Source: an optimization exercise on an open RTL-to-GDS flow (aim: small area, a short achievable clock period and few clock cycles). Production flows keep margins and buffers that such runs may drop. At most, simulation tests tie the RTL to the original design; equivalence was not proved. Not every run is shown, and edits may drop behaviour that the tests do not exercise. The RTL of runs 4 and 5 was laid out without a check of its function.

==> flow/design.v <==
module goldschmidt_divider_q4_4 (
    input wire clk,
    input wire rst_n,
    input wire start,
    input wire signed [7:0] numerator,       
    input wire signed [7:0] denominator,     
    output reg signed [7:0] quotient,        
    output reg valid,
    output reg error
);
    localparam [3:0]
        IDLE              = 4'h0,
        VALIDATE_INPUT    = 4'h1,
        NORMALIZE_DENOM   = 4'h2,
        LOOKUP_INIT_APPROX= 4'h3,
        CONVERT           = 4'h4,
        FIRST_MULT        = 4'h5,
        FACTOR_CALC       = 4'hB,
        GOLDSCHMIDT_ITER  = 4'h6,
        APPLY_CORRECTION  = 4'h7,
        ROUND_RESULT      = 4'h8,
        OUTPUT_RESULT     = 4'h9,
        ERROR_STATE       = 4'hF;
    localparam signed [15:0] Q8_8_ONE = 16'sh0100;
    localparam signed [15:0] Q8_8_TWO = 16'sh0200;
    localparam signed [7:0]  Q4_4_ONE = 8'sh10;
    localparam signed [7:0]  Q4_4_HALF = 8'sh08;
    localparam signed [7:0]  Q4_4_MAX = 8'sh7F;
    localparam signed [7:0]  Q4_4_MIN = -8'sh80;
    localparam MAX_ITERATIONS = 3;
    reg [3:0] state, next_state;
    reg [2:0] iteration_counter;
    reg signed [15:0] num_q8_8;
    reg signed [15:0] denom_q8_8;
    reg signed [15:0] factor_q8_8;
    reg signed [31:0] mul_temp_32;
    reg signed [7:0] num_reg, denom_reg;
    reg signed [7:0] denom_norm_reg;
    reg [4:0] p;
    reg signed [5:0] shift;
    reg [7:0] factor_0;
    reg [2:0] index;
    reg result_sign;
    reg [1:0] fmult_count;
    reg [1:0] iter_mult_count;
    always @(*) begin
        if      (denom_reg[7]) p = 7;
        else if (denom_reg[6]) p = 6;
        else if (denom_reg[5]) p = 5;
        else if (denom_reg[4]) p = 4;
        else if (denom_reg[3]) p = 3;
        else if (denom_reg[2]) p = 2;
        else if (denom_reg[1]) p = 1;
        else if (denom_reg[0]) p = 0;
        else                   p = 0;
        shift = $signed(3 - p);
    end
    always @(*) begin
        case (index)
            3'd0: factor_0 = 8'd32;
            3'd1: factor_0 = 8'd28;
            3'd2: factor_0 = 8'd26;
            3'd3: factor_0 = 8'd23;
            3'd4: factor_0 = 8'd21;
            3'd5: factor_0 = 8'd20;
            3'd6: factor_0 = 8'd18;
            3'd7: factor_0 = 8'd17;
            default: factor_0 = 8'd0;
        endcase
    end
    always @(*) begin
        next_state = state;
        case (state)
            IDLE: if (start) next_state = VALIDATE_INPUT;
            VALIDATE_INPUT: begin
                if (denom_reg == 0)
                    next_state = ERROR_STATE;
                else if (num_reg == 0 || denom_reg == Q4_4_ONE || num_reg == denom_reg)
                    next_state = OUTPUT_RESULT;
                else
                    next_state = NORMALIZE_DENOM;
            end
            NORMALIZE_DENOM:     next_state = LOOKUP_INIT_APPROX;
            LOOKUP_INIT_APPROX:  next_state = CONVERT;
            CONVERT:             next_state = FIRST_MULT;
            FIRST_MULT:
                next_state = (fmult_count == 2'd2) ? FACTOR_CALC : FIRST_MULT;
            FACTOR_CALC:         next_state = GOLDSCHMIDT_ITER;
            GOLDSCHMIDT_ITER: begin
                if (iter_mult_count == 2'd2)
                    next_state = (iteration_counter == MAX_ITERATIONS - 1) ? APPLY_CORRECTION : FACTOR_CALC;
                else
                    next_state = GOLDSCHMIDT_ITER;
            end
            APPLY_CORRECTION:    next_state = ROUND_RESULT;
            ROUND_RESULT:        next_state = OUTPUT_RESULT;
            OUTPUT_RESULT,
            ERROR_STATE:         next_state = IDLE;
            default:             next_state = IDLE;
        endcase
    end
    always @(posedge clk) begin
        case (state)
            IDLE: begin
                if (start)
                    result_sign <= numerator[7] ^ denominator[7];
            end
            NORMALIZE_DENOM: begin
                denom_norm_reg <= (shift >= 0) ? (denom_reg <<< shift) : (denom_reg >>> -shift);
            end
            LOOKUP_INIT_APPROX: begin
                index <= denom_norm_reg[3:1];
            end
            FIRST_MULT: begin
                case (fmult_count)
                    2'd0: mul_temp_32 <= num_q8_8 * factor_q8_8;
                    2'd1: mul_temp_32 <= denom_q8_8 * factor_q8_8;
                    default: ;
                endcase
            end
            GOLDSCHMIDT_ITER: begin
                case (iter_mult_count)
                    2'd0: mul_temp_32 <= num_q8_8 * factor_q8_8;
                    2'd1: mul_temp_32 <= denom_q8_8 * factor_q8_8;
                    default: ;
                endcase
            end
            default: ;
        endcase
    end
    always @(posedge clk or negedge rst_n) begin
        if (!rst_n) begin
            state <= IDLE;
            valid <= 0;
            error <= 0;
            quotient <= 0;
            iteration_counter <= 0;
            num_reg <= 0;
            denom_reg <= 0;
            num_q8_8 <= 0;
            denom_q8_8 <= 0;
            factor_q8_8 <= 0;
            fmult_count <= 0;
            iter_mult_count <= 0;
        end else begin
            state <= next_state;
            case (state)
                IDLE: begin
                    valid <= 0;
                    error <= 0;
                    fmult_count <= 0;
                    iter_mult_count <= 0;
                    if (start) begin
                        num_reg <= (numerator[7]) ? -numerator : numerator;
                        denom_reg <= (denominator[7]) ? -denominator : denominator;
                        iteration_counter <= 0;
                    end
                end
                VALIDATE_INPUT: begin
                    if (num_reg == 0)
                        quotient <= 0;
                    else if (denom_reg == Q4_4_ONE)
                        quotient <= result_sign ? -num_reg : num_reg;
                    else if (num_reg == denom_reg)
                        quotient <= result_sign ? -Q4_4_ONE : Q4_4_ONE;
                end
                CONVERT: begin
                    denom_q8_8 <= {denom_norm_reg, 4'b0};
                    num_q8_8   <= {num_reg, 4'b0};
                    factor_q8_8 <= factor_0 <<< 4;
                end
                FIRST_MULT: begin
                    case (fmult_count)
                        2'd0: begin
                            fmult_count <= 2'd1;
                        end
                        2'd1: begin
                            num_q8_8 <= mul_temp_32[23:8];
                            fmult_count <= 2'd2;
                        end
                        2'd2: begin
                            denom_q8_8 <= mul_temp_32[23:8];
                            fmult_count <= 2'd0;
                        end
                    endcase
                end
                FACTOR_CALC: begin
                    factor_q8_8 <= Q8_8_TWO - denom_q8_8;
                end
                GOLDSCHMIDT_ITER: begin
                    case (iter_mult_count)
                        2'd0: begin
                            iter_mult_count <= 2'd1;
                        end
                        2'd1: begin
                            num_q8_8 <= mul_temp_32[23:8];
                            iter_mult_count <= 2'd2;
                        end
                        2'd2: begin
                            denom_q8_8 <= mul_temp_32[23:8];
                            iter_mult_count <= 2'd0;
                            iteration_counter <= iteration_counter + 1;
                        end
                    endcase
                end
                APPLY_CORRECTION: begin
                    num_q8_8 <= (shift >= 0) ? (num_q8_8 <<< shift) : (num_q8_8 >>> -shift);
                end
                ROUND_RESULT: begin : round_blk
                    reg signed [7:0] rounded;
                    if (num_q8_8[3])
                        rounded = num_q8_8[11:4] + 1;
                    else
                        rounded = num_q8_8[11:4];
                    if (result_sign)
                        quotient <= -rounded;
                    else
                        quotient <= rounded;
                    if (quotient > Q4_4_MAX) quotient <= Q4_4_MAX;
                    else if (quotient < Q4_4_MIN) quotient <= Q4_4_MIN;
                end
                OUTPUT_RESULT: begin
                    valid <= 1;
                    error <= 0;
                end
                ERROR_STATE: begin
                    valid <= 1;
                    error <= 1;
                    quotient <= 0;
                end
            endcase
        end
    end
endmodule
==> flow/run.sh <==
#!/bin/bash
# synth_recipe.tcl (not shown) runs the flow's synth.tcl, then flattens the netlist and writes it again
# the make line also repeats each setting of config.mk as NAME=value (left out here)
make -C /OpenROAD-flow-scripts/flow DESIGN_CONFIG=/design/flow/config.mk WORK_HOME=/design/flow/orfs CLKGATE_MAP_FILE= SYNTH_SCRIPT=/design/flow/synth_recipe.tcl finish
==> flow/config.mk <==
export PLATFORM = sky130hd
export DESIGN_NAME = goldschmidt_divider_q4_4
export DESIGN_NICKNAME = goldschmidt_divider_q4_4
export VERILOG_FILES = /design/flow/design.v
export SDC_FILE = /design/flow/constraint.sdc
export NUM_CORES = 4
export LEC_CHECK = 0
export CAP_MARGIN = 20
export CORE_MARGIN = 2
export CORE_UTILIZATION = 40
export SLEW_MARGIN = 20
==> flow/constraint.sdc <==
create_clock -name core_clock -period 8.0 [get_ports {clk}]
set_input_delay 1.6000 -clock core_clock [delete_from_list [all_inputs] [get_ports {clk}]]
set_output_delay 1.6000 -clock core_clock [all_outputs]
set_load 0.01 [all_outputs]
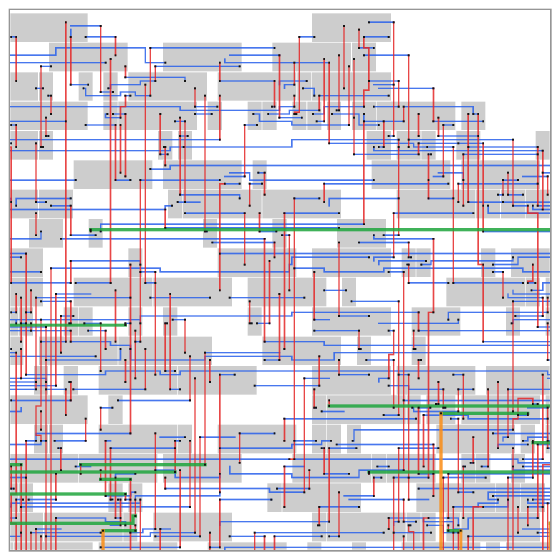
Run 1: zoomed window
Region (36, 157) to (86, 207) um. Cells in gray, sequential cells in the stronger gray; small squares are vias.
met4 -> orange
met3 -> green
met1 -> blue
met2 -> red
most frequent = inv_1 (50), fa_1 (49), nand2_1 (16)
cells with their middle in the window = 133
sequential cells in the window = 0

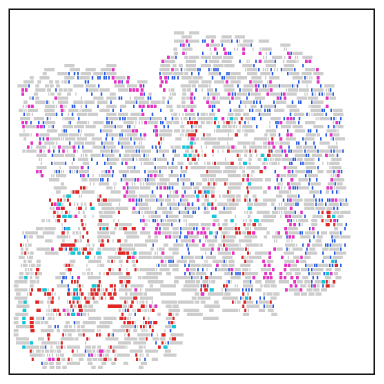
Run 1: logic cells by family
(1.5 px per um)
inverters -> blue  # cells 525
AND-OR and OR-AND gates -> cyan  # cells 53
AND and OR gates -> magenta  # cells 253
inverting AOI/OAI gates -> red  # cells 259

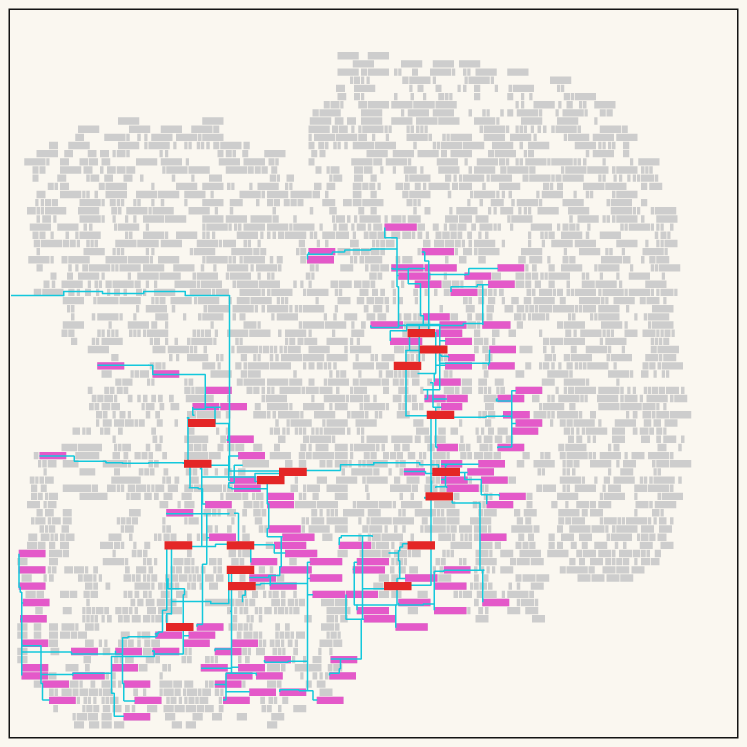
Run 1: clock wires, drivers and flops
(3 px per um)
clock wires -> cyan  # length 2120 um
cells driving clock nets -> red  # count 17
flip-flops -> magenta  # count 119
routed clock nets = 18

==> run_results.csv, run 1 <==
group,metric,value,unit
synth,synth-main-ff-cell,"dfrtp_1",
sta,setup_tns,0,ns
sta,tightest_slew,1.06,ns
setup_path,setup.worst_path.start,"factor_q8_8[2]$_DFFE_PN0P_",
cts,clk_latency,0.43,ns
floorplan,rows,87,
sta,setup_viol,0,
setup_path,critPathLaunchType,"register",
synth,synth_compound_area_frac,0.0909,
synth,yosysSeqAreaShare,0.136,
sta,worst_slack,0.907,ns
synth,synth_fa_ha_area_frac,0.416,
synth,ys_types,85,
floorplan,ios,29,
cells_and_area,multiInputGateArea,0.0171,mm2
synth,yosysMostFrequentCell,"inv_1",
routing,maxUsedRoutingLayer,"met4",
cells_and_area,fin_cells,3306,
cells_and_area,final_common_cell,"inv_1",
synth,syn-num-nets,3158,
cells_and_area,syn_to_final_growth,6.66,%
grt,antenna_found_initial,1,
cells_and_area,antennaDiodeCount,0,
setup_path,critPathSlowestCell,"dfrtp_1",
grt,busiest_layer,"met2",
synth,synth_edf_count,28,
placed_design,dp_cells,3274,
synth,synthDominantCellAreaShare,0.328,
sta,grt_setup_unrepaired,"no",
sta,hold-worst-slack,0.498,ns
sta,max_freq,141,MHz
setup_path,reg2reg_from,"factor_q8_8[2]$_DFFE_PN0P_",
cts,tritoncts,"built",
placed_design,placed_area,0.0237,mm2
cts,htreeDepth,4,
grt,grt-ovfl-total,0,
routing,first_pass_iters,6,
floorplan,die_w,242,um
grt,grt_pass1_wl,106,mm
sta,skew,0.0131,ns
routing,wl_per_cell,19.5,um
routing,wl_met3,4.04,mm
floorplan,dieArea,0.0587,mm2
cts,cts.sinks,119,
status,status,"complete, no violations",
Testbench counts for the RTL of run 1, summed over its fixed seeds: cycles 360,440.
[run 1: layout make-up]
cell class	count	share of cell area
inverters	525	0.0814
well taps	756	0.0390
repair buffers	72	0.0251
flip-flops and latches	119	0.127
clock buffers	20	0.0198
clock inverters	12	0.00372
multi-input cells	1802	0.704
[run 1: worst paths after layout]
kind,to,slack [ns],cells past startpoint
hold / removal,quotient[7]$_DFFE_PN0P_,0.50,1
setup / recovery,mul_temp_32[21]$_DFFE_PP_,0.91,20
min in group asynchronous,num_q8_8[12]$_DFFE_PN0P_,1.18,1
hold reg to reg,quotient[7]$_DFFE_PN0P_,0.50,1
setup reg to reg,mul_temp_32[21]$_DFFE_PP_,0.91,20
max in group asynchronous,num_q8_8[2]$_DFFE_PN0P_,5.74,2
Run 1, track usage over the die:
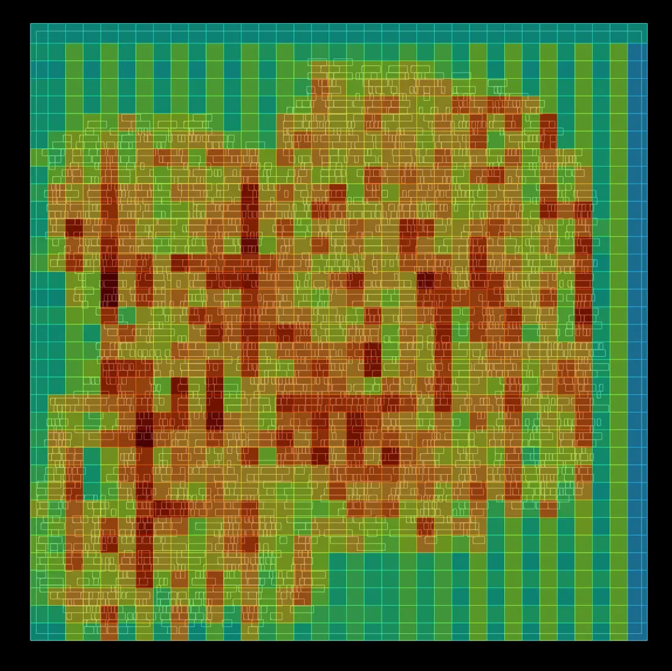

==> run 2: a larger rewrite; changed files in full <==
==> flow/design.v <==
module goldschmidt_divider_q4_4 (
    input  wire       clk,
    input  wire       rst_n,
    input  wire       start,
    input  wire [7:0] numerator,
    input  wire [7:0] denominator,
    output wire [7:0] quotient,
    output reg        valid,
    output reg        error
);
    reg busy;
    always @(posedge clk or negedge rst_n) begin
        if (!rst_n) begin
            busy  <= 1'b0;
            valid <= 1'b0;
        end else begin
            busy  <= start;
            valid <= busy;
        end
    end
    wire       sgn0 = numerator[7] ^ denominator[7];
    wire [7:0] nr0  = numerator[7]   ? -numerator   : numerator;
    wire [7:0] dr0  = denominator[7] ? -denominator : denominator;
    reg [2:0] p0, cls0;
    always @(*) begin
        casez (dr0)
            8'b1???????: begin p0 = 3'd7; cls0 = dr0[6:4]; end
            8'b01??????: begin p0 = 3'd6; cls0 = dr0[5:3]; end
            8'b001?????: begin p0 = 3'd5; cls0 = dr0[4:2]; end
            8'b0001????: begin p0 = 3'd4; cls0 = dr0[3:1]; end
            8'b00001???: begin p0 = 3'd3; cls0 = dr0[2:0]; end
            8'b000001??: begin p0 = 3'd2; cls0 = {dr0[1:0], 1'b0}; end
            8'b0000001?: begin p0 = 3'd1; cls0 = {dr0[0], 2'b0}; end
            default:     begin p0 = 3'd0; cls0 = 3'd0; end
        endcase
    end
    reg [7:0] nr;
    reg [2:0] pa, cls;
    reg       sgna, dza, eq, d16, d128;
    always @(posedge clk) begin
        nr   <= nr0;
        pa   <= p0;
        cls  <= cls0;
        sgna <= sgn0;
        dza  <= (denominator == 8'd0);
        eq   <= (nr0 == dr0);
        d16  <= (dr0 == 8'h10);
        d128 <= (denominator == 8'h80);
    end
    reg [12:0] k1;
    reg [4:0]  d2;
    reg [1:0]  s3a;    
    always @(*) begin
        case (cls)
            3'd0:    begin k1 = 13'd7224; d2 = 5'd31; s3a = 2'd0; end
            3'd1:    begin k1 = 13'd6783; d2 = 5'd18; s3a = 2'd1; end
            3'd2:    begin k1 = 13'd6240; d2 = 5'd13; s3a = 2'd2; end
            3'd3:    begin k1 = 13'd5840; d2 = 5'd6; s3a = 2'd2; end
            3'd4:    begin k1 = 13'd5328; d2 = 5'd7; s3a = 2'd2; end
            3'd5:    begin k1 = 13'd5004; d2 = 5'd2; s3a = 2'd2; end
            3'd6:    begin k1 = 13'd4658; d2 = 5'd2; s3a = 2'd2; end
            default: begin k1 = 13'd4369; d2 = 5'd1; s3a = 2'd2; end
        endcase
    end
    wire m1_1;
    wire m1_2;
    wire m1_3;
    wire m1_4;
    wire m1_5;
    wire m1_6;
    wire m1_7;
    wire m1_8;
    wire m1_9;
    wire m1_10;
    wire m1_11;
    wire m1_12;
    wire m1_13;
    wire m1_14;
    wire m1_15;
    wire m1_16;
    wire m1_17;
    wire m1_18;
    wire m1_19;
    wire m1_20;
    wire m1_21;
    wire m1_22;
    wire m1_23;
    wire m1_24;
    wire m1_25;
    wire m1_26;
    wire m1_27;
    wire m1_28;
    wire m1_29;
    wire m1_30;
    wire m1_31;
    wire m1_32;
    wire m1_33;
    wire m1_34;
    wire m1_35;
    wire m1_36;
    wire m1_37;
    wire m1_38;
    wire m1_39;
    wire m1_40;
    wire m1_41;
    wire m1_42;
    wire m1_43;
    wire m1_44;
    wire m1_45;
    wire m1_46;
    wire m1_47;
    wire m1_48;
    wire m1_49;
    wire m1_50;
    wire m1_51;
    wire m1_52;
    wire m1_53;
    wire m1_54;
    wire m1_55;
    wire m1_56;
    wire m1_57;
    wire m1_58;
    wire m1_59;
    wire m1_60;
    wire m1_61;
    wire m1_62;
    wire m1_63;
    wire m1_64;
    wire m1_65;
    wire m1_66;
    wire m1_67;
    wire m1_68;
    wire m1_69;
    wire m1_70;
    wire m1_71;
    wire m1_72;
    wire m1_73;
    wire m1_74;
    wire m1_75;
    wire m1_76;
    wire m1_77;
    wire m1_78;
    wire m1_79;
    wire m1_80;
    wire m1_81;
    wire m1_82;
    wire m1_83;
    wire m1_84;
    wire m1_85;
    wire m1_86;
    wire m1_87;
    wire m1_88;
    wire m1_89;
    wire m1_90;
    wire m1_91;
    wire m1_92;
    wire m1_93;
    wire m1_94;
    wire m1_95;
    wire m1_96;
    wire m1_97;
    wire m1_98;
    wire m1_99;
    wire m1_100;
    wire m1_101;
    wire m1_102;
    wire m1_103;
    wire m1_104;
    wire m1_105;
    wire m1_106;
    wire m1_107;
    wire m1_108;
    wire m1_109;
    wire m1_110;
    wire m1_111;
    wire m1_112;
    wire m1_113;
    wire m1_114;
    wire m1_115;
    wire m1_116;
    wire m1_117;
    wire m1_118;
    wire m1_119;
    wire m1_120;
    wire m1_121;
    wire m1_122;
    wire m1_123;
    wire m1_124;
    wire m1_125;
    wire m1_126;
    wire m1_127;
    wire m1_128;
    wire m1_129;
    wire m1_130;
    wire m1_131;
    wire m1_132;
    wire m1_133;
    wire m1_134;
    wire m1_135;
    wire m1_136;
    wire m1_137;
    wire m1_138;
    wire m1_139;
    wire m1_140;
    wire m1_141;
    wire m1_142;
    wire m1_143;
    wire m1_144;
    assign m1_1 = (nr[0] & k1[2]) ^ (nr[1] & k1[1]) ^ (nr[2] & k1[0]);
    assign m1_2 = ((nr[0] & k1[2]) & (nr[1] & k1[1])) | ((nr[0] & k1[2]) & (nr[2] & k1[0])) | ((nr[1] & k1[1]) & (nr[2] & k1[0]));
    assign m1_3 = (nr[0] & k1[3]) ^ (nr[1] & k1[2]) ^ (nr[2] & k1[1]);
    assign m1_4 = ((nr[0] & k1[3]) & (nr[1] & k1[2])) | ((nr[0] & k1[3]) & (nr[2] & k1[1])) | ((nr[1] & k1[2]) & (nr[2] & k1[1]));
    assign m1_5 = (nr[3] & k1[0]) ^ m1_2 ^ m1_3;
    assign m1_6 = ((nr[3] & k1[0]) & m1_2) | ((nr[3] & k1[0]) & m1_3) | (m1_2 & m1_3);
    assign m1_7 = (nr[0] & k1[4]) ^ (nr[1] & k1[3]) ^ (nr[2] & k1[2]);
    assign m1_8 = ((nr[0] & k1[4]) & (nr[1] & k1[3])) | ((nr[0] & k1[4]) & (nr[2] & k1[2])) | ((nr[1] & k1[3]) & (nr[2] & k1[2]));
    assign m1_9 = (nr[3] & k1[1]) ^ (nr[4] & k1[0]) ^ m1_4;
    assign m1_10 = ((nr[3] & k1[1]) & (nr[4] & k1[0])) | ((nr[3] & k1[1]) & m1_4) | ((nr[4] & k1[0]) & m1_4);
    assign m1_11 = m1_7 ^ m1_9 ^ m1_6;
    assign m1_12 = (m1_7 & m1_9) | (m1_7 & m1_6) | (m1_9 & m1_6);
    assign m1_13 = (nr[0] & k1[5]) ^ (nr[1] & k1[4]) ^ (nr[2] & k1[3]);
    assign m1_14 = ((nr[0] & k1[5]) & (nr[1] & k1[4])) | ((nr[0] & k1[5]) & (nr[2] & k1[3])) | ((nr[1] & k1[4]) & (nr[2] & k1[3]));
    assign m1_15 = (nr[3] & k1[2]) ^ (nr[4] & k1[1]) ^ (nr[5] & k1[0]);
    assign m1_16 = ((nr[3] & k1[2]) & (nr[4] & k1[1])) | ((nr[3] & k1[2]) & (nr[5] & k1[0])) | ((nr[4] & k1[1]) & (nr[5] & k1[0]));
    assign m1_17 = m1_8 ^ m1_13 ^ m1_15;
    assign m1_18 = (m1_8 & m1_13) | (m1_8 & m1_15) | (m1_13 & m1_15);
    assign m1_19 = m1_10 ^ m1_17 ^ m1_12;
    assign m1_20 = (m1_10 & m1_17) | (m1_10 & m1_12) | (m1_17 & m1_12);
    assign m1_21 = (nr[0] & k1[6]) ^ (nr[1] & k1[5]) ^ (nr[2] & k1[4]);
    assign m1_22 = ((nr[0] & k1[6]) & (nr[1] & k1[5])) | ((nr[0] & k1[6]) & (nr[2] & k1[4])) | ((nr[1] & k1[5]) & (nr[2] & k1[4]));
    assign m1_23 = (nr[3] & k1[3]) ^ (nr[4] & k1[2]) ^ (nr[5] & k1[1]);
    assign m1_24 = ((nr[3] & k1[3]) & (nr[4] & k1[2])) | ((nr[3] & k1[3]) & (nr[5] & k1[1])) | ((nr[4] & k1[2]) & (nr[5] & k1[1]));
    assign m1_25 = (nr[6] & k1[0]) ^ m1_14 ^ m1_16;
    assign m1_26 = ((nr[6] & k1[0]) & m1_14) | ((nr[6] & k1[0]) & m1_16) | (m1_14 & m1_16);
    assign m1_27 = m1_21 ^ m1_23 ^ m1_25;
    assign m1_28 = (m1_21 & m1_23) | (m1_21 & m1_25) | (m1_23 & m1_25);
    assign m1_29 = m1_18 ^ m1_27 ^ m1_20;
    assign m1_30 = (m1_18 & m1_27) | (m1_18 & m1_20) | (m1_27 & m1_20);
    assign m1_31 = (nr[0] & k1[7]) ^ (nr[1] & k1[6]) ^ (nr[2] & k1[5]);
    assign m1_32 = ((nr[0] & k1[7]) & (nr[1] & k1[6])) | ((nr[0] & k1[7]) & (nr[2] & k1[5])) | ((nr[1] & k1[6]) & (nr[2] & k1[5]));
    assign m1_33 = (nr[3] & k1[4]) ^ (nr[4] & k1[3]) ^ (nr[5] & k1[2]);
    assign m1_34 = ((nr[3] & k1[4]) & (nr[4] & k1[3])) | ((nr[3] & k1[4]) & (nr[5] & k1[2])) | ((nr[4] & k1[3]) & (nr[5] & k1[2]));
    assign m1_35 = (nr[6] & k1[1]) ^ (nr[7] & k1[0]) ^ m1_22;
    assign m1_36 = ((nr[6] & k1[1]) & (nr[7] & k1[0])) | ((nr[6] & k1[1]) & m1_22) | ((nr[7] & k1[0]) & m1_22);
    assign m1_37 = m1_24 ^ m1_31 ^ m1_33;
    assign m1_38 = (m1_24 & m1_31) | (m1_24 & m1_33) | (m1_31 & m1_33);
    assign m1_39 = m1_26 ^ m1_35 ^ m1_37;
    assign m1_40 = (m1_26 & m1_35) | (m1_26 & m1_37) | (m1_35 & m1_37);
    assign m1_41 = m1_28 ^ m1_39 ^ m1_30;
    assign m1_42 = (m1_28 & m1_39) | (m1_28 & m1_30) | (m1_39 & m1_30);
    assign m1_43 = (nr[0] & k1[8]) ^ (nr[1] & k1[7]) ^ (nr[2] & k1[6]);
    assign m1_44 = ((nr[0] & k1[8]) & (nr[1] & k1[7])) | ((nr[0] & k1[8]) & (nr[2] & k1[6])) | ((nr[1] & k1[7]) & (nr[2] & k1[6]));
    assign m1_45 = (nr[3] & k1[5]) ^ (nr[4] & k1[4]) ^ (nr[5] & k1[3]);
    assign m1_46 = ((nr[3] & k1[5]) & (nr[4] & k1[4])) | ((nr[3] & k1[5]) & (nr[5] & k1[3])) | ((nr[4] & k1[4]) & (nr[5] & k1[3]));
    assign m1_47 = (nr[6] & k1[2]) ^ (nr[7] & k1[1]) ^ m1_32;
    assign m1_48 = ((nr[6] & k1[2]) & (nr[7] & k1[1])) | ((nr[6] & k1[2]) & m1_32) | ((nr[7] & k1[1]) & m1_32);
    assign m1_49 = m1_34 ^ m1_43 ^ m1_45;
    assign m1_50 = (m1_34 & m1_43) | (m1_34 & m1_45) | (m1_43 & m1_45);
    assign m1_51 = m1_36 ^ m1_47 ^ m1_38;
    assign m1_52 = (m1_36 & m1_47) | (m1_36 & m1_38) | (m1_47 & m1_38);
    assign m1_53 = m1_49 ^ m1_40 ^ m1_51;
    assign m1_54 = (m1_49 & m1_40) | (m1_49 & m1_51) | (m1_40 & m1_51);
    assign m1_55 = (nr[0] & k1[9]) ^ (nr[1] & k1[8]) ^ (nr[2] & k1[7]);
    assign m1_56 = ((nr[0] & k1[9]) & (nr[1] & k1[8])) | ((nr[0] & k1[9]) & (nr[2] & k1[7])) | ((nr[1] & k1[8]) & (nr[2] & k1[7]));
    assign m1_57 = (nr[3] & k1[6]) ^ (nr[4] & k1[5]) ^ (nr[5] & k1[4]);
    assign m1_58 = ((nr[3] & k1[6]) & (nr[4] & k1[5])) | ((nr[3] & k1[6]) & (nr[5] & k1[4])) | ((nr[4] & k1[5]) & (nr[5] & k1[4]));
    assign m1_59 = (nr[6] & k1[3]) ^ (nr[7] & k1[2]) ^ m1_44;
    assign m1_60 = ((nr[6] & k1[3]) & (nr[7] & k1[2])) | ((nr[6] & k1[3]) & m1_44) | ((nr[7] & k1[2]) & m1_44);
    assign m1_61 = m1_46 ^ m1_55 ^ m1_57;
    assign m1_62 = (m1_46 & m1_55) | (m1_46 & m1_57) | (m1_55 & m1_57);
    assign m1_63 = m1_48 ^ m1_59 ^ m1_50;
    assign m1_64 = (m1_48 & m1_59) | (m1_48 & m1_50) | (m1_59 & m1_50);
    assign m1_65 = m1_61 ^ m1_52 ^ m1_63;
    assign m1_66 = (m1_61 & m1_52) | (m1_61 & m1_63) | (m1_52 & m1_63);
    assign m1_67 = (nr[0] & k1[10]) ^ (nr[1] & k1[9]) ^ (nr[2] & k1[8]);
    assign m1_68 = ((nr[0] & k1[10]) & (nr[1] & k1[9])) | ((nr[0] & k1[10]) & (nr[2] & k1[8])) | ((nr[1] & k1[9]) & (nr[2] & k1[8]));
    assign m1_69 = (nr[3] & k1[7]) ^ (nr[4] & k1[6]) ^ (nr[5] & k1[5]);
    assign m1_70 = ((nr[3] & k1[7]) & (nr[4] & k1[6])) | ((nr[3] & k1[7]) & (nr[5] & k1[5])) | ((nr[4] & k1[6]) & (nr[5] & k1[5]));
    assign m1_71 = (nr[6] & k1[4]) ^ (nr[7] & k1[3]) ^ m1_56;
    assign m1_72 = ((nr[6] & k1[4]) & (nr[7] & k1[3])) | ((nr[6] & k1[4]) & m1_56) | ((nr[7] & k1[3]) & m1_56);
    assign m1_73 = m1_58 ^ m1_67 ^ m1_69;
    assign m1_74 = (m1_58 & m1_67) | (m1_58 & m1_69) | (m1_67 & m1_69);
    assign m1_75 = m1_60 ^ m1_71 ^ m1_62;
    assign m1_76 = (m1_60 & m1_71) | (m1_60 & m1_62) | (m1_71 & m1_62);
    assign m1_77 = m1_73 ^ m1_64 ^ m1_75;
    assign m1_78 = (m1_73 & m1_64) | (m1_73 & m1_75) | (m1_64 & m1_75);
    assign m1_79 = (nr[0] & k1[11]) ^ (nr[1] & k1[10]) ^ (nr[2] & k1[9]);
    assign m1_80 = ((nr[0] & k1[11]) & (nr[1] & k1[10])) | ((nr[0] & k1[11]) & (nr[2] & k1[9])) | ((nr[1] & k1[10]) & (nr[2] & k1[9]));
    assign m1_81 = (nr[3] & k1[8]) ^ (nr[4] & k1[7]) ^ (nr[5] & k1[6]);
    assign m1_82 = ((nr[3] & k1[8]) & (nr[4] & k1[7])) | ((nr[3] & k1[8]) & (nr[5] & k1[6])) | ((nr[4] & k1[7]) & (nr[5] & k1[6]));
    assign m1_83 = (nr[6] & k1[5]) ^ (nr[7] & k1[4]) ^ m1_68;
    assign m1_84 = ((nr[6] & k1[5]) & (nr[7] & k1[4])) | ((nr[6] & k1[5]) & m1_68) | ((nr[7] & k1[4]) & m1_68);
    assign m1_85 = m1_70 ^ m1_79 ^ m1_81;
    assign m1_86 = (m1_70 & m1_79) | (m1_70 & m1_81) | (m1_79 & m1_81);
    assign m1_87 = m1_72 ^ m1_83 ^ m1_74;
    assign m1_88 = (m1_72 & m1_83) | (m1_72 & m1_74) | (m1_83 & m1_74);
    assign m1_89 = m1_85 ^ m1_76 ^ m1_87;
    assign m1_90 = (m1_85 & m1_76) | (m1_85 & m1_87) | (m1_76 & m1_87);
    assign m1_91 = (nr[0] & k1[12]) ^ (nr[1] & k1[11]) ^ (nr[2] & k1[10]);
    assign m1_92 = ((nr[0] & k1[12]) & (nr[1] & k1[11])) | ((nr[0] & k1[12]) & (nr[2] & k1[10])) | ((nr[1] & k1[11]) & (nr[2] & k1[10]));
    assign m1_93 = (nr[3] & k1[9]) ^ (nr[4] & k1[8]) ^ (nr[5] & k1[7]);
    assign m1_94 = ((nr[3] & k1[9]) & (nr[4] & k1[8])) | ((nr[3] & k1[9]) & (nr[5] & k1[7])) | ((nr[4] & k1[8]) & (nr[5] & k1[7]));
    assign m1_95 = (nr[6] & k1[6]) ^ (nr[7] & k1[5]) ^ m1_80;
    assign m1_96 = ((nr[6] & k1[6]) & (nr[7] & k1[5])) | ((nr[6] & k1[6]) & m1_80) | ((nr[7] & k1[5]) & m1_80);
    assign m1_97 = m1_82 ^ m1_91 ^ m1_93;
    assign m1_98 = (m1_82 & m1_91) | (m1_82 & m1_93) | (m1_91 & m1_93);
    assign m1_99 = m1_84 ^ m1_95 ^ m1_86;
    assign m1_100 = (m1_84 & m1_95) | (m1_84 & m1_86) | (m1_95 & m1_86);
    assign m1_101 = m1_97 ^ m1_88 ^ m1_99;
    assign m1_102 = (m1_97 & m1_88) | (m1_97 & m1_99) | (m1_88 & m1_99);
    assign m1_103 = (nr[1] & k1[12]) ^ (nr[2] & k1[11]) ^ (nr[3] & k1[10]);
    assign m1_104 = ((nr[1] & k1[12]) & (nr[2] & k1[11])) | ((nr[1] & k1[12]) & (nr[3] & k1[10])) | ((nr[2] & k1[11]) & (nr[3] & k1[10]));
    assign m1_105 = (nr[4] & k1[9]) ^ (nr[5] & k1[8]) ^ (nr[6] & k1[7]);
    assign m1_106 = ((nr[4] & k1[9]) & (nr[5] & k1[8])) | ((nr[4] & k1[9]) & (nr[6] & k1[7])) | ((nr[5] & k1[8]) & (nr[6] & k1[7]));
    assign m1_107 = (nr[7] & k1[6]) ^ m1_92 ^ m1_94;
    assign m1_108 = ((nr[7] & k1[6]) & m1_92) | ((nr[7] & k1[6]) & m1_94) | (m1_92 & m1_94);
    assign m1_109 = m1_103 ^ m1_105 ^ m1_96;
    assign m1_110 = (m1_103 & m1_105) | (m1_103 & m1_96) | (m1_105 & m1_96);
    assign m1_111 = m1_107 ^ m1_98 ^ m1_100;
    assign m1_112 = (m1_107 & m1_98) | (m1_107 & m1_100) | (m1_98 & m1_100);
    assign m1_113 = m1_109 ^ m1_102 ^ m1_111;
    assign m1_114 = (m1_109 & m1_102) | (m1_109 & m1_111) | (m1_102 & m1_111);
    assign m1_115 = (nr[2] & k1[12]) ^ (nr[3] & k1[11]) ^ (nr[4] & k1[10]);
    assign m1_116 = ((nr[2] & k1[12]) & (nr[3] & k1[11])) | ((nr[2] & k1[12]) & (nr[4] & k1[10])) | ((nr[3] & k1[11]) & (nr[4] & k1[10]));
    assign m1_117 = (nr[5] & k1[9]) ^ (nr[6] & k1[8]) ^ (nr[7] & k1[7]);
    assign m1_118 = ((nr[5] & k1[9]) & (nr[6] & k1[8])) | ((nr[5] & k1[9]) & (nr[7] & k1[7])) | ((nr[6] & k1[8]) & (nr[7] & k1[7]));
    assign m1_119 = m1_104 ^ m1_106 ^ m1_115;
    assign m1_120 = (m1_104 & m1_106) | (m1_104 & m1_115) | (m1_106 & m1_115);
    assign m1_121 = m1_117 ^ m1_108 ^ m1_119;
    assign m1_122 = (m1_117 & m1_108) | (m1_117 & m1_119) | (m1_108 & m1_119);
    assign m1_123 = m1_110 ^ m1_121 ^ m1_112;
    assign m1_124 = (m1_110 & m1_121) | (m1_110 & m1_112) | (m1_121 & m1_112);
    assign m1_125 = (nr[3] & k1[12]) ^ (nr[4] & k1[11]) ^ (nr[5] & k1[10]);
    assign m1_126 = ((nr[3] & k1[12]) & (nr[4] & k1[11])) | ((nr[3] & k1[12]) & (nr[5] & k1[10])) | ((nr[4] & k1[11]) & (nr[5] & k1[10]));
    assign m1_127 = (nr[6] & k1[9]) ^ (nr[7] & k1[8]) ^ m1_116;
    assign m1_128 = ((nr[6] & k1[9]) & (nr[7] & k1[8])) | ((nr[6] & k1[9]) & m1_116) | ((nr[7] & k1[8]) & m1_116);
    assign m1_129 = m1_118 ^ m1_125 ^ m1_127;
    assign m1_130 = (m1_118 & m1_125) | (m1_118 & m1_127) | (m1_125 & m1_127);
    assign m1_131 = m1_120 ^ m1_122 ^ m1_129;
    assign m1_132 = (m1_120 & m1_122) | (m1_120 & m1_129) | (m1_122 & m1_129);
    assign m1_133 = (nr[4] & k1[12]) ^ (nr[5] & k1[11]) ^ (nr[6] & k1[10]);
    assign m1_134 = ((nr[4] & k1[12]) & (nr[5] & k1[11])) | ((nr[4] & k1[12]) & (nr[6] & k1[10])) | ((nr[5] & k1[11]) & (nr[6] & k1[10]));
    assign m1_135 = (nr[7] & k1[9]) ^ m1_126 ^ m1_133;
    assign m1_136 = ((nr[7] & k1[9]) & m1_126) | ((nr[7] & k1[9]) & m1_133) | (m1_126 & m1_133);
    assign m1_137 = m1_128 ^ m1_135 ^ m1_130;
    assign m1_138 = (m1_128 & m1_135) | (m1_128 & m1_130) | (m1_135 & m1_130);
    assign m1_139 = (nr[5] & k1[12]) ^ (nr[6] & k1[11]) ^ (nr[7] & k1[10]);
    assign m1_140 = ((nr[5] & k1[12]) & (nr[6] & k1[11])) | ((nr[5] & k1[12]) & (nr[7] & k1[10])) | ((nr[6] & k1[11]) & (nr[7] & k1[10]));
    assign m1_141 = m1_134 ^ m1_139 ^ m1_136;
    assign m1_142 = (m1_134 & m1_139) | (m1_134 & m1_136) | (m1_139 & m1_136);
    assign m1_143 = (nr[6] & k1[12]) ^ (nr[7] & k1[11]) ^ m1_140;
    assign m1_144 = ((nr[6] & k1[12]) & (nr[7] & k1[11])) | ((nr[6] & k1[12]) & m1_140) | ((nr[7] & k1[11]) & m1_140);
    wire [19:0] x_a = {(nr[7] & k1[12]), m1_143, m1_141, m1_132, m1_131, m1_114, m1_113, m1_90, m1_78, m1_66, m1_54, m1_53, m1_41, m1_29, m1_19, m1_11, m1_5, m1_1, (nr[0] & k1[1]), (nr[0] & k1[0])};
    wire [19:0] x_b = {m1_144, m1_142, m1_138, m1_137, m1_124, m1_123, 1'b0, m1_101, m1_89, m1_77, m1_65, m1_42, 1'b0, 1'b0, 1'b0, 1'b0, 1'b0, 1'b0, (nr[1] & k1[0]), 1'b0};
    wire [19:0] x = x_a + x_b;
    wire [11:0] n2 = x[19:8];
    wire m2_1;
    wire m2_2;
    wire m2_3;
    wire m2_4;
    wire m2_5;
    wire m2_6;
    wire m2_7;
    wire m2_8;
    wire m2_9;
    wire m2_10;
    wire m2_11;
    wire m2_12;
    wire m2_13;
    wire m2_14;
    wire m2_15;
    wire m2_16;
    wire m2_17;
    wire m2_18;
    wire m2_19;
    wire m2_20;
    wire m2_21;
    wire m2_22;
    wire m2_23;
    wire m2_24;
    wire m2_25;
    wire m2_26;
    wire m2_27;
    wire m2_28;
    wire m2_29;
    wire m2_30;
    wire m2_31;
    wire m2_32;
    wire m2_33;
    wire m2_34;
    wire m2_35;
    wire m2_36;
    wire m2_37;
    wire m2_38;
    wire m2_39;
    wire m2_40;
    wire m2_41;
    wire m2_42;
    wire m2_43;
    wire m2_44;
    wire m2_45;
    wire m2_46;
    wire m2_47;
    wire m2_48;
    wire m2_49;
    wire m2_50;
    wire m2_51;
    wire m2_52;
    wire m2_53;
    wire m2_54;
    wire m2_55;
    wire m2_56;
    wire m2_57;
    wire m2_58;
    wire m2_59;
    wire m2_60;
    wire m2_61;
    wire m2_62;
    wire m2_63;
    wire m2_64;
    wire m2_65;
    wire m2_66;
    wire m2_67;
    wire m2_68;
    wire m2_69;
    wire m2_70;
    wire m2_71;
    wire m2_72;
    wire m2_73;
    wire m2_74;
    wire m2_75;
    wire m2_76;
    wire m2_77;
    wire m2_78;
    wire m2_79;
    wire m2_80;
    wire m2_81;
    wire m2_82;
    assign m2_1 = (n2[0] & d2[2]) ^ (n2[1] & d2[1]) ^ (n2[2] & d2[0]);
    assign m2_2 = ((n2[0] & d2[2]) & (n2[1] & d2[1])) | ((n2[0] & d2[2]) & (n2[2] & d2[0])) | ((n2[1] & d2[1]) & (n2[2] & d2[0]));
    assign m2_3 = (n2[0] & d2[3]) ^ (n2[1] & d2[2]) ^ (n2[2] & d2[1]);
    assign m2_4 = ((n2[0] & d2[3]) & (n2[1] & d2[2])) | ((n2[0] & d2[3]) & (n2[2] & d2[1])) | ((n2[1] & d2[2]) & (n2[2] & d2[1]));
    assign m2_5 = (n2[3] & d2[0]) ^ m2_2 ^ m2_3;
    assign m2_6 = ((n2[3] & d2[0]) & m2_2) | ((n2[3] & d2[0]) & m2_3) | (m2_2 & m2_3);
    assign m2_7 = (n2[0] & d2[4]) ^ (n2[1] & d2[3]) ^ (n2[2] & d2[2]);
    assign m2_8 = ((n2[0] & d2[4]) & (n2[1] & d2[3])) | ((n2[0] & d2[4]) & (n2[2] & d2[2])) | ((n2[1] & d2[3]) & (n2[2] & d2[2]));
    assign m2_9 = (n2[3] & d2[1]) ^ (n2[4] & d2[0]) ^ m2_4;
    assign m2_10 = ((n2[3] & d2[1]) & (n2[4] & d2[0])) | ((n2[3] & d2[1]) & m2_4) | ((n2[4] & d2[0]) & m2_4);
    assign m2_11 = m2_7 ^ m2_6 ^ m2_9;
    assign m2_12 = (m2_7 & m2_6) | (m2_7 & m2_9) | (m2_6 & m2_9);
    assign m2_13 = (n2[1] & d2[4]) ^ (n2[2] & d2[3]) ^ (n2[3] & d2[2]);
    assign m2_14 = ((n2[1] & d2[4]) & (n2[2] & d2[3])) | ((n2[1] & d2[4]) & (n2[3] & d2[2])) | ((n2[2] & d2[3]) & (n2[3] & d2[2]));
    assign m2_15 = (n2[4] & d2[1]) ^ (n2[5] & d2[0]) ^ m2_8;
    assign m2_16 = ((n2[4] & d2[1]) & (n2[5] & d2[0])) | ((n2[4] & d2[1]) & m2_8) | ((n2[5] & d2[0]) & m2_8);
    assign m2_17 = m2_13 ^ m2_10 ^ m2_15;
    assign m2_18 = (m2_13 & m2_10) | (m2_13 & m2_15) | (m2_10 & m2_15);
    assign m2_19 = (n2[2] & d2[4]) ^ (n2[3] & d2[3]) ^ (n2[4] & d2[2]);
    assign m2_20 = ((n2[2] & d2[4]) & (n2[3] & d2[3])) | ((n2[2] & d2[4]) & (n2[4] & d2[2])) | ((n2[3] & d2[3]) & (n2[4] & d2[2]));
    assign m2_21 = (n2[5] & d2[1]) ^ (n2[6] & d2[0]) ^ m2_14;
    assign m2_22 = ((n2[5] & d2[1]) & (n2[6] & d2[0])) | ((n2[5] & d2[1]) & m2_14) | ((n2[6] & d2[0]) & m2_14);
    assign m2_23 = m2_19 ^ m2_16 ^ m2_21;
    assign m2_24 = (m2_19 & m2_16) | (m2_19 & m2_21) | (m2_16 & m2_21);
    assign m2_25 = (n2[3] & d2[4]) ^ (n2[4] & d2[3]) ^ (n2[5] & d2[2]);
    assign m2_26 = ((n2[3] & d2[4]) & (n2[4] & d2[3])) | ((n2[3] & d2[4]) & (n2[5] & d2[2])) | ((n2[4] & d2[3]) & (n2[5] & d2[2]));
    assign m2_27 = (n2[6] & d2[1]) ^ (n2[7] & d2[0]) ^ m2_20;
    assign m2_28 = ((n2[6] & d2[1]) & (n2[7] & d2[0])) | ((n2[6] & d2[1]) & m2_20) | ((n2[7] & d2[0]) & m2_20);
    assign m2_29 = m2_25 ^ m2_22 ^ m2_27;
    assign m2_30 = (m2_25 & m2_22) | (m2_25 & m2_27) | (m2_22 & m2_27);
    assign m2_31 = n2[0] ^ (n2[4] & d2[4]) ^ (n2[5] & d2[3]);
    assign m2_32 = (n2[0] & (n2[4] & d2[4])) | (n2[0] & (n2[5] & d2[3])) | ((n2[4] & d2[4]) & (n2[5] & d2[3]));
    assign m2_33 = (n2[6] & d2[2]) ^ (n2[7] & d2[1]) ^ (n2[8] & d2[0]);
    assign m2_34 = ((n2[6] & d2[2]) & (n2[7] & d2[1])) | ((n2[6] & d2[2]) & (n2[8] & d2[0])) | ((n2[7] & d2[1]) & (n2[8] & d2[0]));
    assign m2_35 = m2_26 ^ m2_31 ^ m2_33;
    assign m2_36 = (m2_26 & m2_31) | (m2_26 & m2_33) | (m2_31 & m2_33);
    assign m2_37 = m2_28 ^ m2_35 ^ m2_30;
    assign m2_38 = (m2_28 & m2_35) | (m2_28 & m2_30) | (m2_35 & m2_30);
    assign m2_39 = n2[1] ^ (n2[5] & d2[4]) ^ (n2[6] & d2[3]);
    assign m2_40 = (n2[1] & (n2[5] & d2[4])) | (n2[1] & (n2[6] & d2[3])) | ((n2[5] & d2[4]) & (n2[6] & d2[3]));
    assign m2_41 = (n2[7] & d2[2]) ^ (n2[8] & d2[1]) ^ (n2[9] & d2[0]);
    assign m2_42 = ((n2[7] & d2[2]) & (n2[8] & d2[1])) | ((n2[7] & d2[2]) & (n2[9] & d2[0])) | ((n2[8] & d2[1]) & (n2[9] & d2[0]));
    assign m2_43 = m2_32 ^ m2_34 ^ m2_39;
    assign m2_44 = (m2_32 & m2_34) | (m2_32 & m2_39) | (m2_34 & m2_39);
    assign m2_45 = m2_41 ^ m2_36 ^ m2_43;
    assign m2_46 = (m2_41 & m2_36) | (m2_41 & m2_43) | (m2_36 & m2_43);
    assign m2_47 = n2[2] ^ (n2[6] & d2[4]) ^ (n2[7] & d2[3]);
    assign m2_48 = (n2[2] & (n2[6] & d2[4])) | (n2[2] & (n2[7] & d2[3])) | ((n2[6] & d2[4]) & (n2[7] & d2[3]));
    assign m2_49 = (n2[8] & d2[2]) ^ (n2[9] & d2[1]) ^ (n2[10] & d2[0]);
    assign m2_50 = ((n2[8] & d2[2]) & (n2[9] & d2[1])) | ((n2[8] & d2[2]) & (n2[10] & d2[0])) | ((n2[9] & d2[1]) & (n2[10] & d2[0]));
    assign m2_51 = m2_40 ^ m2_42 ^ m2_47;
    assign m2_52 = (m2_40 & m2_42) | (m2_40 & m2_47) | (m2_42 & m2_47);
    assign m2_53 = m2_49 ^ m2_44 ^ m2_51;
    assign m2_54 = (m2_49 & m2_44) | (m2_49 & m2_51) | (m2_44 & m2_51);
    assign m2_55 = n2[3] ^ (n2[7] & d2[4]) ^ (n2[8] & d2[3]);
    assign m2_56 = (n2[3] & (n2[7] & d2[4])) | (n2[3] & (n2[8] & d2[3])) | ((n2[7] & d2[4]) & (n2[8] & d2[3]));
    assign m2_57 = (n2[9] & d2[2]) ^ (n2[10] & d2[1]) ^ (n2[11] & d2[0]);
    assign m2_58 = ((n2[9] & d2[2]) & (n2[10] & d2[1])) | ((n2[9] & d2[2]) & (n2[11] & d2[0])) | ((n2[10] & d2[1]) & (n2[11] & d2[0]));
    assign m2_59 = m2_48 ^ m2_50 ^ m2_55;
    assign m2_60 = (m2_48 & m2_50) | (m2_48 & m2_55) | (m2_50 & m2_55);
    assign m2_61 = m2_57 ^ m2_52 ^ m2_59;
    assign m2_62 = (m2_57 & m2_52) | (m2_57 & m2_59) | (m2_52 & m2_59);
    assign m2_63 = n2[4] ^ (n2[8] & d2[4]) ^ (n2[9] & d2[3]);
    assign m2_64 = (n2[4] & (n2[8] & d2[4])) | (n2[4] & (n2[9] & d2[3])) | ((n2[8] & d2[4]) & (n2[9] & d2[3]));
    assign m2_65 = (n2[10] & d2[2]) ^ (n2[11] & d2[1]) ^ m2_56;
    assign m2_66 = ((n2[10] & d2[2]) & (n2[11] & d2[1])) | ((n2[10] & d2[2]) & m2_56) | ((n2[11] & d2[1]) & m2_56);
    assign m2_67 = m2_58 ^ m2_63 ^ m2_60;
    assign m2_68 = (m2_58 & m2_63) | (m2_58 & m2_60) | (m2_63 & m2_60);
    assign m2_69 = m2_65 ^ m2_67 ^ m2_62;
    assign m2_70 = (m2_65 & m2_67) | (m2_65 & m2_62) | (m2_67 & m2_62);
    assign m2_71 = n2[5] ^ (n2[9] & d2[4]) ^ (n2[10] & d2[3]);
    assign m2_72 = (n2[5] & (n2[9] & d2[4])) | (n2[5] & (n2[10] & d2[3])) | ((n2[9] & d2[4]) & (n2[10] & d2[3]));
    assign m2_73 = (n2[11] & d2[2]) ^ m2_64 ^ m2_71;
    assign m2_74 = ((n2[11] & d2[2]) & m2_64) | ((n2[11] & d2[2]) & m2_71) | (m2_64 & m2_71);
    assign m2_75 = m2_66 ^ m2_73 ^ m2_68;
    assign m2_76 = (m2_66 & m2_73) | (m2_66 & m2_68) | (m2_73 & m2_68);
    assign m2_77 = n2[6] ^ (n2[10] & d2[4]) ^ (n2[11] & d2[3]);
    assign m2_78 = (n2[6] & (n2[10] & d2[4])) | (n2[6] & (n2[11] & d2[3])) | ((n2[10] & d2[4]) & (n2[11] & d2[3]));
    assign m2_79 = m2_72 ^ m2_77 ^ m2_74;
    assign m2_80 = (m2_72 & m2_77) | (m2_72 & m2_74) | (m2_77 & m2_74);
    assign m2_81 = n2[7] ^ (n2[11] & d2[4]) ^ m2_78;
    assign m2_82 = (n2[7] & (n2[11] & d2[4])) | (n2[7] & m2_78) | ((n2[11] & d2[4]) & m2_78);
    wire [19:0] y_a = {n2[11], n2[10], n2[9], n2[8], m2_81, m2_79, m2_75, m2_69, m2_54, m2_46, m2_45, m2_37, m2_24, m2_18, m2_12, m2_11, m2_5, m2_1, (n2[0] & d2[1]), (n2[0] & d2[0])};
    wire [19:0] y_b = {1'b0, 1'b0, 1'b0, m2_82, m2_80, m2_76, m2_70, 1'b0, m2_61, m2_53, m2_38, 1'b0, m2_29, m2_23, m2_17, 1'b0, 1'b0, 1'b0, (n2[1] & d2[0]), 1'b0};
    wire [19:0] y = y_a + y_b;
    wire [11:0] n3 = y[19:8];
    reg [7:0] rom;
    always @(*) begin
        case (nr[6:0])
            7'd0: rom = 8'd0;
            7'd1: rom = 8'd187;
            7'd2: rom = 8'd229;
            7'd3: rom = 8'd108;
            7'd4: rom = 8'd242;
            7'd5: rom = 8'd173;
            7'd6: rom = 8'd215;
            7'd7: rom = 8'd94;
            7'd8: rom = 8'd229;
            7'd9: rom = 8'd15;
            7'd10: rom = 8'd202;
            7'd11: rom = 8'd81;
            7'd12: rom = 8'd122;
            7'd13: rom = 8'd1;
            7'd14: rom = 8'd188;
            7'd15: rom = 8'd67;
            7'd16: rom = 8'd109;
            7'd17: rom = 8'd244;
            7'd18: rom = 8'd123;
            7'd19: rom = 8'd216;
            7'd20: rom = 8'd95;
            7'd21: rom = 8'd230;
            7'd22: rom = 8'd16;
            7'd23: rom = 8'd203;
            7'd24: rom = 8'd82;
            7'd25: rom = 8'd217;
            7'd26: rom = 8'd3;
            7'd27: rom = 8'd138;
            7'd28: rom = 8'd68;
            7'd29: rom = 8'd110;
            7'd30: rom = 8'd245;
            7'd31: rom = 8'd124;
            7'd32: rom = 8'd166;
            7'd33: rom = 8'd97;
            7'd34: rom = 8'd232;
            7'd35: rom = 8'd111;
            7'd36: rom = 8'd153;
            7'd37: rom = 8'd83;
            7'd38: rom = 8'd218;
            7'd39: rom = 8'd4;
            7'd40: rom = 8'd139;
            7'd41: rom = 8'd18;
            7'd42: rom = 8'd112;
            7'd43: rom = 8'd247;
            7'd44: rom = 8'd125;
            7'd45: rom = 8'd4;
            7'd46: rom = 8'd98;
            7'd47: rom = 8'd233;
            7'd48: rom = 8'd112;
            7'd49: rom = 8'd154;
            7'd50: rom = 8'd33;
            7'd51: rom = 8'd220;
            7'd52: rom = 8'd5;
            7'd53: rom = 8'd140;
            7'd54: rom = 8'd19;
            7'd55: rom = 8'd206;
            7'd56: rom = 8'd248;
            7'd57: rom = 8'd127;
            7'd58: rom = 8'd6;
            7'd59: rom = 8'd47;
            7'd60: rom = 8'd234;
            7'd61: rom = 8'd113;
            7'd62: rom = 8'd155;
            7'd63: rom = 8'd34;
            7'd64: rom = 8'd169;
            7'd65: rom = 8'd100;
            7'd66: rom = 8'd141;
            7'd67: rom = 8'd20;
            7'd68: rom = 8'd155;
            7'd69: rom = 8'd249;
            7'd70: rom = 8'd128;
            7'd71: rom = 8'd7;
            7'd72: rom = 8'd49;
            7'd73: rom = 8'd183;
            7'd74: rom = 8'd114;
            7'd75: rom = 8'd249;
            7'd76: rom = 8'd35;
            7'd77: rom = 8'd170;
            7'd78: rom = 8'd101;
            7'd79: rom = 8'd143;
            7'd80: rom = 8'd21;
            7'd81: rom = 8'd156;
            7'd82: rom = 8'd198;
            7'd83: rom = 8'd129;
            7'd84: rom = 8'd8;
            7'd85: rom = 8'd143;
            7'd86: rom = 8'd58;
            7'd87: rom = 8'd245;
            7'd88: rom = 8'd30;
            7'd89: rom = 8'd165;
            7'd90: rom = 8'd44;
            7'd91: rom = 8'd179;
            7'd92: rom = 8'd17;
            7'd93: rom = 8'd152;
            7'd94: rom = 8'd31;
            7'd95: rom = 8'd72;
            7'd96: rom = 8'd207;
            7'd97: rom = 8'd138;
            7'd98: rom = 8'd180;
            7'd99: rom = 8'd59;
            7'd100: rom = 8'd194;
            7'd101: rom = 8'd125;
            7'd102: rom = 8'd166;
            7'd103: rom = 8'd45;
            7'd104: rom = 8'd180;
            7'd105: rom = 8'd222;
            7'd106: rom = 8'd153;
            7'd107: rom = 8'd32;
            7'd108: rom = 8'd74;
            7'd109: rom = 8'd208;
            7'd110: rom = 8'd139;
            7'd111: rom = 8'd18;
            7'd112: rom = 8'd60;
            7'd113: rom = 8'd195;
            7'd114: rom = 8'd74;
            7'd115: rom = 8'd168;
            7'd116: rom = 8'd47;
            7'd117: rom = 8'd181;
            7'd118: rom = 8'd223;
            7'd119: rom = 8'd154;
            7'd120: rom = 8'd33;
            7'd121: rom = 8'd168;
            7'd122: rom = 8'd210;
            7'd123: rom = 8'd89;
            7'd124: rom = 8'd19;
            7'd125: rom = 8'd61;
            7'd126: rom = 8'd196;
            7'd127: rom = 8'd75;
            default: rom = 8'd0;
        endcase
    end
    reg [7:0] spec0;
    always @(*) begin
        if (dza)       spec0 = 8'h00;
        else if (eq)   spec0 = 8'h10;
        else if (d16)  spec0 = nr;
        else           spec0 = rom;
    end
    reg [11:0] n3b;
    reg [7:0]  spec;
    reg [2:0]  pb;
    reg [1:0]  s3;
    reg        usesp, sg;
    always @(posedge clk) begin
        n3b   <= n3;
        spec  <= spec0;
        pb    <= pa;
        s3    <= s3a;
        usesp <= dza | eq | d16 | d128;
        sg    <= sgna & ~dza;
        error <= dza;
    end
    wire [12:0] n4 = n3b + ((s3 == 2'd0) ? (n3b >> 6) : (s3 == 2'd1) ? (n3b >> 7) : (n3b >> 8));
    wire [12:0] n4s = n4 >> pb;
    wire [7:0]  xm = usesp ? spec : n4s[8:1];
    wire        cm = ~usesp & n4s[0];
    assign quotient = (xm ^ {8{sg}}) + {7'd0, sg ^ cm};
endmodule
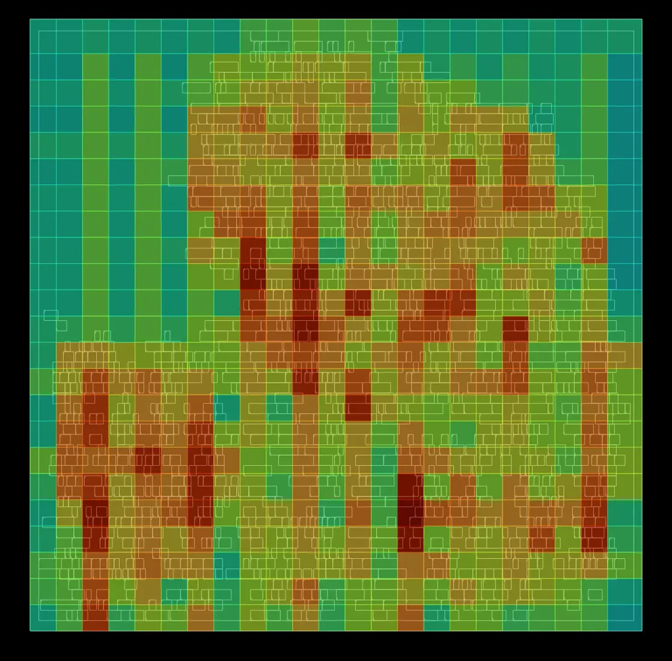
Run 2: track usage over the die
met2 Use GR: 0.352
gr usage total: 0.211
GR Layer Usage met1: 0.289

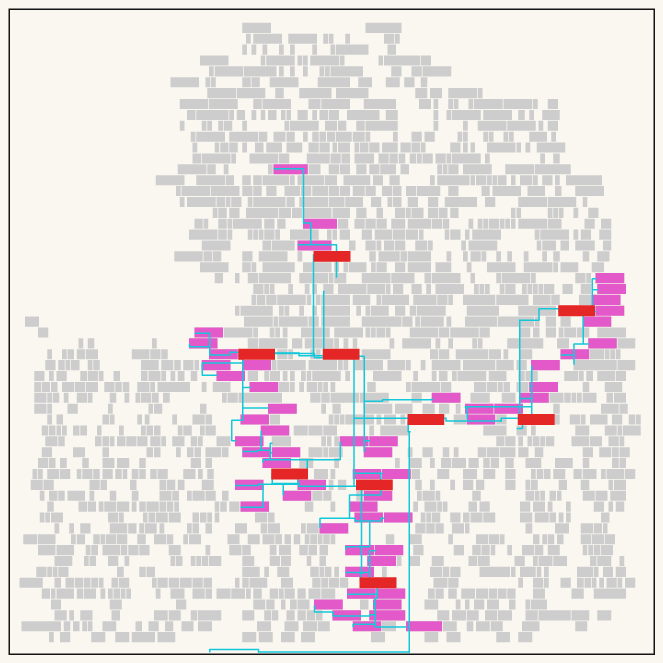
Run 2: clock wires, drivers and flops
(4 px per um)
flip-flops -> magenta  # count 57
cells driving clock nets -> red  # count 9
clock wires -> cyan  # length 832 um
routed clock nets = 10

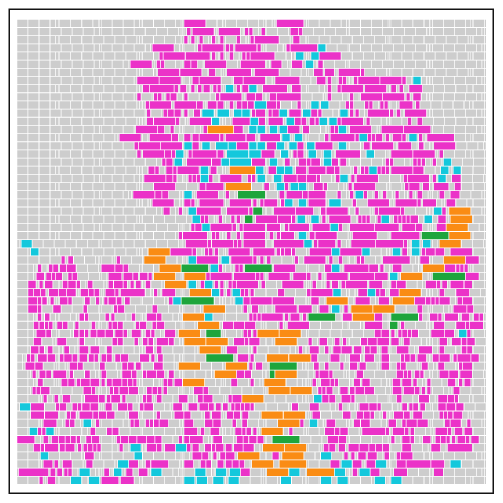
Run 2: placed cells, one color a class
(3 px per um) Fill, decap, tap and diode cells in gray.
flip-flops -> orange  # cells 57, share of their area 10%
other buffers and delay cells -> cyan  # cells 144, share of their area 10%
all other logic -> magenta  # cells 1125, share of their area 77%
clock drivers and dummy loads -> green  # cells 16, share of their area 2.9%

==> run_results.csv, run 2 <==
group,metric,value,unit
routing,drc,0,
cells_and_area,fin_cells,1666,
setup_path,endpoint_kind,"register",
synth,synth_fa_ha_area_frac,0.284,
setup_path,arrival,8.09,ns
worst_hold_path,min-delay-start,"pa[2]$_DFF_P_",
sta,hold_viol,0,
status,status,"complete, no violations",
synth,synth-main-ff-cell,"dfxtp_1",
flow_run,max_cap_violations,0,
placed_design,placed_area,0.0110,mm2
synth,yosys_warnings,1,
synth,yosysSeqAreaShare,0.117,
routing,wl_per_cell,16.4,um
cts,cts.path.max_buffers,2,
synth,synthMuxAreaShare,0.0273,
synth,syn-mean-instance-area,7.78,um2
cells_and_area,design_area,0.0119,mm2
cells_and_area,multiInputGateArea,0.00826,mm2
sta,max_freq,128,MHz
synth,synthXorXnorAreaFrac,0.0567,
setup_path,cp-endpoint,"n3b[11]$_DFF_P_",
cells_and_area,final_common_cell,"nand2_1",
synth,yosysMostFrequentCell,"nand2_1",
worst_hold_path,worstHoldPathCells,0,
setup_path,crit_required,8.26,ns
cells_and_area,syn_to_final_growth,20.9,%
cts,cts_buffers,9,
sta,slew_viol_final,0,
sta,hold-worst-slack,0.323,ns
sta,min_period,7.83,ns
grt,use_met3,0.0209,
synth,ys_types,87,
routing,first_pass_iters,5,
synth,ys_ff_latch,57,
cells_and_area,antennaDiodeCount,0,
worst_hold_path,holdPathEnd,"pb[2]$_DFF_P_",
synth,synth_compound_area_frac,0.213,
synth,synth_common_cells,"nand2_1, inv_1, fa_1",
routing,maxUsedRoutingLayer,"met4",
placed_design,port_buffers,28,
setup_path,critPathLaunchType,"register",
cells_and_area,nets,1511,
routing,wl_met1,12.3,mm
cells_and_area,num-fill-cells,2341,
setup_path,critPathSlowestCell,"fa_1",
grt,antenna_found_initial,0,
cells_and_area,largest_reg_flops,12,
grt,grt-ovfl-total,0,
sta,fin_crit_sh,0.979,
synth,syn_inst,1265,
cts,clk_latency,0.34,ns
setup_path,reg2reg_depth,34,
sta,worst_slack,0.169,ns
sta,tightest_slew,0.981,ns
cells_and_area,drive_gt1_frac,0.183,
grt,busiest_layer,"met2",
setup_path,crit_type,"reg2reg",
synth,synth_area,0.00984,mm2
synth,syn-num-nets,1439,
routing,viasPerCell,5.53,
grt,grt_pass1_vias,8810,
cells_and_area,postLayoutCoreUtil,0.491,
grt,grt_max_degree,60,
routing,wl_met3,1.23,mm
cells_and_area,regMostFlops,"n3b",
setup_path,setup.worst_path.start,"cls[2]$_DFF_P_",
cts,cts_root_buffer,"clkbuf_16",
cells_and_area,layout_common_cells,"nand2_1, inv_1, buf_4",
sta,skew,0.0119,ns
floorplan,dieArea,0.0259,mm2
grt,grt_pass1_wl,44.5,mm
placed_design,dp_cells,1634,
worst_hold_path,hp-class,"reg2reg",
setup_path,reg2reg_from,"cls[2]$_DFF_P_",
cts,cts.sinks,57,
sta,setup_viol,0,
floorplan,start_util,0.406,
setup_path,rrSetupSlack,0.17,ns
cts,htreeDepth,3,
floorplan,rows,57,
setup_path,cp.depth,34,
floorplan,ios,29,
routing,antenna_left,0,
sta,setup_tns,0,ns
sta,maxSlewHeadroom,0.345,
synth,synth-simple-area-share,0.212,
synth,synth_edf_count,0,
synth,synth_top_cells_by_area,"fa_1, dfxtp_1, nand2_1",
synth,yosys.area.top_type,"fa_1",
setup_path,cp_top_family,"adder cells",
sta,grt_setup_unrepaired,"yes",
cts,tritoncts,"built",
synth,synthDominantCellAreaShare,0.232,
placed_design,gp_congestion,0.918,
synth,synth_top_family_by_area,"adder cells",
setup_path,crit_buf_inv,7,
floorplan,die_w,161,um
setup_path,cp_max_fo,5,
setup_path,worst_r2r_endpoint,"n3b[11]$_DFF_P_",
Testbench counts for the RTL of run 2, summed over its fixed seeds: cycles 32,000.
==> run 2: cell count changes after synthesis, sizes merged, moves of 49 or more <==
cell / delta
and2: -176
clkbuf: -81
dfrtp: -83
dfxtp: +49
fa: -258
ha: -119
inv: -380
nand2: -191
==> run 2: cells by family (layout without fill, tap and decap cells) <==
kind of cell,after synthesis,in the layout
XOR/XNOR,62,62
AO/OA/AOI/OAI,301,301
buffers and inverters,230,307
adder cells (fa/ha/maj),155,155
multiplexers,23,23
flip-flops,57,57
AND/OR/NAND/NOR,437,437
==> run 2: repair_timing <==
action                                  CTS  global route
pin swaps                                 7            42
hold buffers                              0             0
resized for setup                        15            89
endpoints found under the setup margin    3            12
setup buffers                             2            14
==> run 2: layout make-up <==
class,count,area share
Sequential cell,57,0.0977
Timing Repair Buffer,144,0.101
Multi-Input combinational cell,978,0.694
Inverter,147,0.0464
Clock buffer,10,0.0201
Clock inverter,6,0.00746
Tap cell,324,0.0341
Run 2, logic cells by family:
(2 px per um)
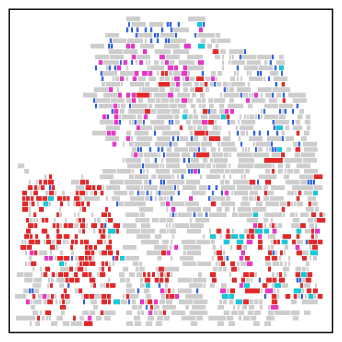

==> run 3: too many edits to list; what changed since run 2 <==
flow/design.v: 685 -> 655 lines; modules unchanged: 0
  goldschmidt_divider_q4_4: edited, 685 -> 655 lines
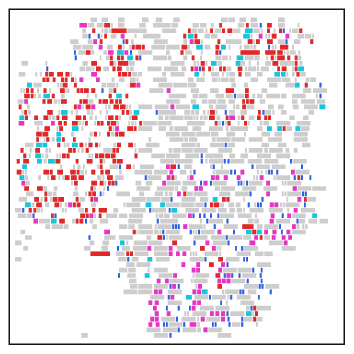
Run 3: logic cells by family
(2 px per um)
AND-OR and OR-AND gates -> cyan  # cells 52
AND and OR gates -> magenta  # cells 114
inverters -> blue  # cells 138
inverting AOI/OAI gates -> red  # cells 274

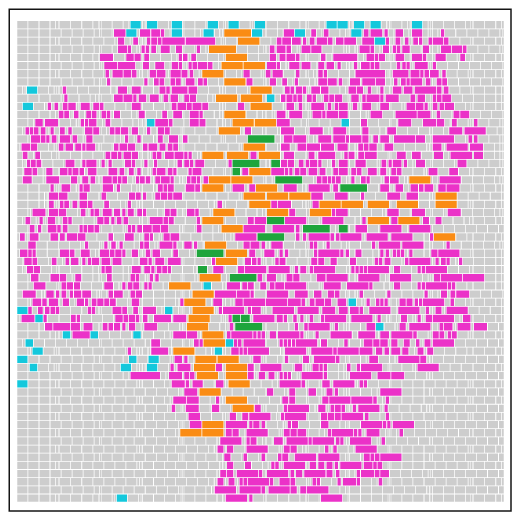
Run 3: placed cells, one color a class
(3 px per um) Fill, decap, tap and diode cells in gray.
clock drivers and dummy loads -> green  # cells 16, share of their area 2.6%
all other logic -> magenta  # cells 1163, share of their area 81%
other buffers and delay cells -> cyan  # cells 44, share of their area 3.6%
flip-flops -> orange  # cells 70, share of their area 13%

==> run_results.csv, run 3 <==
group,metric,value,unit
grt,use_met3,0.0173,
synth,synth_edf_count,0,
synth,synth_fa_ha_area_frac,0.272,
synth,synth-simple-area-share,0.204,
synth,ys_ff_latch,70,
cells_and_area,final_common_cell,"inv_1",
sta,setup_viol,0,
synth,synth_top_cells_by_area,"fa_1, dfxtp_1, ha_1",
sta,hold_viol,0,
setup_path,rrSetupSlack,0.76,ns
worst_hold_path,worstHoldPathCells,0,
sta,skew,0.00950,ns
floorplan,rows,59,
setup_path,cp-endpoint,"quotient[6]",
worst_hold_path,min-delay-start,"dza$_DFF_P_",
synth,syn-num-nets,1498,
setup_path,cp_top_family,"compound AO/OA/AOI/OAI gates",
cells_and_area,antennaDiodeCount,0,
setup_path,reg2reg_from,"nr[2]$_DFF_P_",
synth,yosys_warnings,1,
cts,cts_root_buffer,"clkbuf_16",
cts,cts_buffers,9,
cts,htreeDepth,3,
synth,synthDominantCellAreaShare,0.206,
routing,antenna_left,0,
setup_path,reg2reg_depth,23,
grt,use_met1,0.283,
floorplan,dieArea,0.0278,mm2
placed_design,placed_area,0.0111,mm2
grt,antenna_found_initial,0,
worst_hold_path,hp-class,"reg2reg",
setup_path,cp.depth,21,
synth,synth_top_family_by_area,"adder cells",
sta,max_freq,130,MHz
setup_path,critPathSlowestCell,"clkdlybuf4s50_1",
cells_and_area,syn_to_final_growth,7.79,%
cts,cts.sinks,70,
routing,first_pass_iters,6,
synth,synth_area,0.0106,mm2
synth,synth_compound_area_frac,0.209,
setup_path,arrival,6.09,ns
synth,synthMuxAreaShare,0.0384,
placed_design,gp_congestion,0.945,
setup_path,crit_type,"reg2out",
floorplan,ios,29,
synth,yosysSeqAreaShare,0.133,
flow_run,max_cap_violations,0,
setup_path,setup.worst_path.start,"ysb[0]$_SDFF_PP0_",
synth,yosys.area.top_type,"fa_1",
floorplan,start_util,0.407,
sta,min_period,7.69,ns
routing,viasPerCell,5.70,
cts,cts_setup_buffers,0,
synth,synth_common_cells,"inv_1, nand2_1, fa_1",
setup_path,cp_max_fo,5,
placed_design,port_buffers,28,
status,status,"complete, no violations",
cells_and_area,fin_cells,1628,
cells_and_area,nets,1472,
synth,yosysMostFrequentCell,"inv_1",
grt,grt_max_degree,45,
cts,cts_hold_buf,0,
sta,tightest_slew,0.901,ns
grt,grt-ovfl-total,0,
synth,syn-mean-instance-area,8.07,um2
routing,maxUsedRoutingLayer,"met4",
synth,ys_types,86,
setup_path,crit_required,6.40,ns
grt,grt_pass1_vias,9266,
synth,synth-main-ff-cell,"dfxtp_1",
cts,tritoncts,"built",
sta,slew_viol_final,0,
cells_and_area,num-fill-cells,2618,
grt,grt_pass1_wl,47.4,mm
sta,setup_tns,0,ns
Testbench counts for the RTL of run 3, summed over its fixed seeds: cycles 32,000.
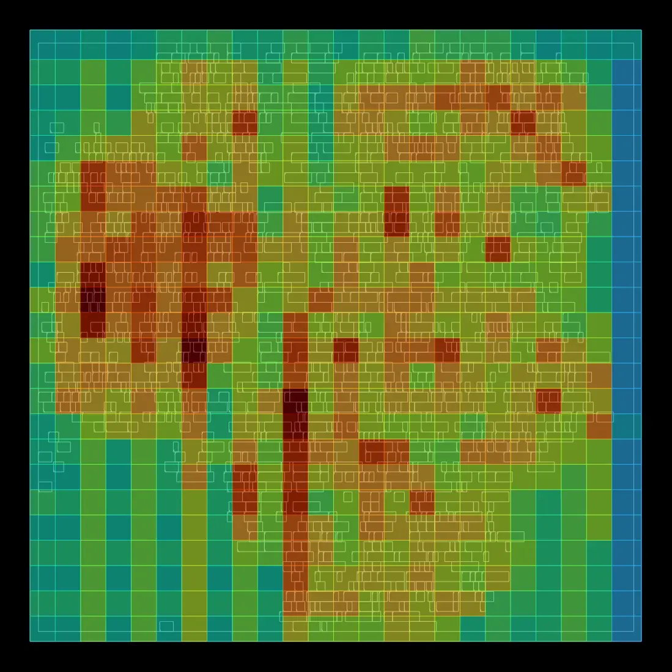
Run 3: track usage over the die
busiest grt layer: met2
gr usage total: 0.204
met2 Use GR: 0.343
routed wire length per instance: 17.2 um
post-layout util: 0.438

run 3: cell count changes in the layout (fill, tap and decap cells not counted), sizes merged, moves of 13 or more:
cell | previous run | this run
nor3 | 22 | 37
nor2 | 112 | 92
mux2 | 1 | 19
nand3 | 26 | 13
dfxtp | 55 | 68
buf | 116 | 16
o211ai | 24 | 8
ha | 41 | 56
nand2 | 146 | 112
and2 | 49 | 87
a21oi | 66 | 85
run 3: layout make-up:
class / count / area, um2 / area share
repair buffers: 44 / 400 / 0.0350
inverters: 138 / 518 / 0.0453
well taps: 335 / 419 / 0.0367
clock inverters: 7 / 66.3 / 0.00581
flip-flops and latches: 70 / 1410 / 0.124
clock buffers: 9 / 225 / 0.0197
multi-input cells: 1025 / 8380 / 0.734
run 3: logic make-up (layout without fill, tap and decap cells):
kind of cell / count (synthesis) / after routing
buf+inv: 219 / 198
mux: 37 / 37
xor+xnor: 69 / 69
flops: 70 / 70
compound gates: 326 / 326
simple gates: 428 / 428
fa+ha+maj: 165 / 165
run 3: timing repair:
action,in CTS,in global routing
gates resized for setup,0,10
hold endpoints to repair,0,0
endpoints found under the setup margin,0,6
Run 3, zoomed window:
Region (17, 100) to (67, 150) um. Cells in gray, sequential cells in the stronger gray; small squares are vias.
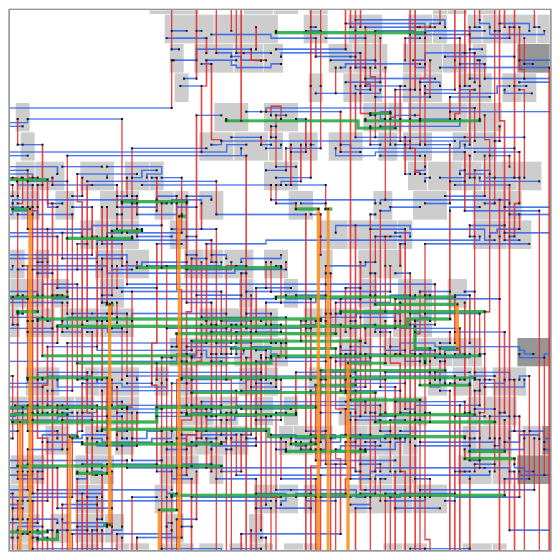

==> run 4: too many edits to list; what changed since run 3 <==
flow/design.v: 655 -> 655 lines; modules unchanged: 0
  goldschmidt_divider_q4_4: edited, 655 -> 655 lines
--- a/flow/config.mk
+++ b/flow/config.mk
@@ -8,4 +8,5 @@
 export CAP_MARGIN = 20
 export CORE_MARGIN = 2
-export CORE_UTILIZATION = 40
+export CORE_UTILIZATION = 60
+export SETUP_SLACK_MARGIN = 1.5
 export SLEW_MARGIN = 20
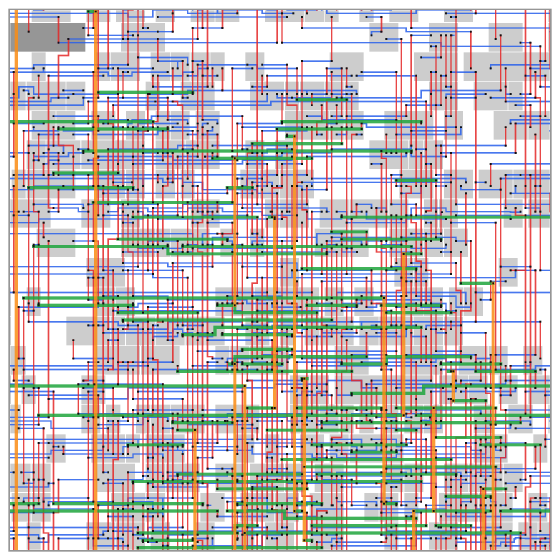
Run 4: zoomed window
Region (10, 79) to (60, 129) um. Cells in gray, sequential cells in the stronger gray; small squares are vias.
met4 -> orange
met3 -> green
met1 -> blue
met2 -> red
cells with their middle in the window = 215
most frequent = o21ai_0 (25), a21oi_1 (24)
netlist names of flops here include = `valid` (1)
sequential cells in the window = 1

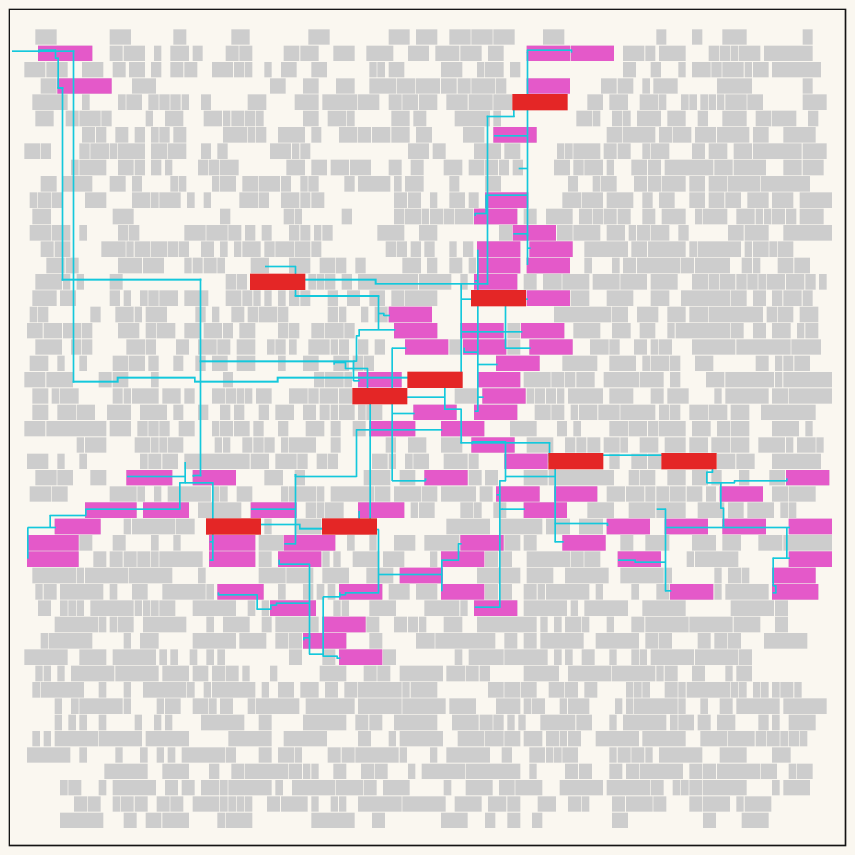
Run 4: clock wires, drivers and flops
(6 px per um)
clock wires -> cyan  # length 1080 um
flip-flops -> magenta  # count 72
cells driving clock nets -> red  # count 9
routed clock nets = 10

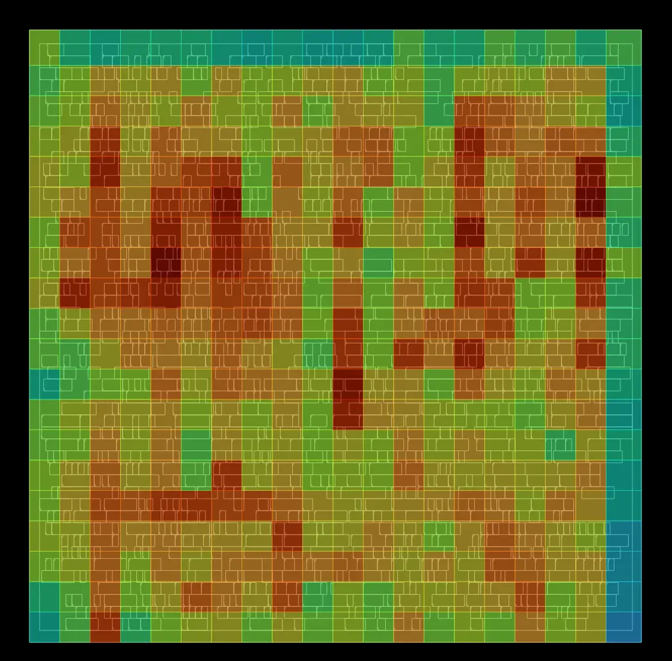
Run 4: track usage over the die
met2 Use GR: 0.489
routed wire length per instance: 18.9 um
post-layout util: 0.680
met3 usage: 0.0549
gr usage total: 0.301

==> run_results.csv, run 4 <==
group,metric,value,unit
synth,syn_inst,1332,
cells_and_area,design_area,0.0122,mm2
synth,yosys_warnings,1,
sta,min_period,7.01,ns
sta,skew,0.0198,ns
sta,setup_viol,0,
synth,synth-main-ff-cell,"dfxtp_1",
routing,first_pass_iters,6,
sta,grt_setup_unrepaired,"yes",
synth,synth_area,0.0110,mm2
placed_design,gp_congestion,0.936,
synth,syn-num-nets,1526,
setup_path,reg2reg_from,"nr[0]$_DFF_P_",
synth,synthDominantCellAreaShare,0.181,
setup_path,endpoint_kind,"output pin",
sta,max_freq,143,MHz
floorplan,start_util,0.610,
setup_path,setup.worst_path.start,"c8b$_DFF_P_",
sta,setup_tns,0,ns
setup_path,crit_type,"reg2out",
synth,yosys.area.top_type,"fa_1",
status,status,"complete, no violations",
cells_and_area,layout_common_cells,"inv_1, nand2_1, fa_1",
routing,drc,0,
cells_and_area,fin_cells,1553,
cts,clk_latency,0.35,ns
cells_and_area,drive_gt1_frac,0.145,
cells_and_area,final_common_cell,"inv_1",
routing,viasPerCell,6.39,
cells_and_area,antennaDiodeCount,0,
sta,maxSlewHeadroom,0.380,
cts,cts_buffers,9,
setup_path,crit_buf_inv,2,
setup_path,critPathLaunchType,"register",
sta,tightest_slew,0.904,ns
sta,fin_crit_sh,0.876,
grt,grt_pass1_vias,9407,
setup_path,arrival,5.41,ns
synth,yosysSeqAreaShare,0.132,
cts,htreeDepth,3,
cts,cts_hold_buf,0,
worst_hold_path,min-delay-start,"sgna$_DFF_P_",
synth,ys_ff_latch,72,
cts,cts_setup_buffers,11,
sta,hold-worst-slack,0.325,ns
cells_and_area,nets,1514,
setup_path,cp_top_family,"adder cells",
cts,cts.sinks,72,
sta,slew_viol_final,0,
placed_design,port_buffers,28,
setup_path,critPathSlowestCell,"fa_1",
grt,grt-ovfl-total,0,
cts,post_cts_resized,73,
flow_run,max_cap_violations,0,
cells_and_area,syn_to_final_growth,11.4,%
run 4: cell type report:
class | instances | area (um2)
multi-input combinational | 1044 | 9100
fill | 1549 | 5760
sequential | 72 | 1480
timing repair buffer | 65 | 543
inverter | 128 | 480
tap | 229 | 287
clock buffer | 10 | 239
clock inverter | 5 | 81.3
run 4: kinds of logic (layout without fill, tap and decap cells):
family          after synthesis  count (layout)  synth area share
simple gates                443             443             0.216
compound gates              324             324             0.210
buf+inv                     216             208            0.0775
fa+ha+maj                   175             175             0.268
flops                        72              72             0.132
xor+xnor                     59              59            0.0478
mux                          43              43            0.0483
run 4: metal layers:
| layer | up-vias | GRT usage | share of wire |
|---|---|---|---|
| li1 | 4658 | - | - |
| met4 | 0 | 0.0755 | 0.023 |
| met2 | 404 | 0.489 | 0.47 |
| met1 | 4809 | 0.418 | 0.44 |
| met3 | 58 | 0.0549 | 0.070 |
| met5 | - | 0 | 0 |
run 4: worst paths after layout:
kind                                    to  cells after the start
setup / recovery               quotient[3]                     21
hold / removal                  sg$_DFF_P_                      0
setup reg to reg               c8b$_DFF_P_                     21
hold reg to reg                 sg$_DFF_P_                      0
max in group asynchronous  valid$_DFF_PN0_                      1
min in group asynchronous   busy$_DFF_PN0_                      1
Run 4, placed cells, one color a class:
(3 px per um) Fill, decap, tap and diode cells in gray.
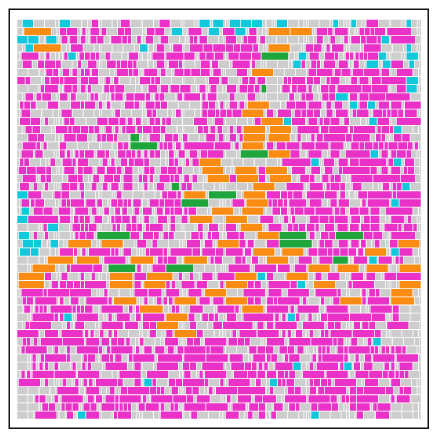

==> run 4 -> run 5 <==
--- a/flow/config.mk
+++ b/flow/config.mk
@@ -8,5 +8,5 @@
 export CAP_MARGIN = 20
 export CORE_MARGIN = 2
 export CORE_UTILIZATION = 60
-export SETUP_SLACK_MARGIN = 1.5
+export SETUP_SLACK_MARGIN = 2.5
 export SLEW_MARGIN = 20
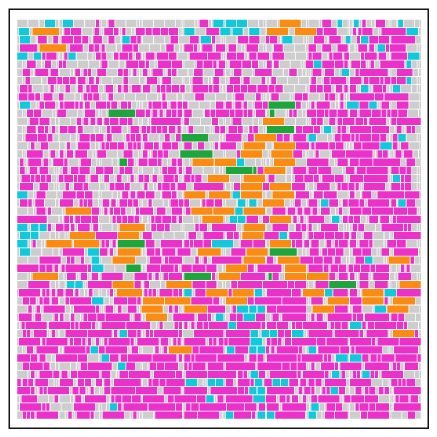
Run 5: placed cells, one color a class
(3 px per um) Fill, decap, tap and diode cells in gray.
flip-flops -> orange  # cells 72, share of their area 12%
other buffers and delay cells -> cyan  # cells 113, share of their area 7.5%
clock drivers and dummy loads -> green  # cells 15, share of their area 2.3%
all other logic -> magenta  # cells 1172, share of their area 79%

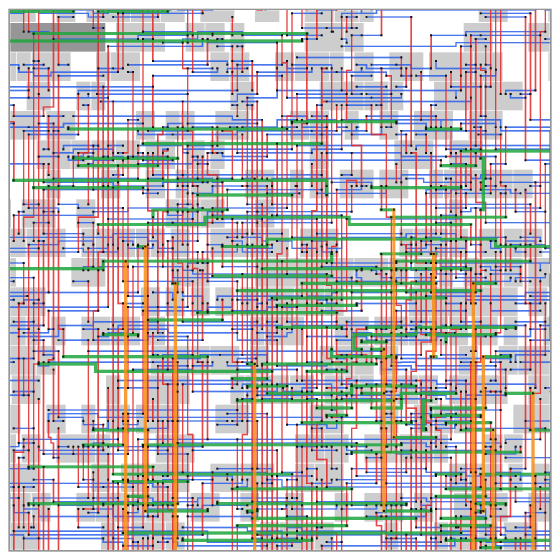
Run 5: zoomed window
Region (10, 79) to (60, 129) um. Cells in gray, sequential cells in the stronger gray; small squares are vias.
met3 -> green
met1 -> blue
met2 -> red
met4 -> orange
cells with their middle in the window = 220
netlist names of flops here include = `valid` (1)
sequential cells in the window = 1
most frequent = a21oi_1 (29), o21ai_0 (24), nor2_1 (23)

==> run_results.csv, run 5 <==
group,metric,value,unit
status,status,"complete, no violations",
cells_and_area,num-fill-cells,1352,
placed_design,placed_area,0.0114,mm2
sta,slew_viol_final,0,
grt,track_usage,0.321,
sta,grt_setup_unrepaired,"yes",
sta,fin_crit_sh,0.875,
sta,tightest_slew,0.941,ns
worst_hold_path,hp-class,"reg2reg",
synth,syn-num-nets,1526,
routing,first_pass_iters,6,
grt,grt_max_degree,53,
synth,syn-mean-instance-area,8.23,um2
routing,maxUsedRoutingLayer,"met4",
routing,wl_met3,2.16,mm
cells_and_area,layout_common_cells,"inv_1, nand2_1, and2_1",
synth,synthXorXnorAreaFrac,0.0478,
sta,min_period,7.00,ns
grt,grt_pass1_vias,10000,
setup_path,endpoint_kind,"output pin",
sta,skew,0.0149,ns
cells_and_area,fin_cells,1602,
cts,cts_hold_buf,0,
cts,cts_setup_buffers,50,
synth,ys_types,92,
grt,busiest_layer,"met2",
floorplan,die_w,139,um
cts,clk_latency,0.35,ns
synth,synth_top_family_by_area,"adder cells",
cells_and_area,multi_input_cells,1044,
floorplan,ios,29,
worst_hold_path,holdPathEnd,"sg$_DFF_P_",
worst_hold_path,worstHoldPathCells,0,
routing,drc,0,
cts,cts.sinks,72,
cells_and_area,multiInputGateArea,0.00961,mm2
cts,cts_root_buffer,"clkbuf_16",
cts,tritoncts,"built",
synth,synth-simple-area-share,0.216,
routing,wl_met2,15.2,mm
setup_path,rrSetupSlack,1.83,ns
sta,worst_slack,0.996,ns
floorplan,dieArea,0.0194,mm2
setup_path,reg2reg_depth,21,
grt,antenna_found_initial,1,
sta,setup_tns,0,ns
grt,grt_pass1_wl,51.1,mm
setup_path,worst_r2r_endpoint,"ysb[3]$_DFF_P_",
cells_and_area,seq_share,0.114,
synth,yosysSeqAreaShare,0.132,
cells_and_area,clkbuf_count,12,
sta,hold_viol,0,
cts,cts_buffers,9,
setup_path,crit_type,"reg2out",
cts,cts.path.max_buffers,2,
setup_path,crit_required,6.40,ns
sta,max_freq,143,MHz
placed_design,dp_cells,1511,
cells_and_area,register_area,0.00149,mm2
floorplan,rows,49,
cells_and_area,buffers_excl_clock,113,
placed_design,port_buffers,28,
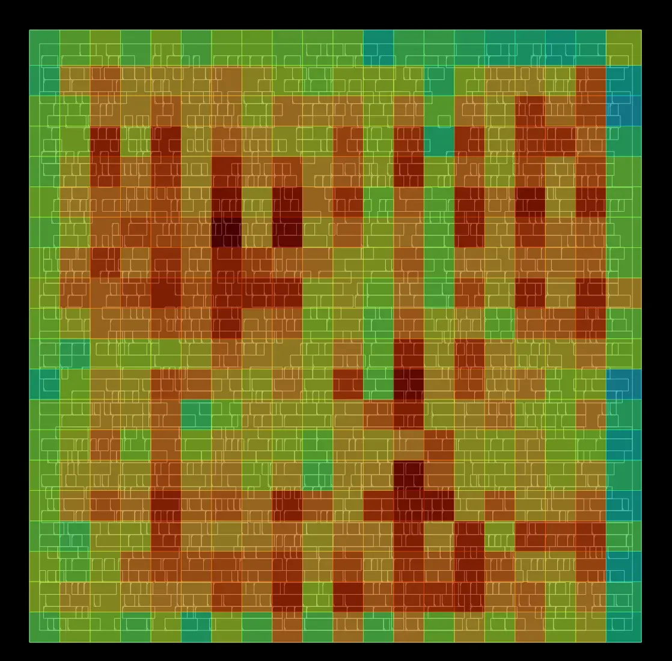
Run 5: track usage over the die
routed wire length per instance: 19.8 um
GR Layer Usage met1: 0.443
met2 Use GR: 0.523

[run 5: worst max path at each step]
stage,slack [ns],startpoint,end,cells past startpoint
2_1_floorplan,1.64,c8b$_DFF_P_,quotient[1],20
3_3_place_gp,0.96,c8b$_DFF_P_,quotient[1],21
3_5_place_dp,0.86,c8b$_DFF_P_,quotient[1],21
4_1_cts,1.05,ysb[0]$_SDFF_PP0_,quotient[3],21
5_1_grt,0.72,ysb[0]$_SDFF_PP0_,quotient[2],22
6_report,1.0,ysb[0]$_SDFF_PP0_,quotient[3],21
[run 5: worst max-delay path, stage by stage (launching register included)]
cell	delay, ns
dfxtp_2	0.32
fa_2	0.41
inv_2	0.07
fa_2	0.21
nor2b_2	0.05
o31a_1	0.28
or2_4	0.24
a211o_1	0.26
nand3_1	0.08
a31oi_1	0.10
xnor2_1	0.16
fa_1	0.58
nand2_1	0.08
fa_2	0.37
nand2b_4	0.15
a21o_1	0.20
a211oi_4	0.32
or4_4	0.19
o211ai_1	0.08
mux4_2	0.50
mux2_4	0.29
buf_6	0.12

## separate check: timing with driven ports
Ports are ideal in the flow. The routed layouts listed here were re-timed in OpenROAD. Step 1 (the two cells are an assumption about what drives the block):
set clk [get_ports {clk}]
set_driving_cell -lib_cell sky130_fd_sc_hd__clkbuf_16 $clk
set_driving_cell -lib_cell sky130_fd_sc_hd__buf_2 [delete_from_list [all_inputs] $clk]
Step 2, shift: input delay + t, output delay - t, t = (earliest + latest rising clock arrival at the registers) / 2. This alone moves slack from input paths to output paths. Three values: no drivers, after step 1, after step 2; two values: the first two.
| run | shift t [ns] | setup WS [ns] | latest minus earliest clock arrival (ns) | worst register clock-pin slew, ns |
|---|---|---|---|---|
| run 1 | 0.477 | 0.907 / 0.907 / 0.907 | 0.013 / 0.013 | 0.07 / 0.07 |
| run 2 | 0.368 | 0.169 / 0.169 / 0.169 | 0.012 / 0.011 | 0.06 / 0.06 |
| run 3 | 0.370 | 0.310 / 0.268 / 0.638 | 0.010 / 0.010 | 0.07 / 0.07 |
| run 4 | 0.383 | 0.990 / 0.944 / 1.327 | 0.021 / 0.021 | 0.07 / 0.07 |
| run 5 | 0.385 | 0.996 / 0.951 / 1.336 | 0.017 / 0.017 | 0.07 / 0.07 |
After both steps setup and hold are still met in every run listed.
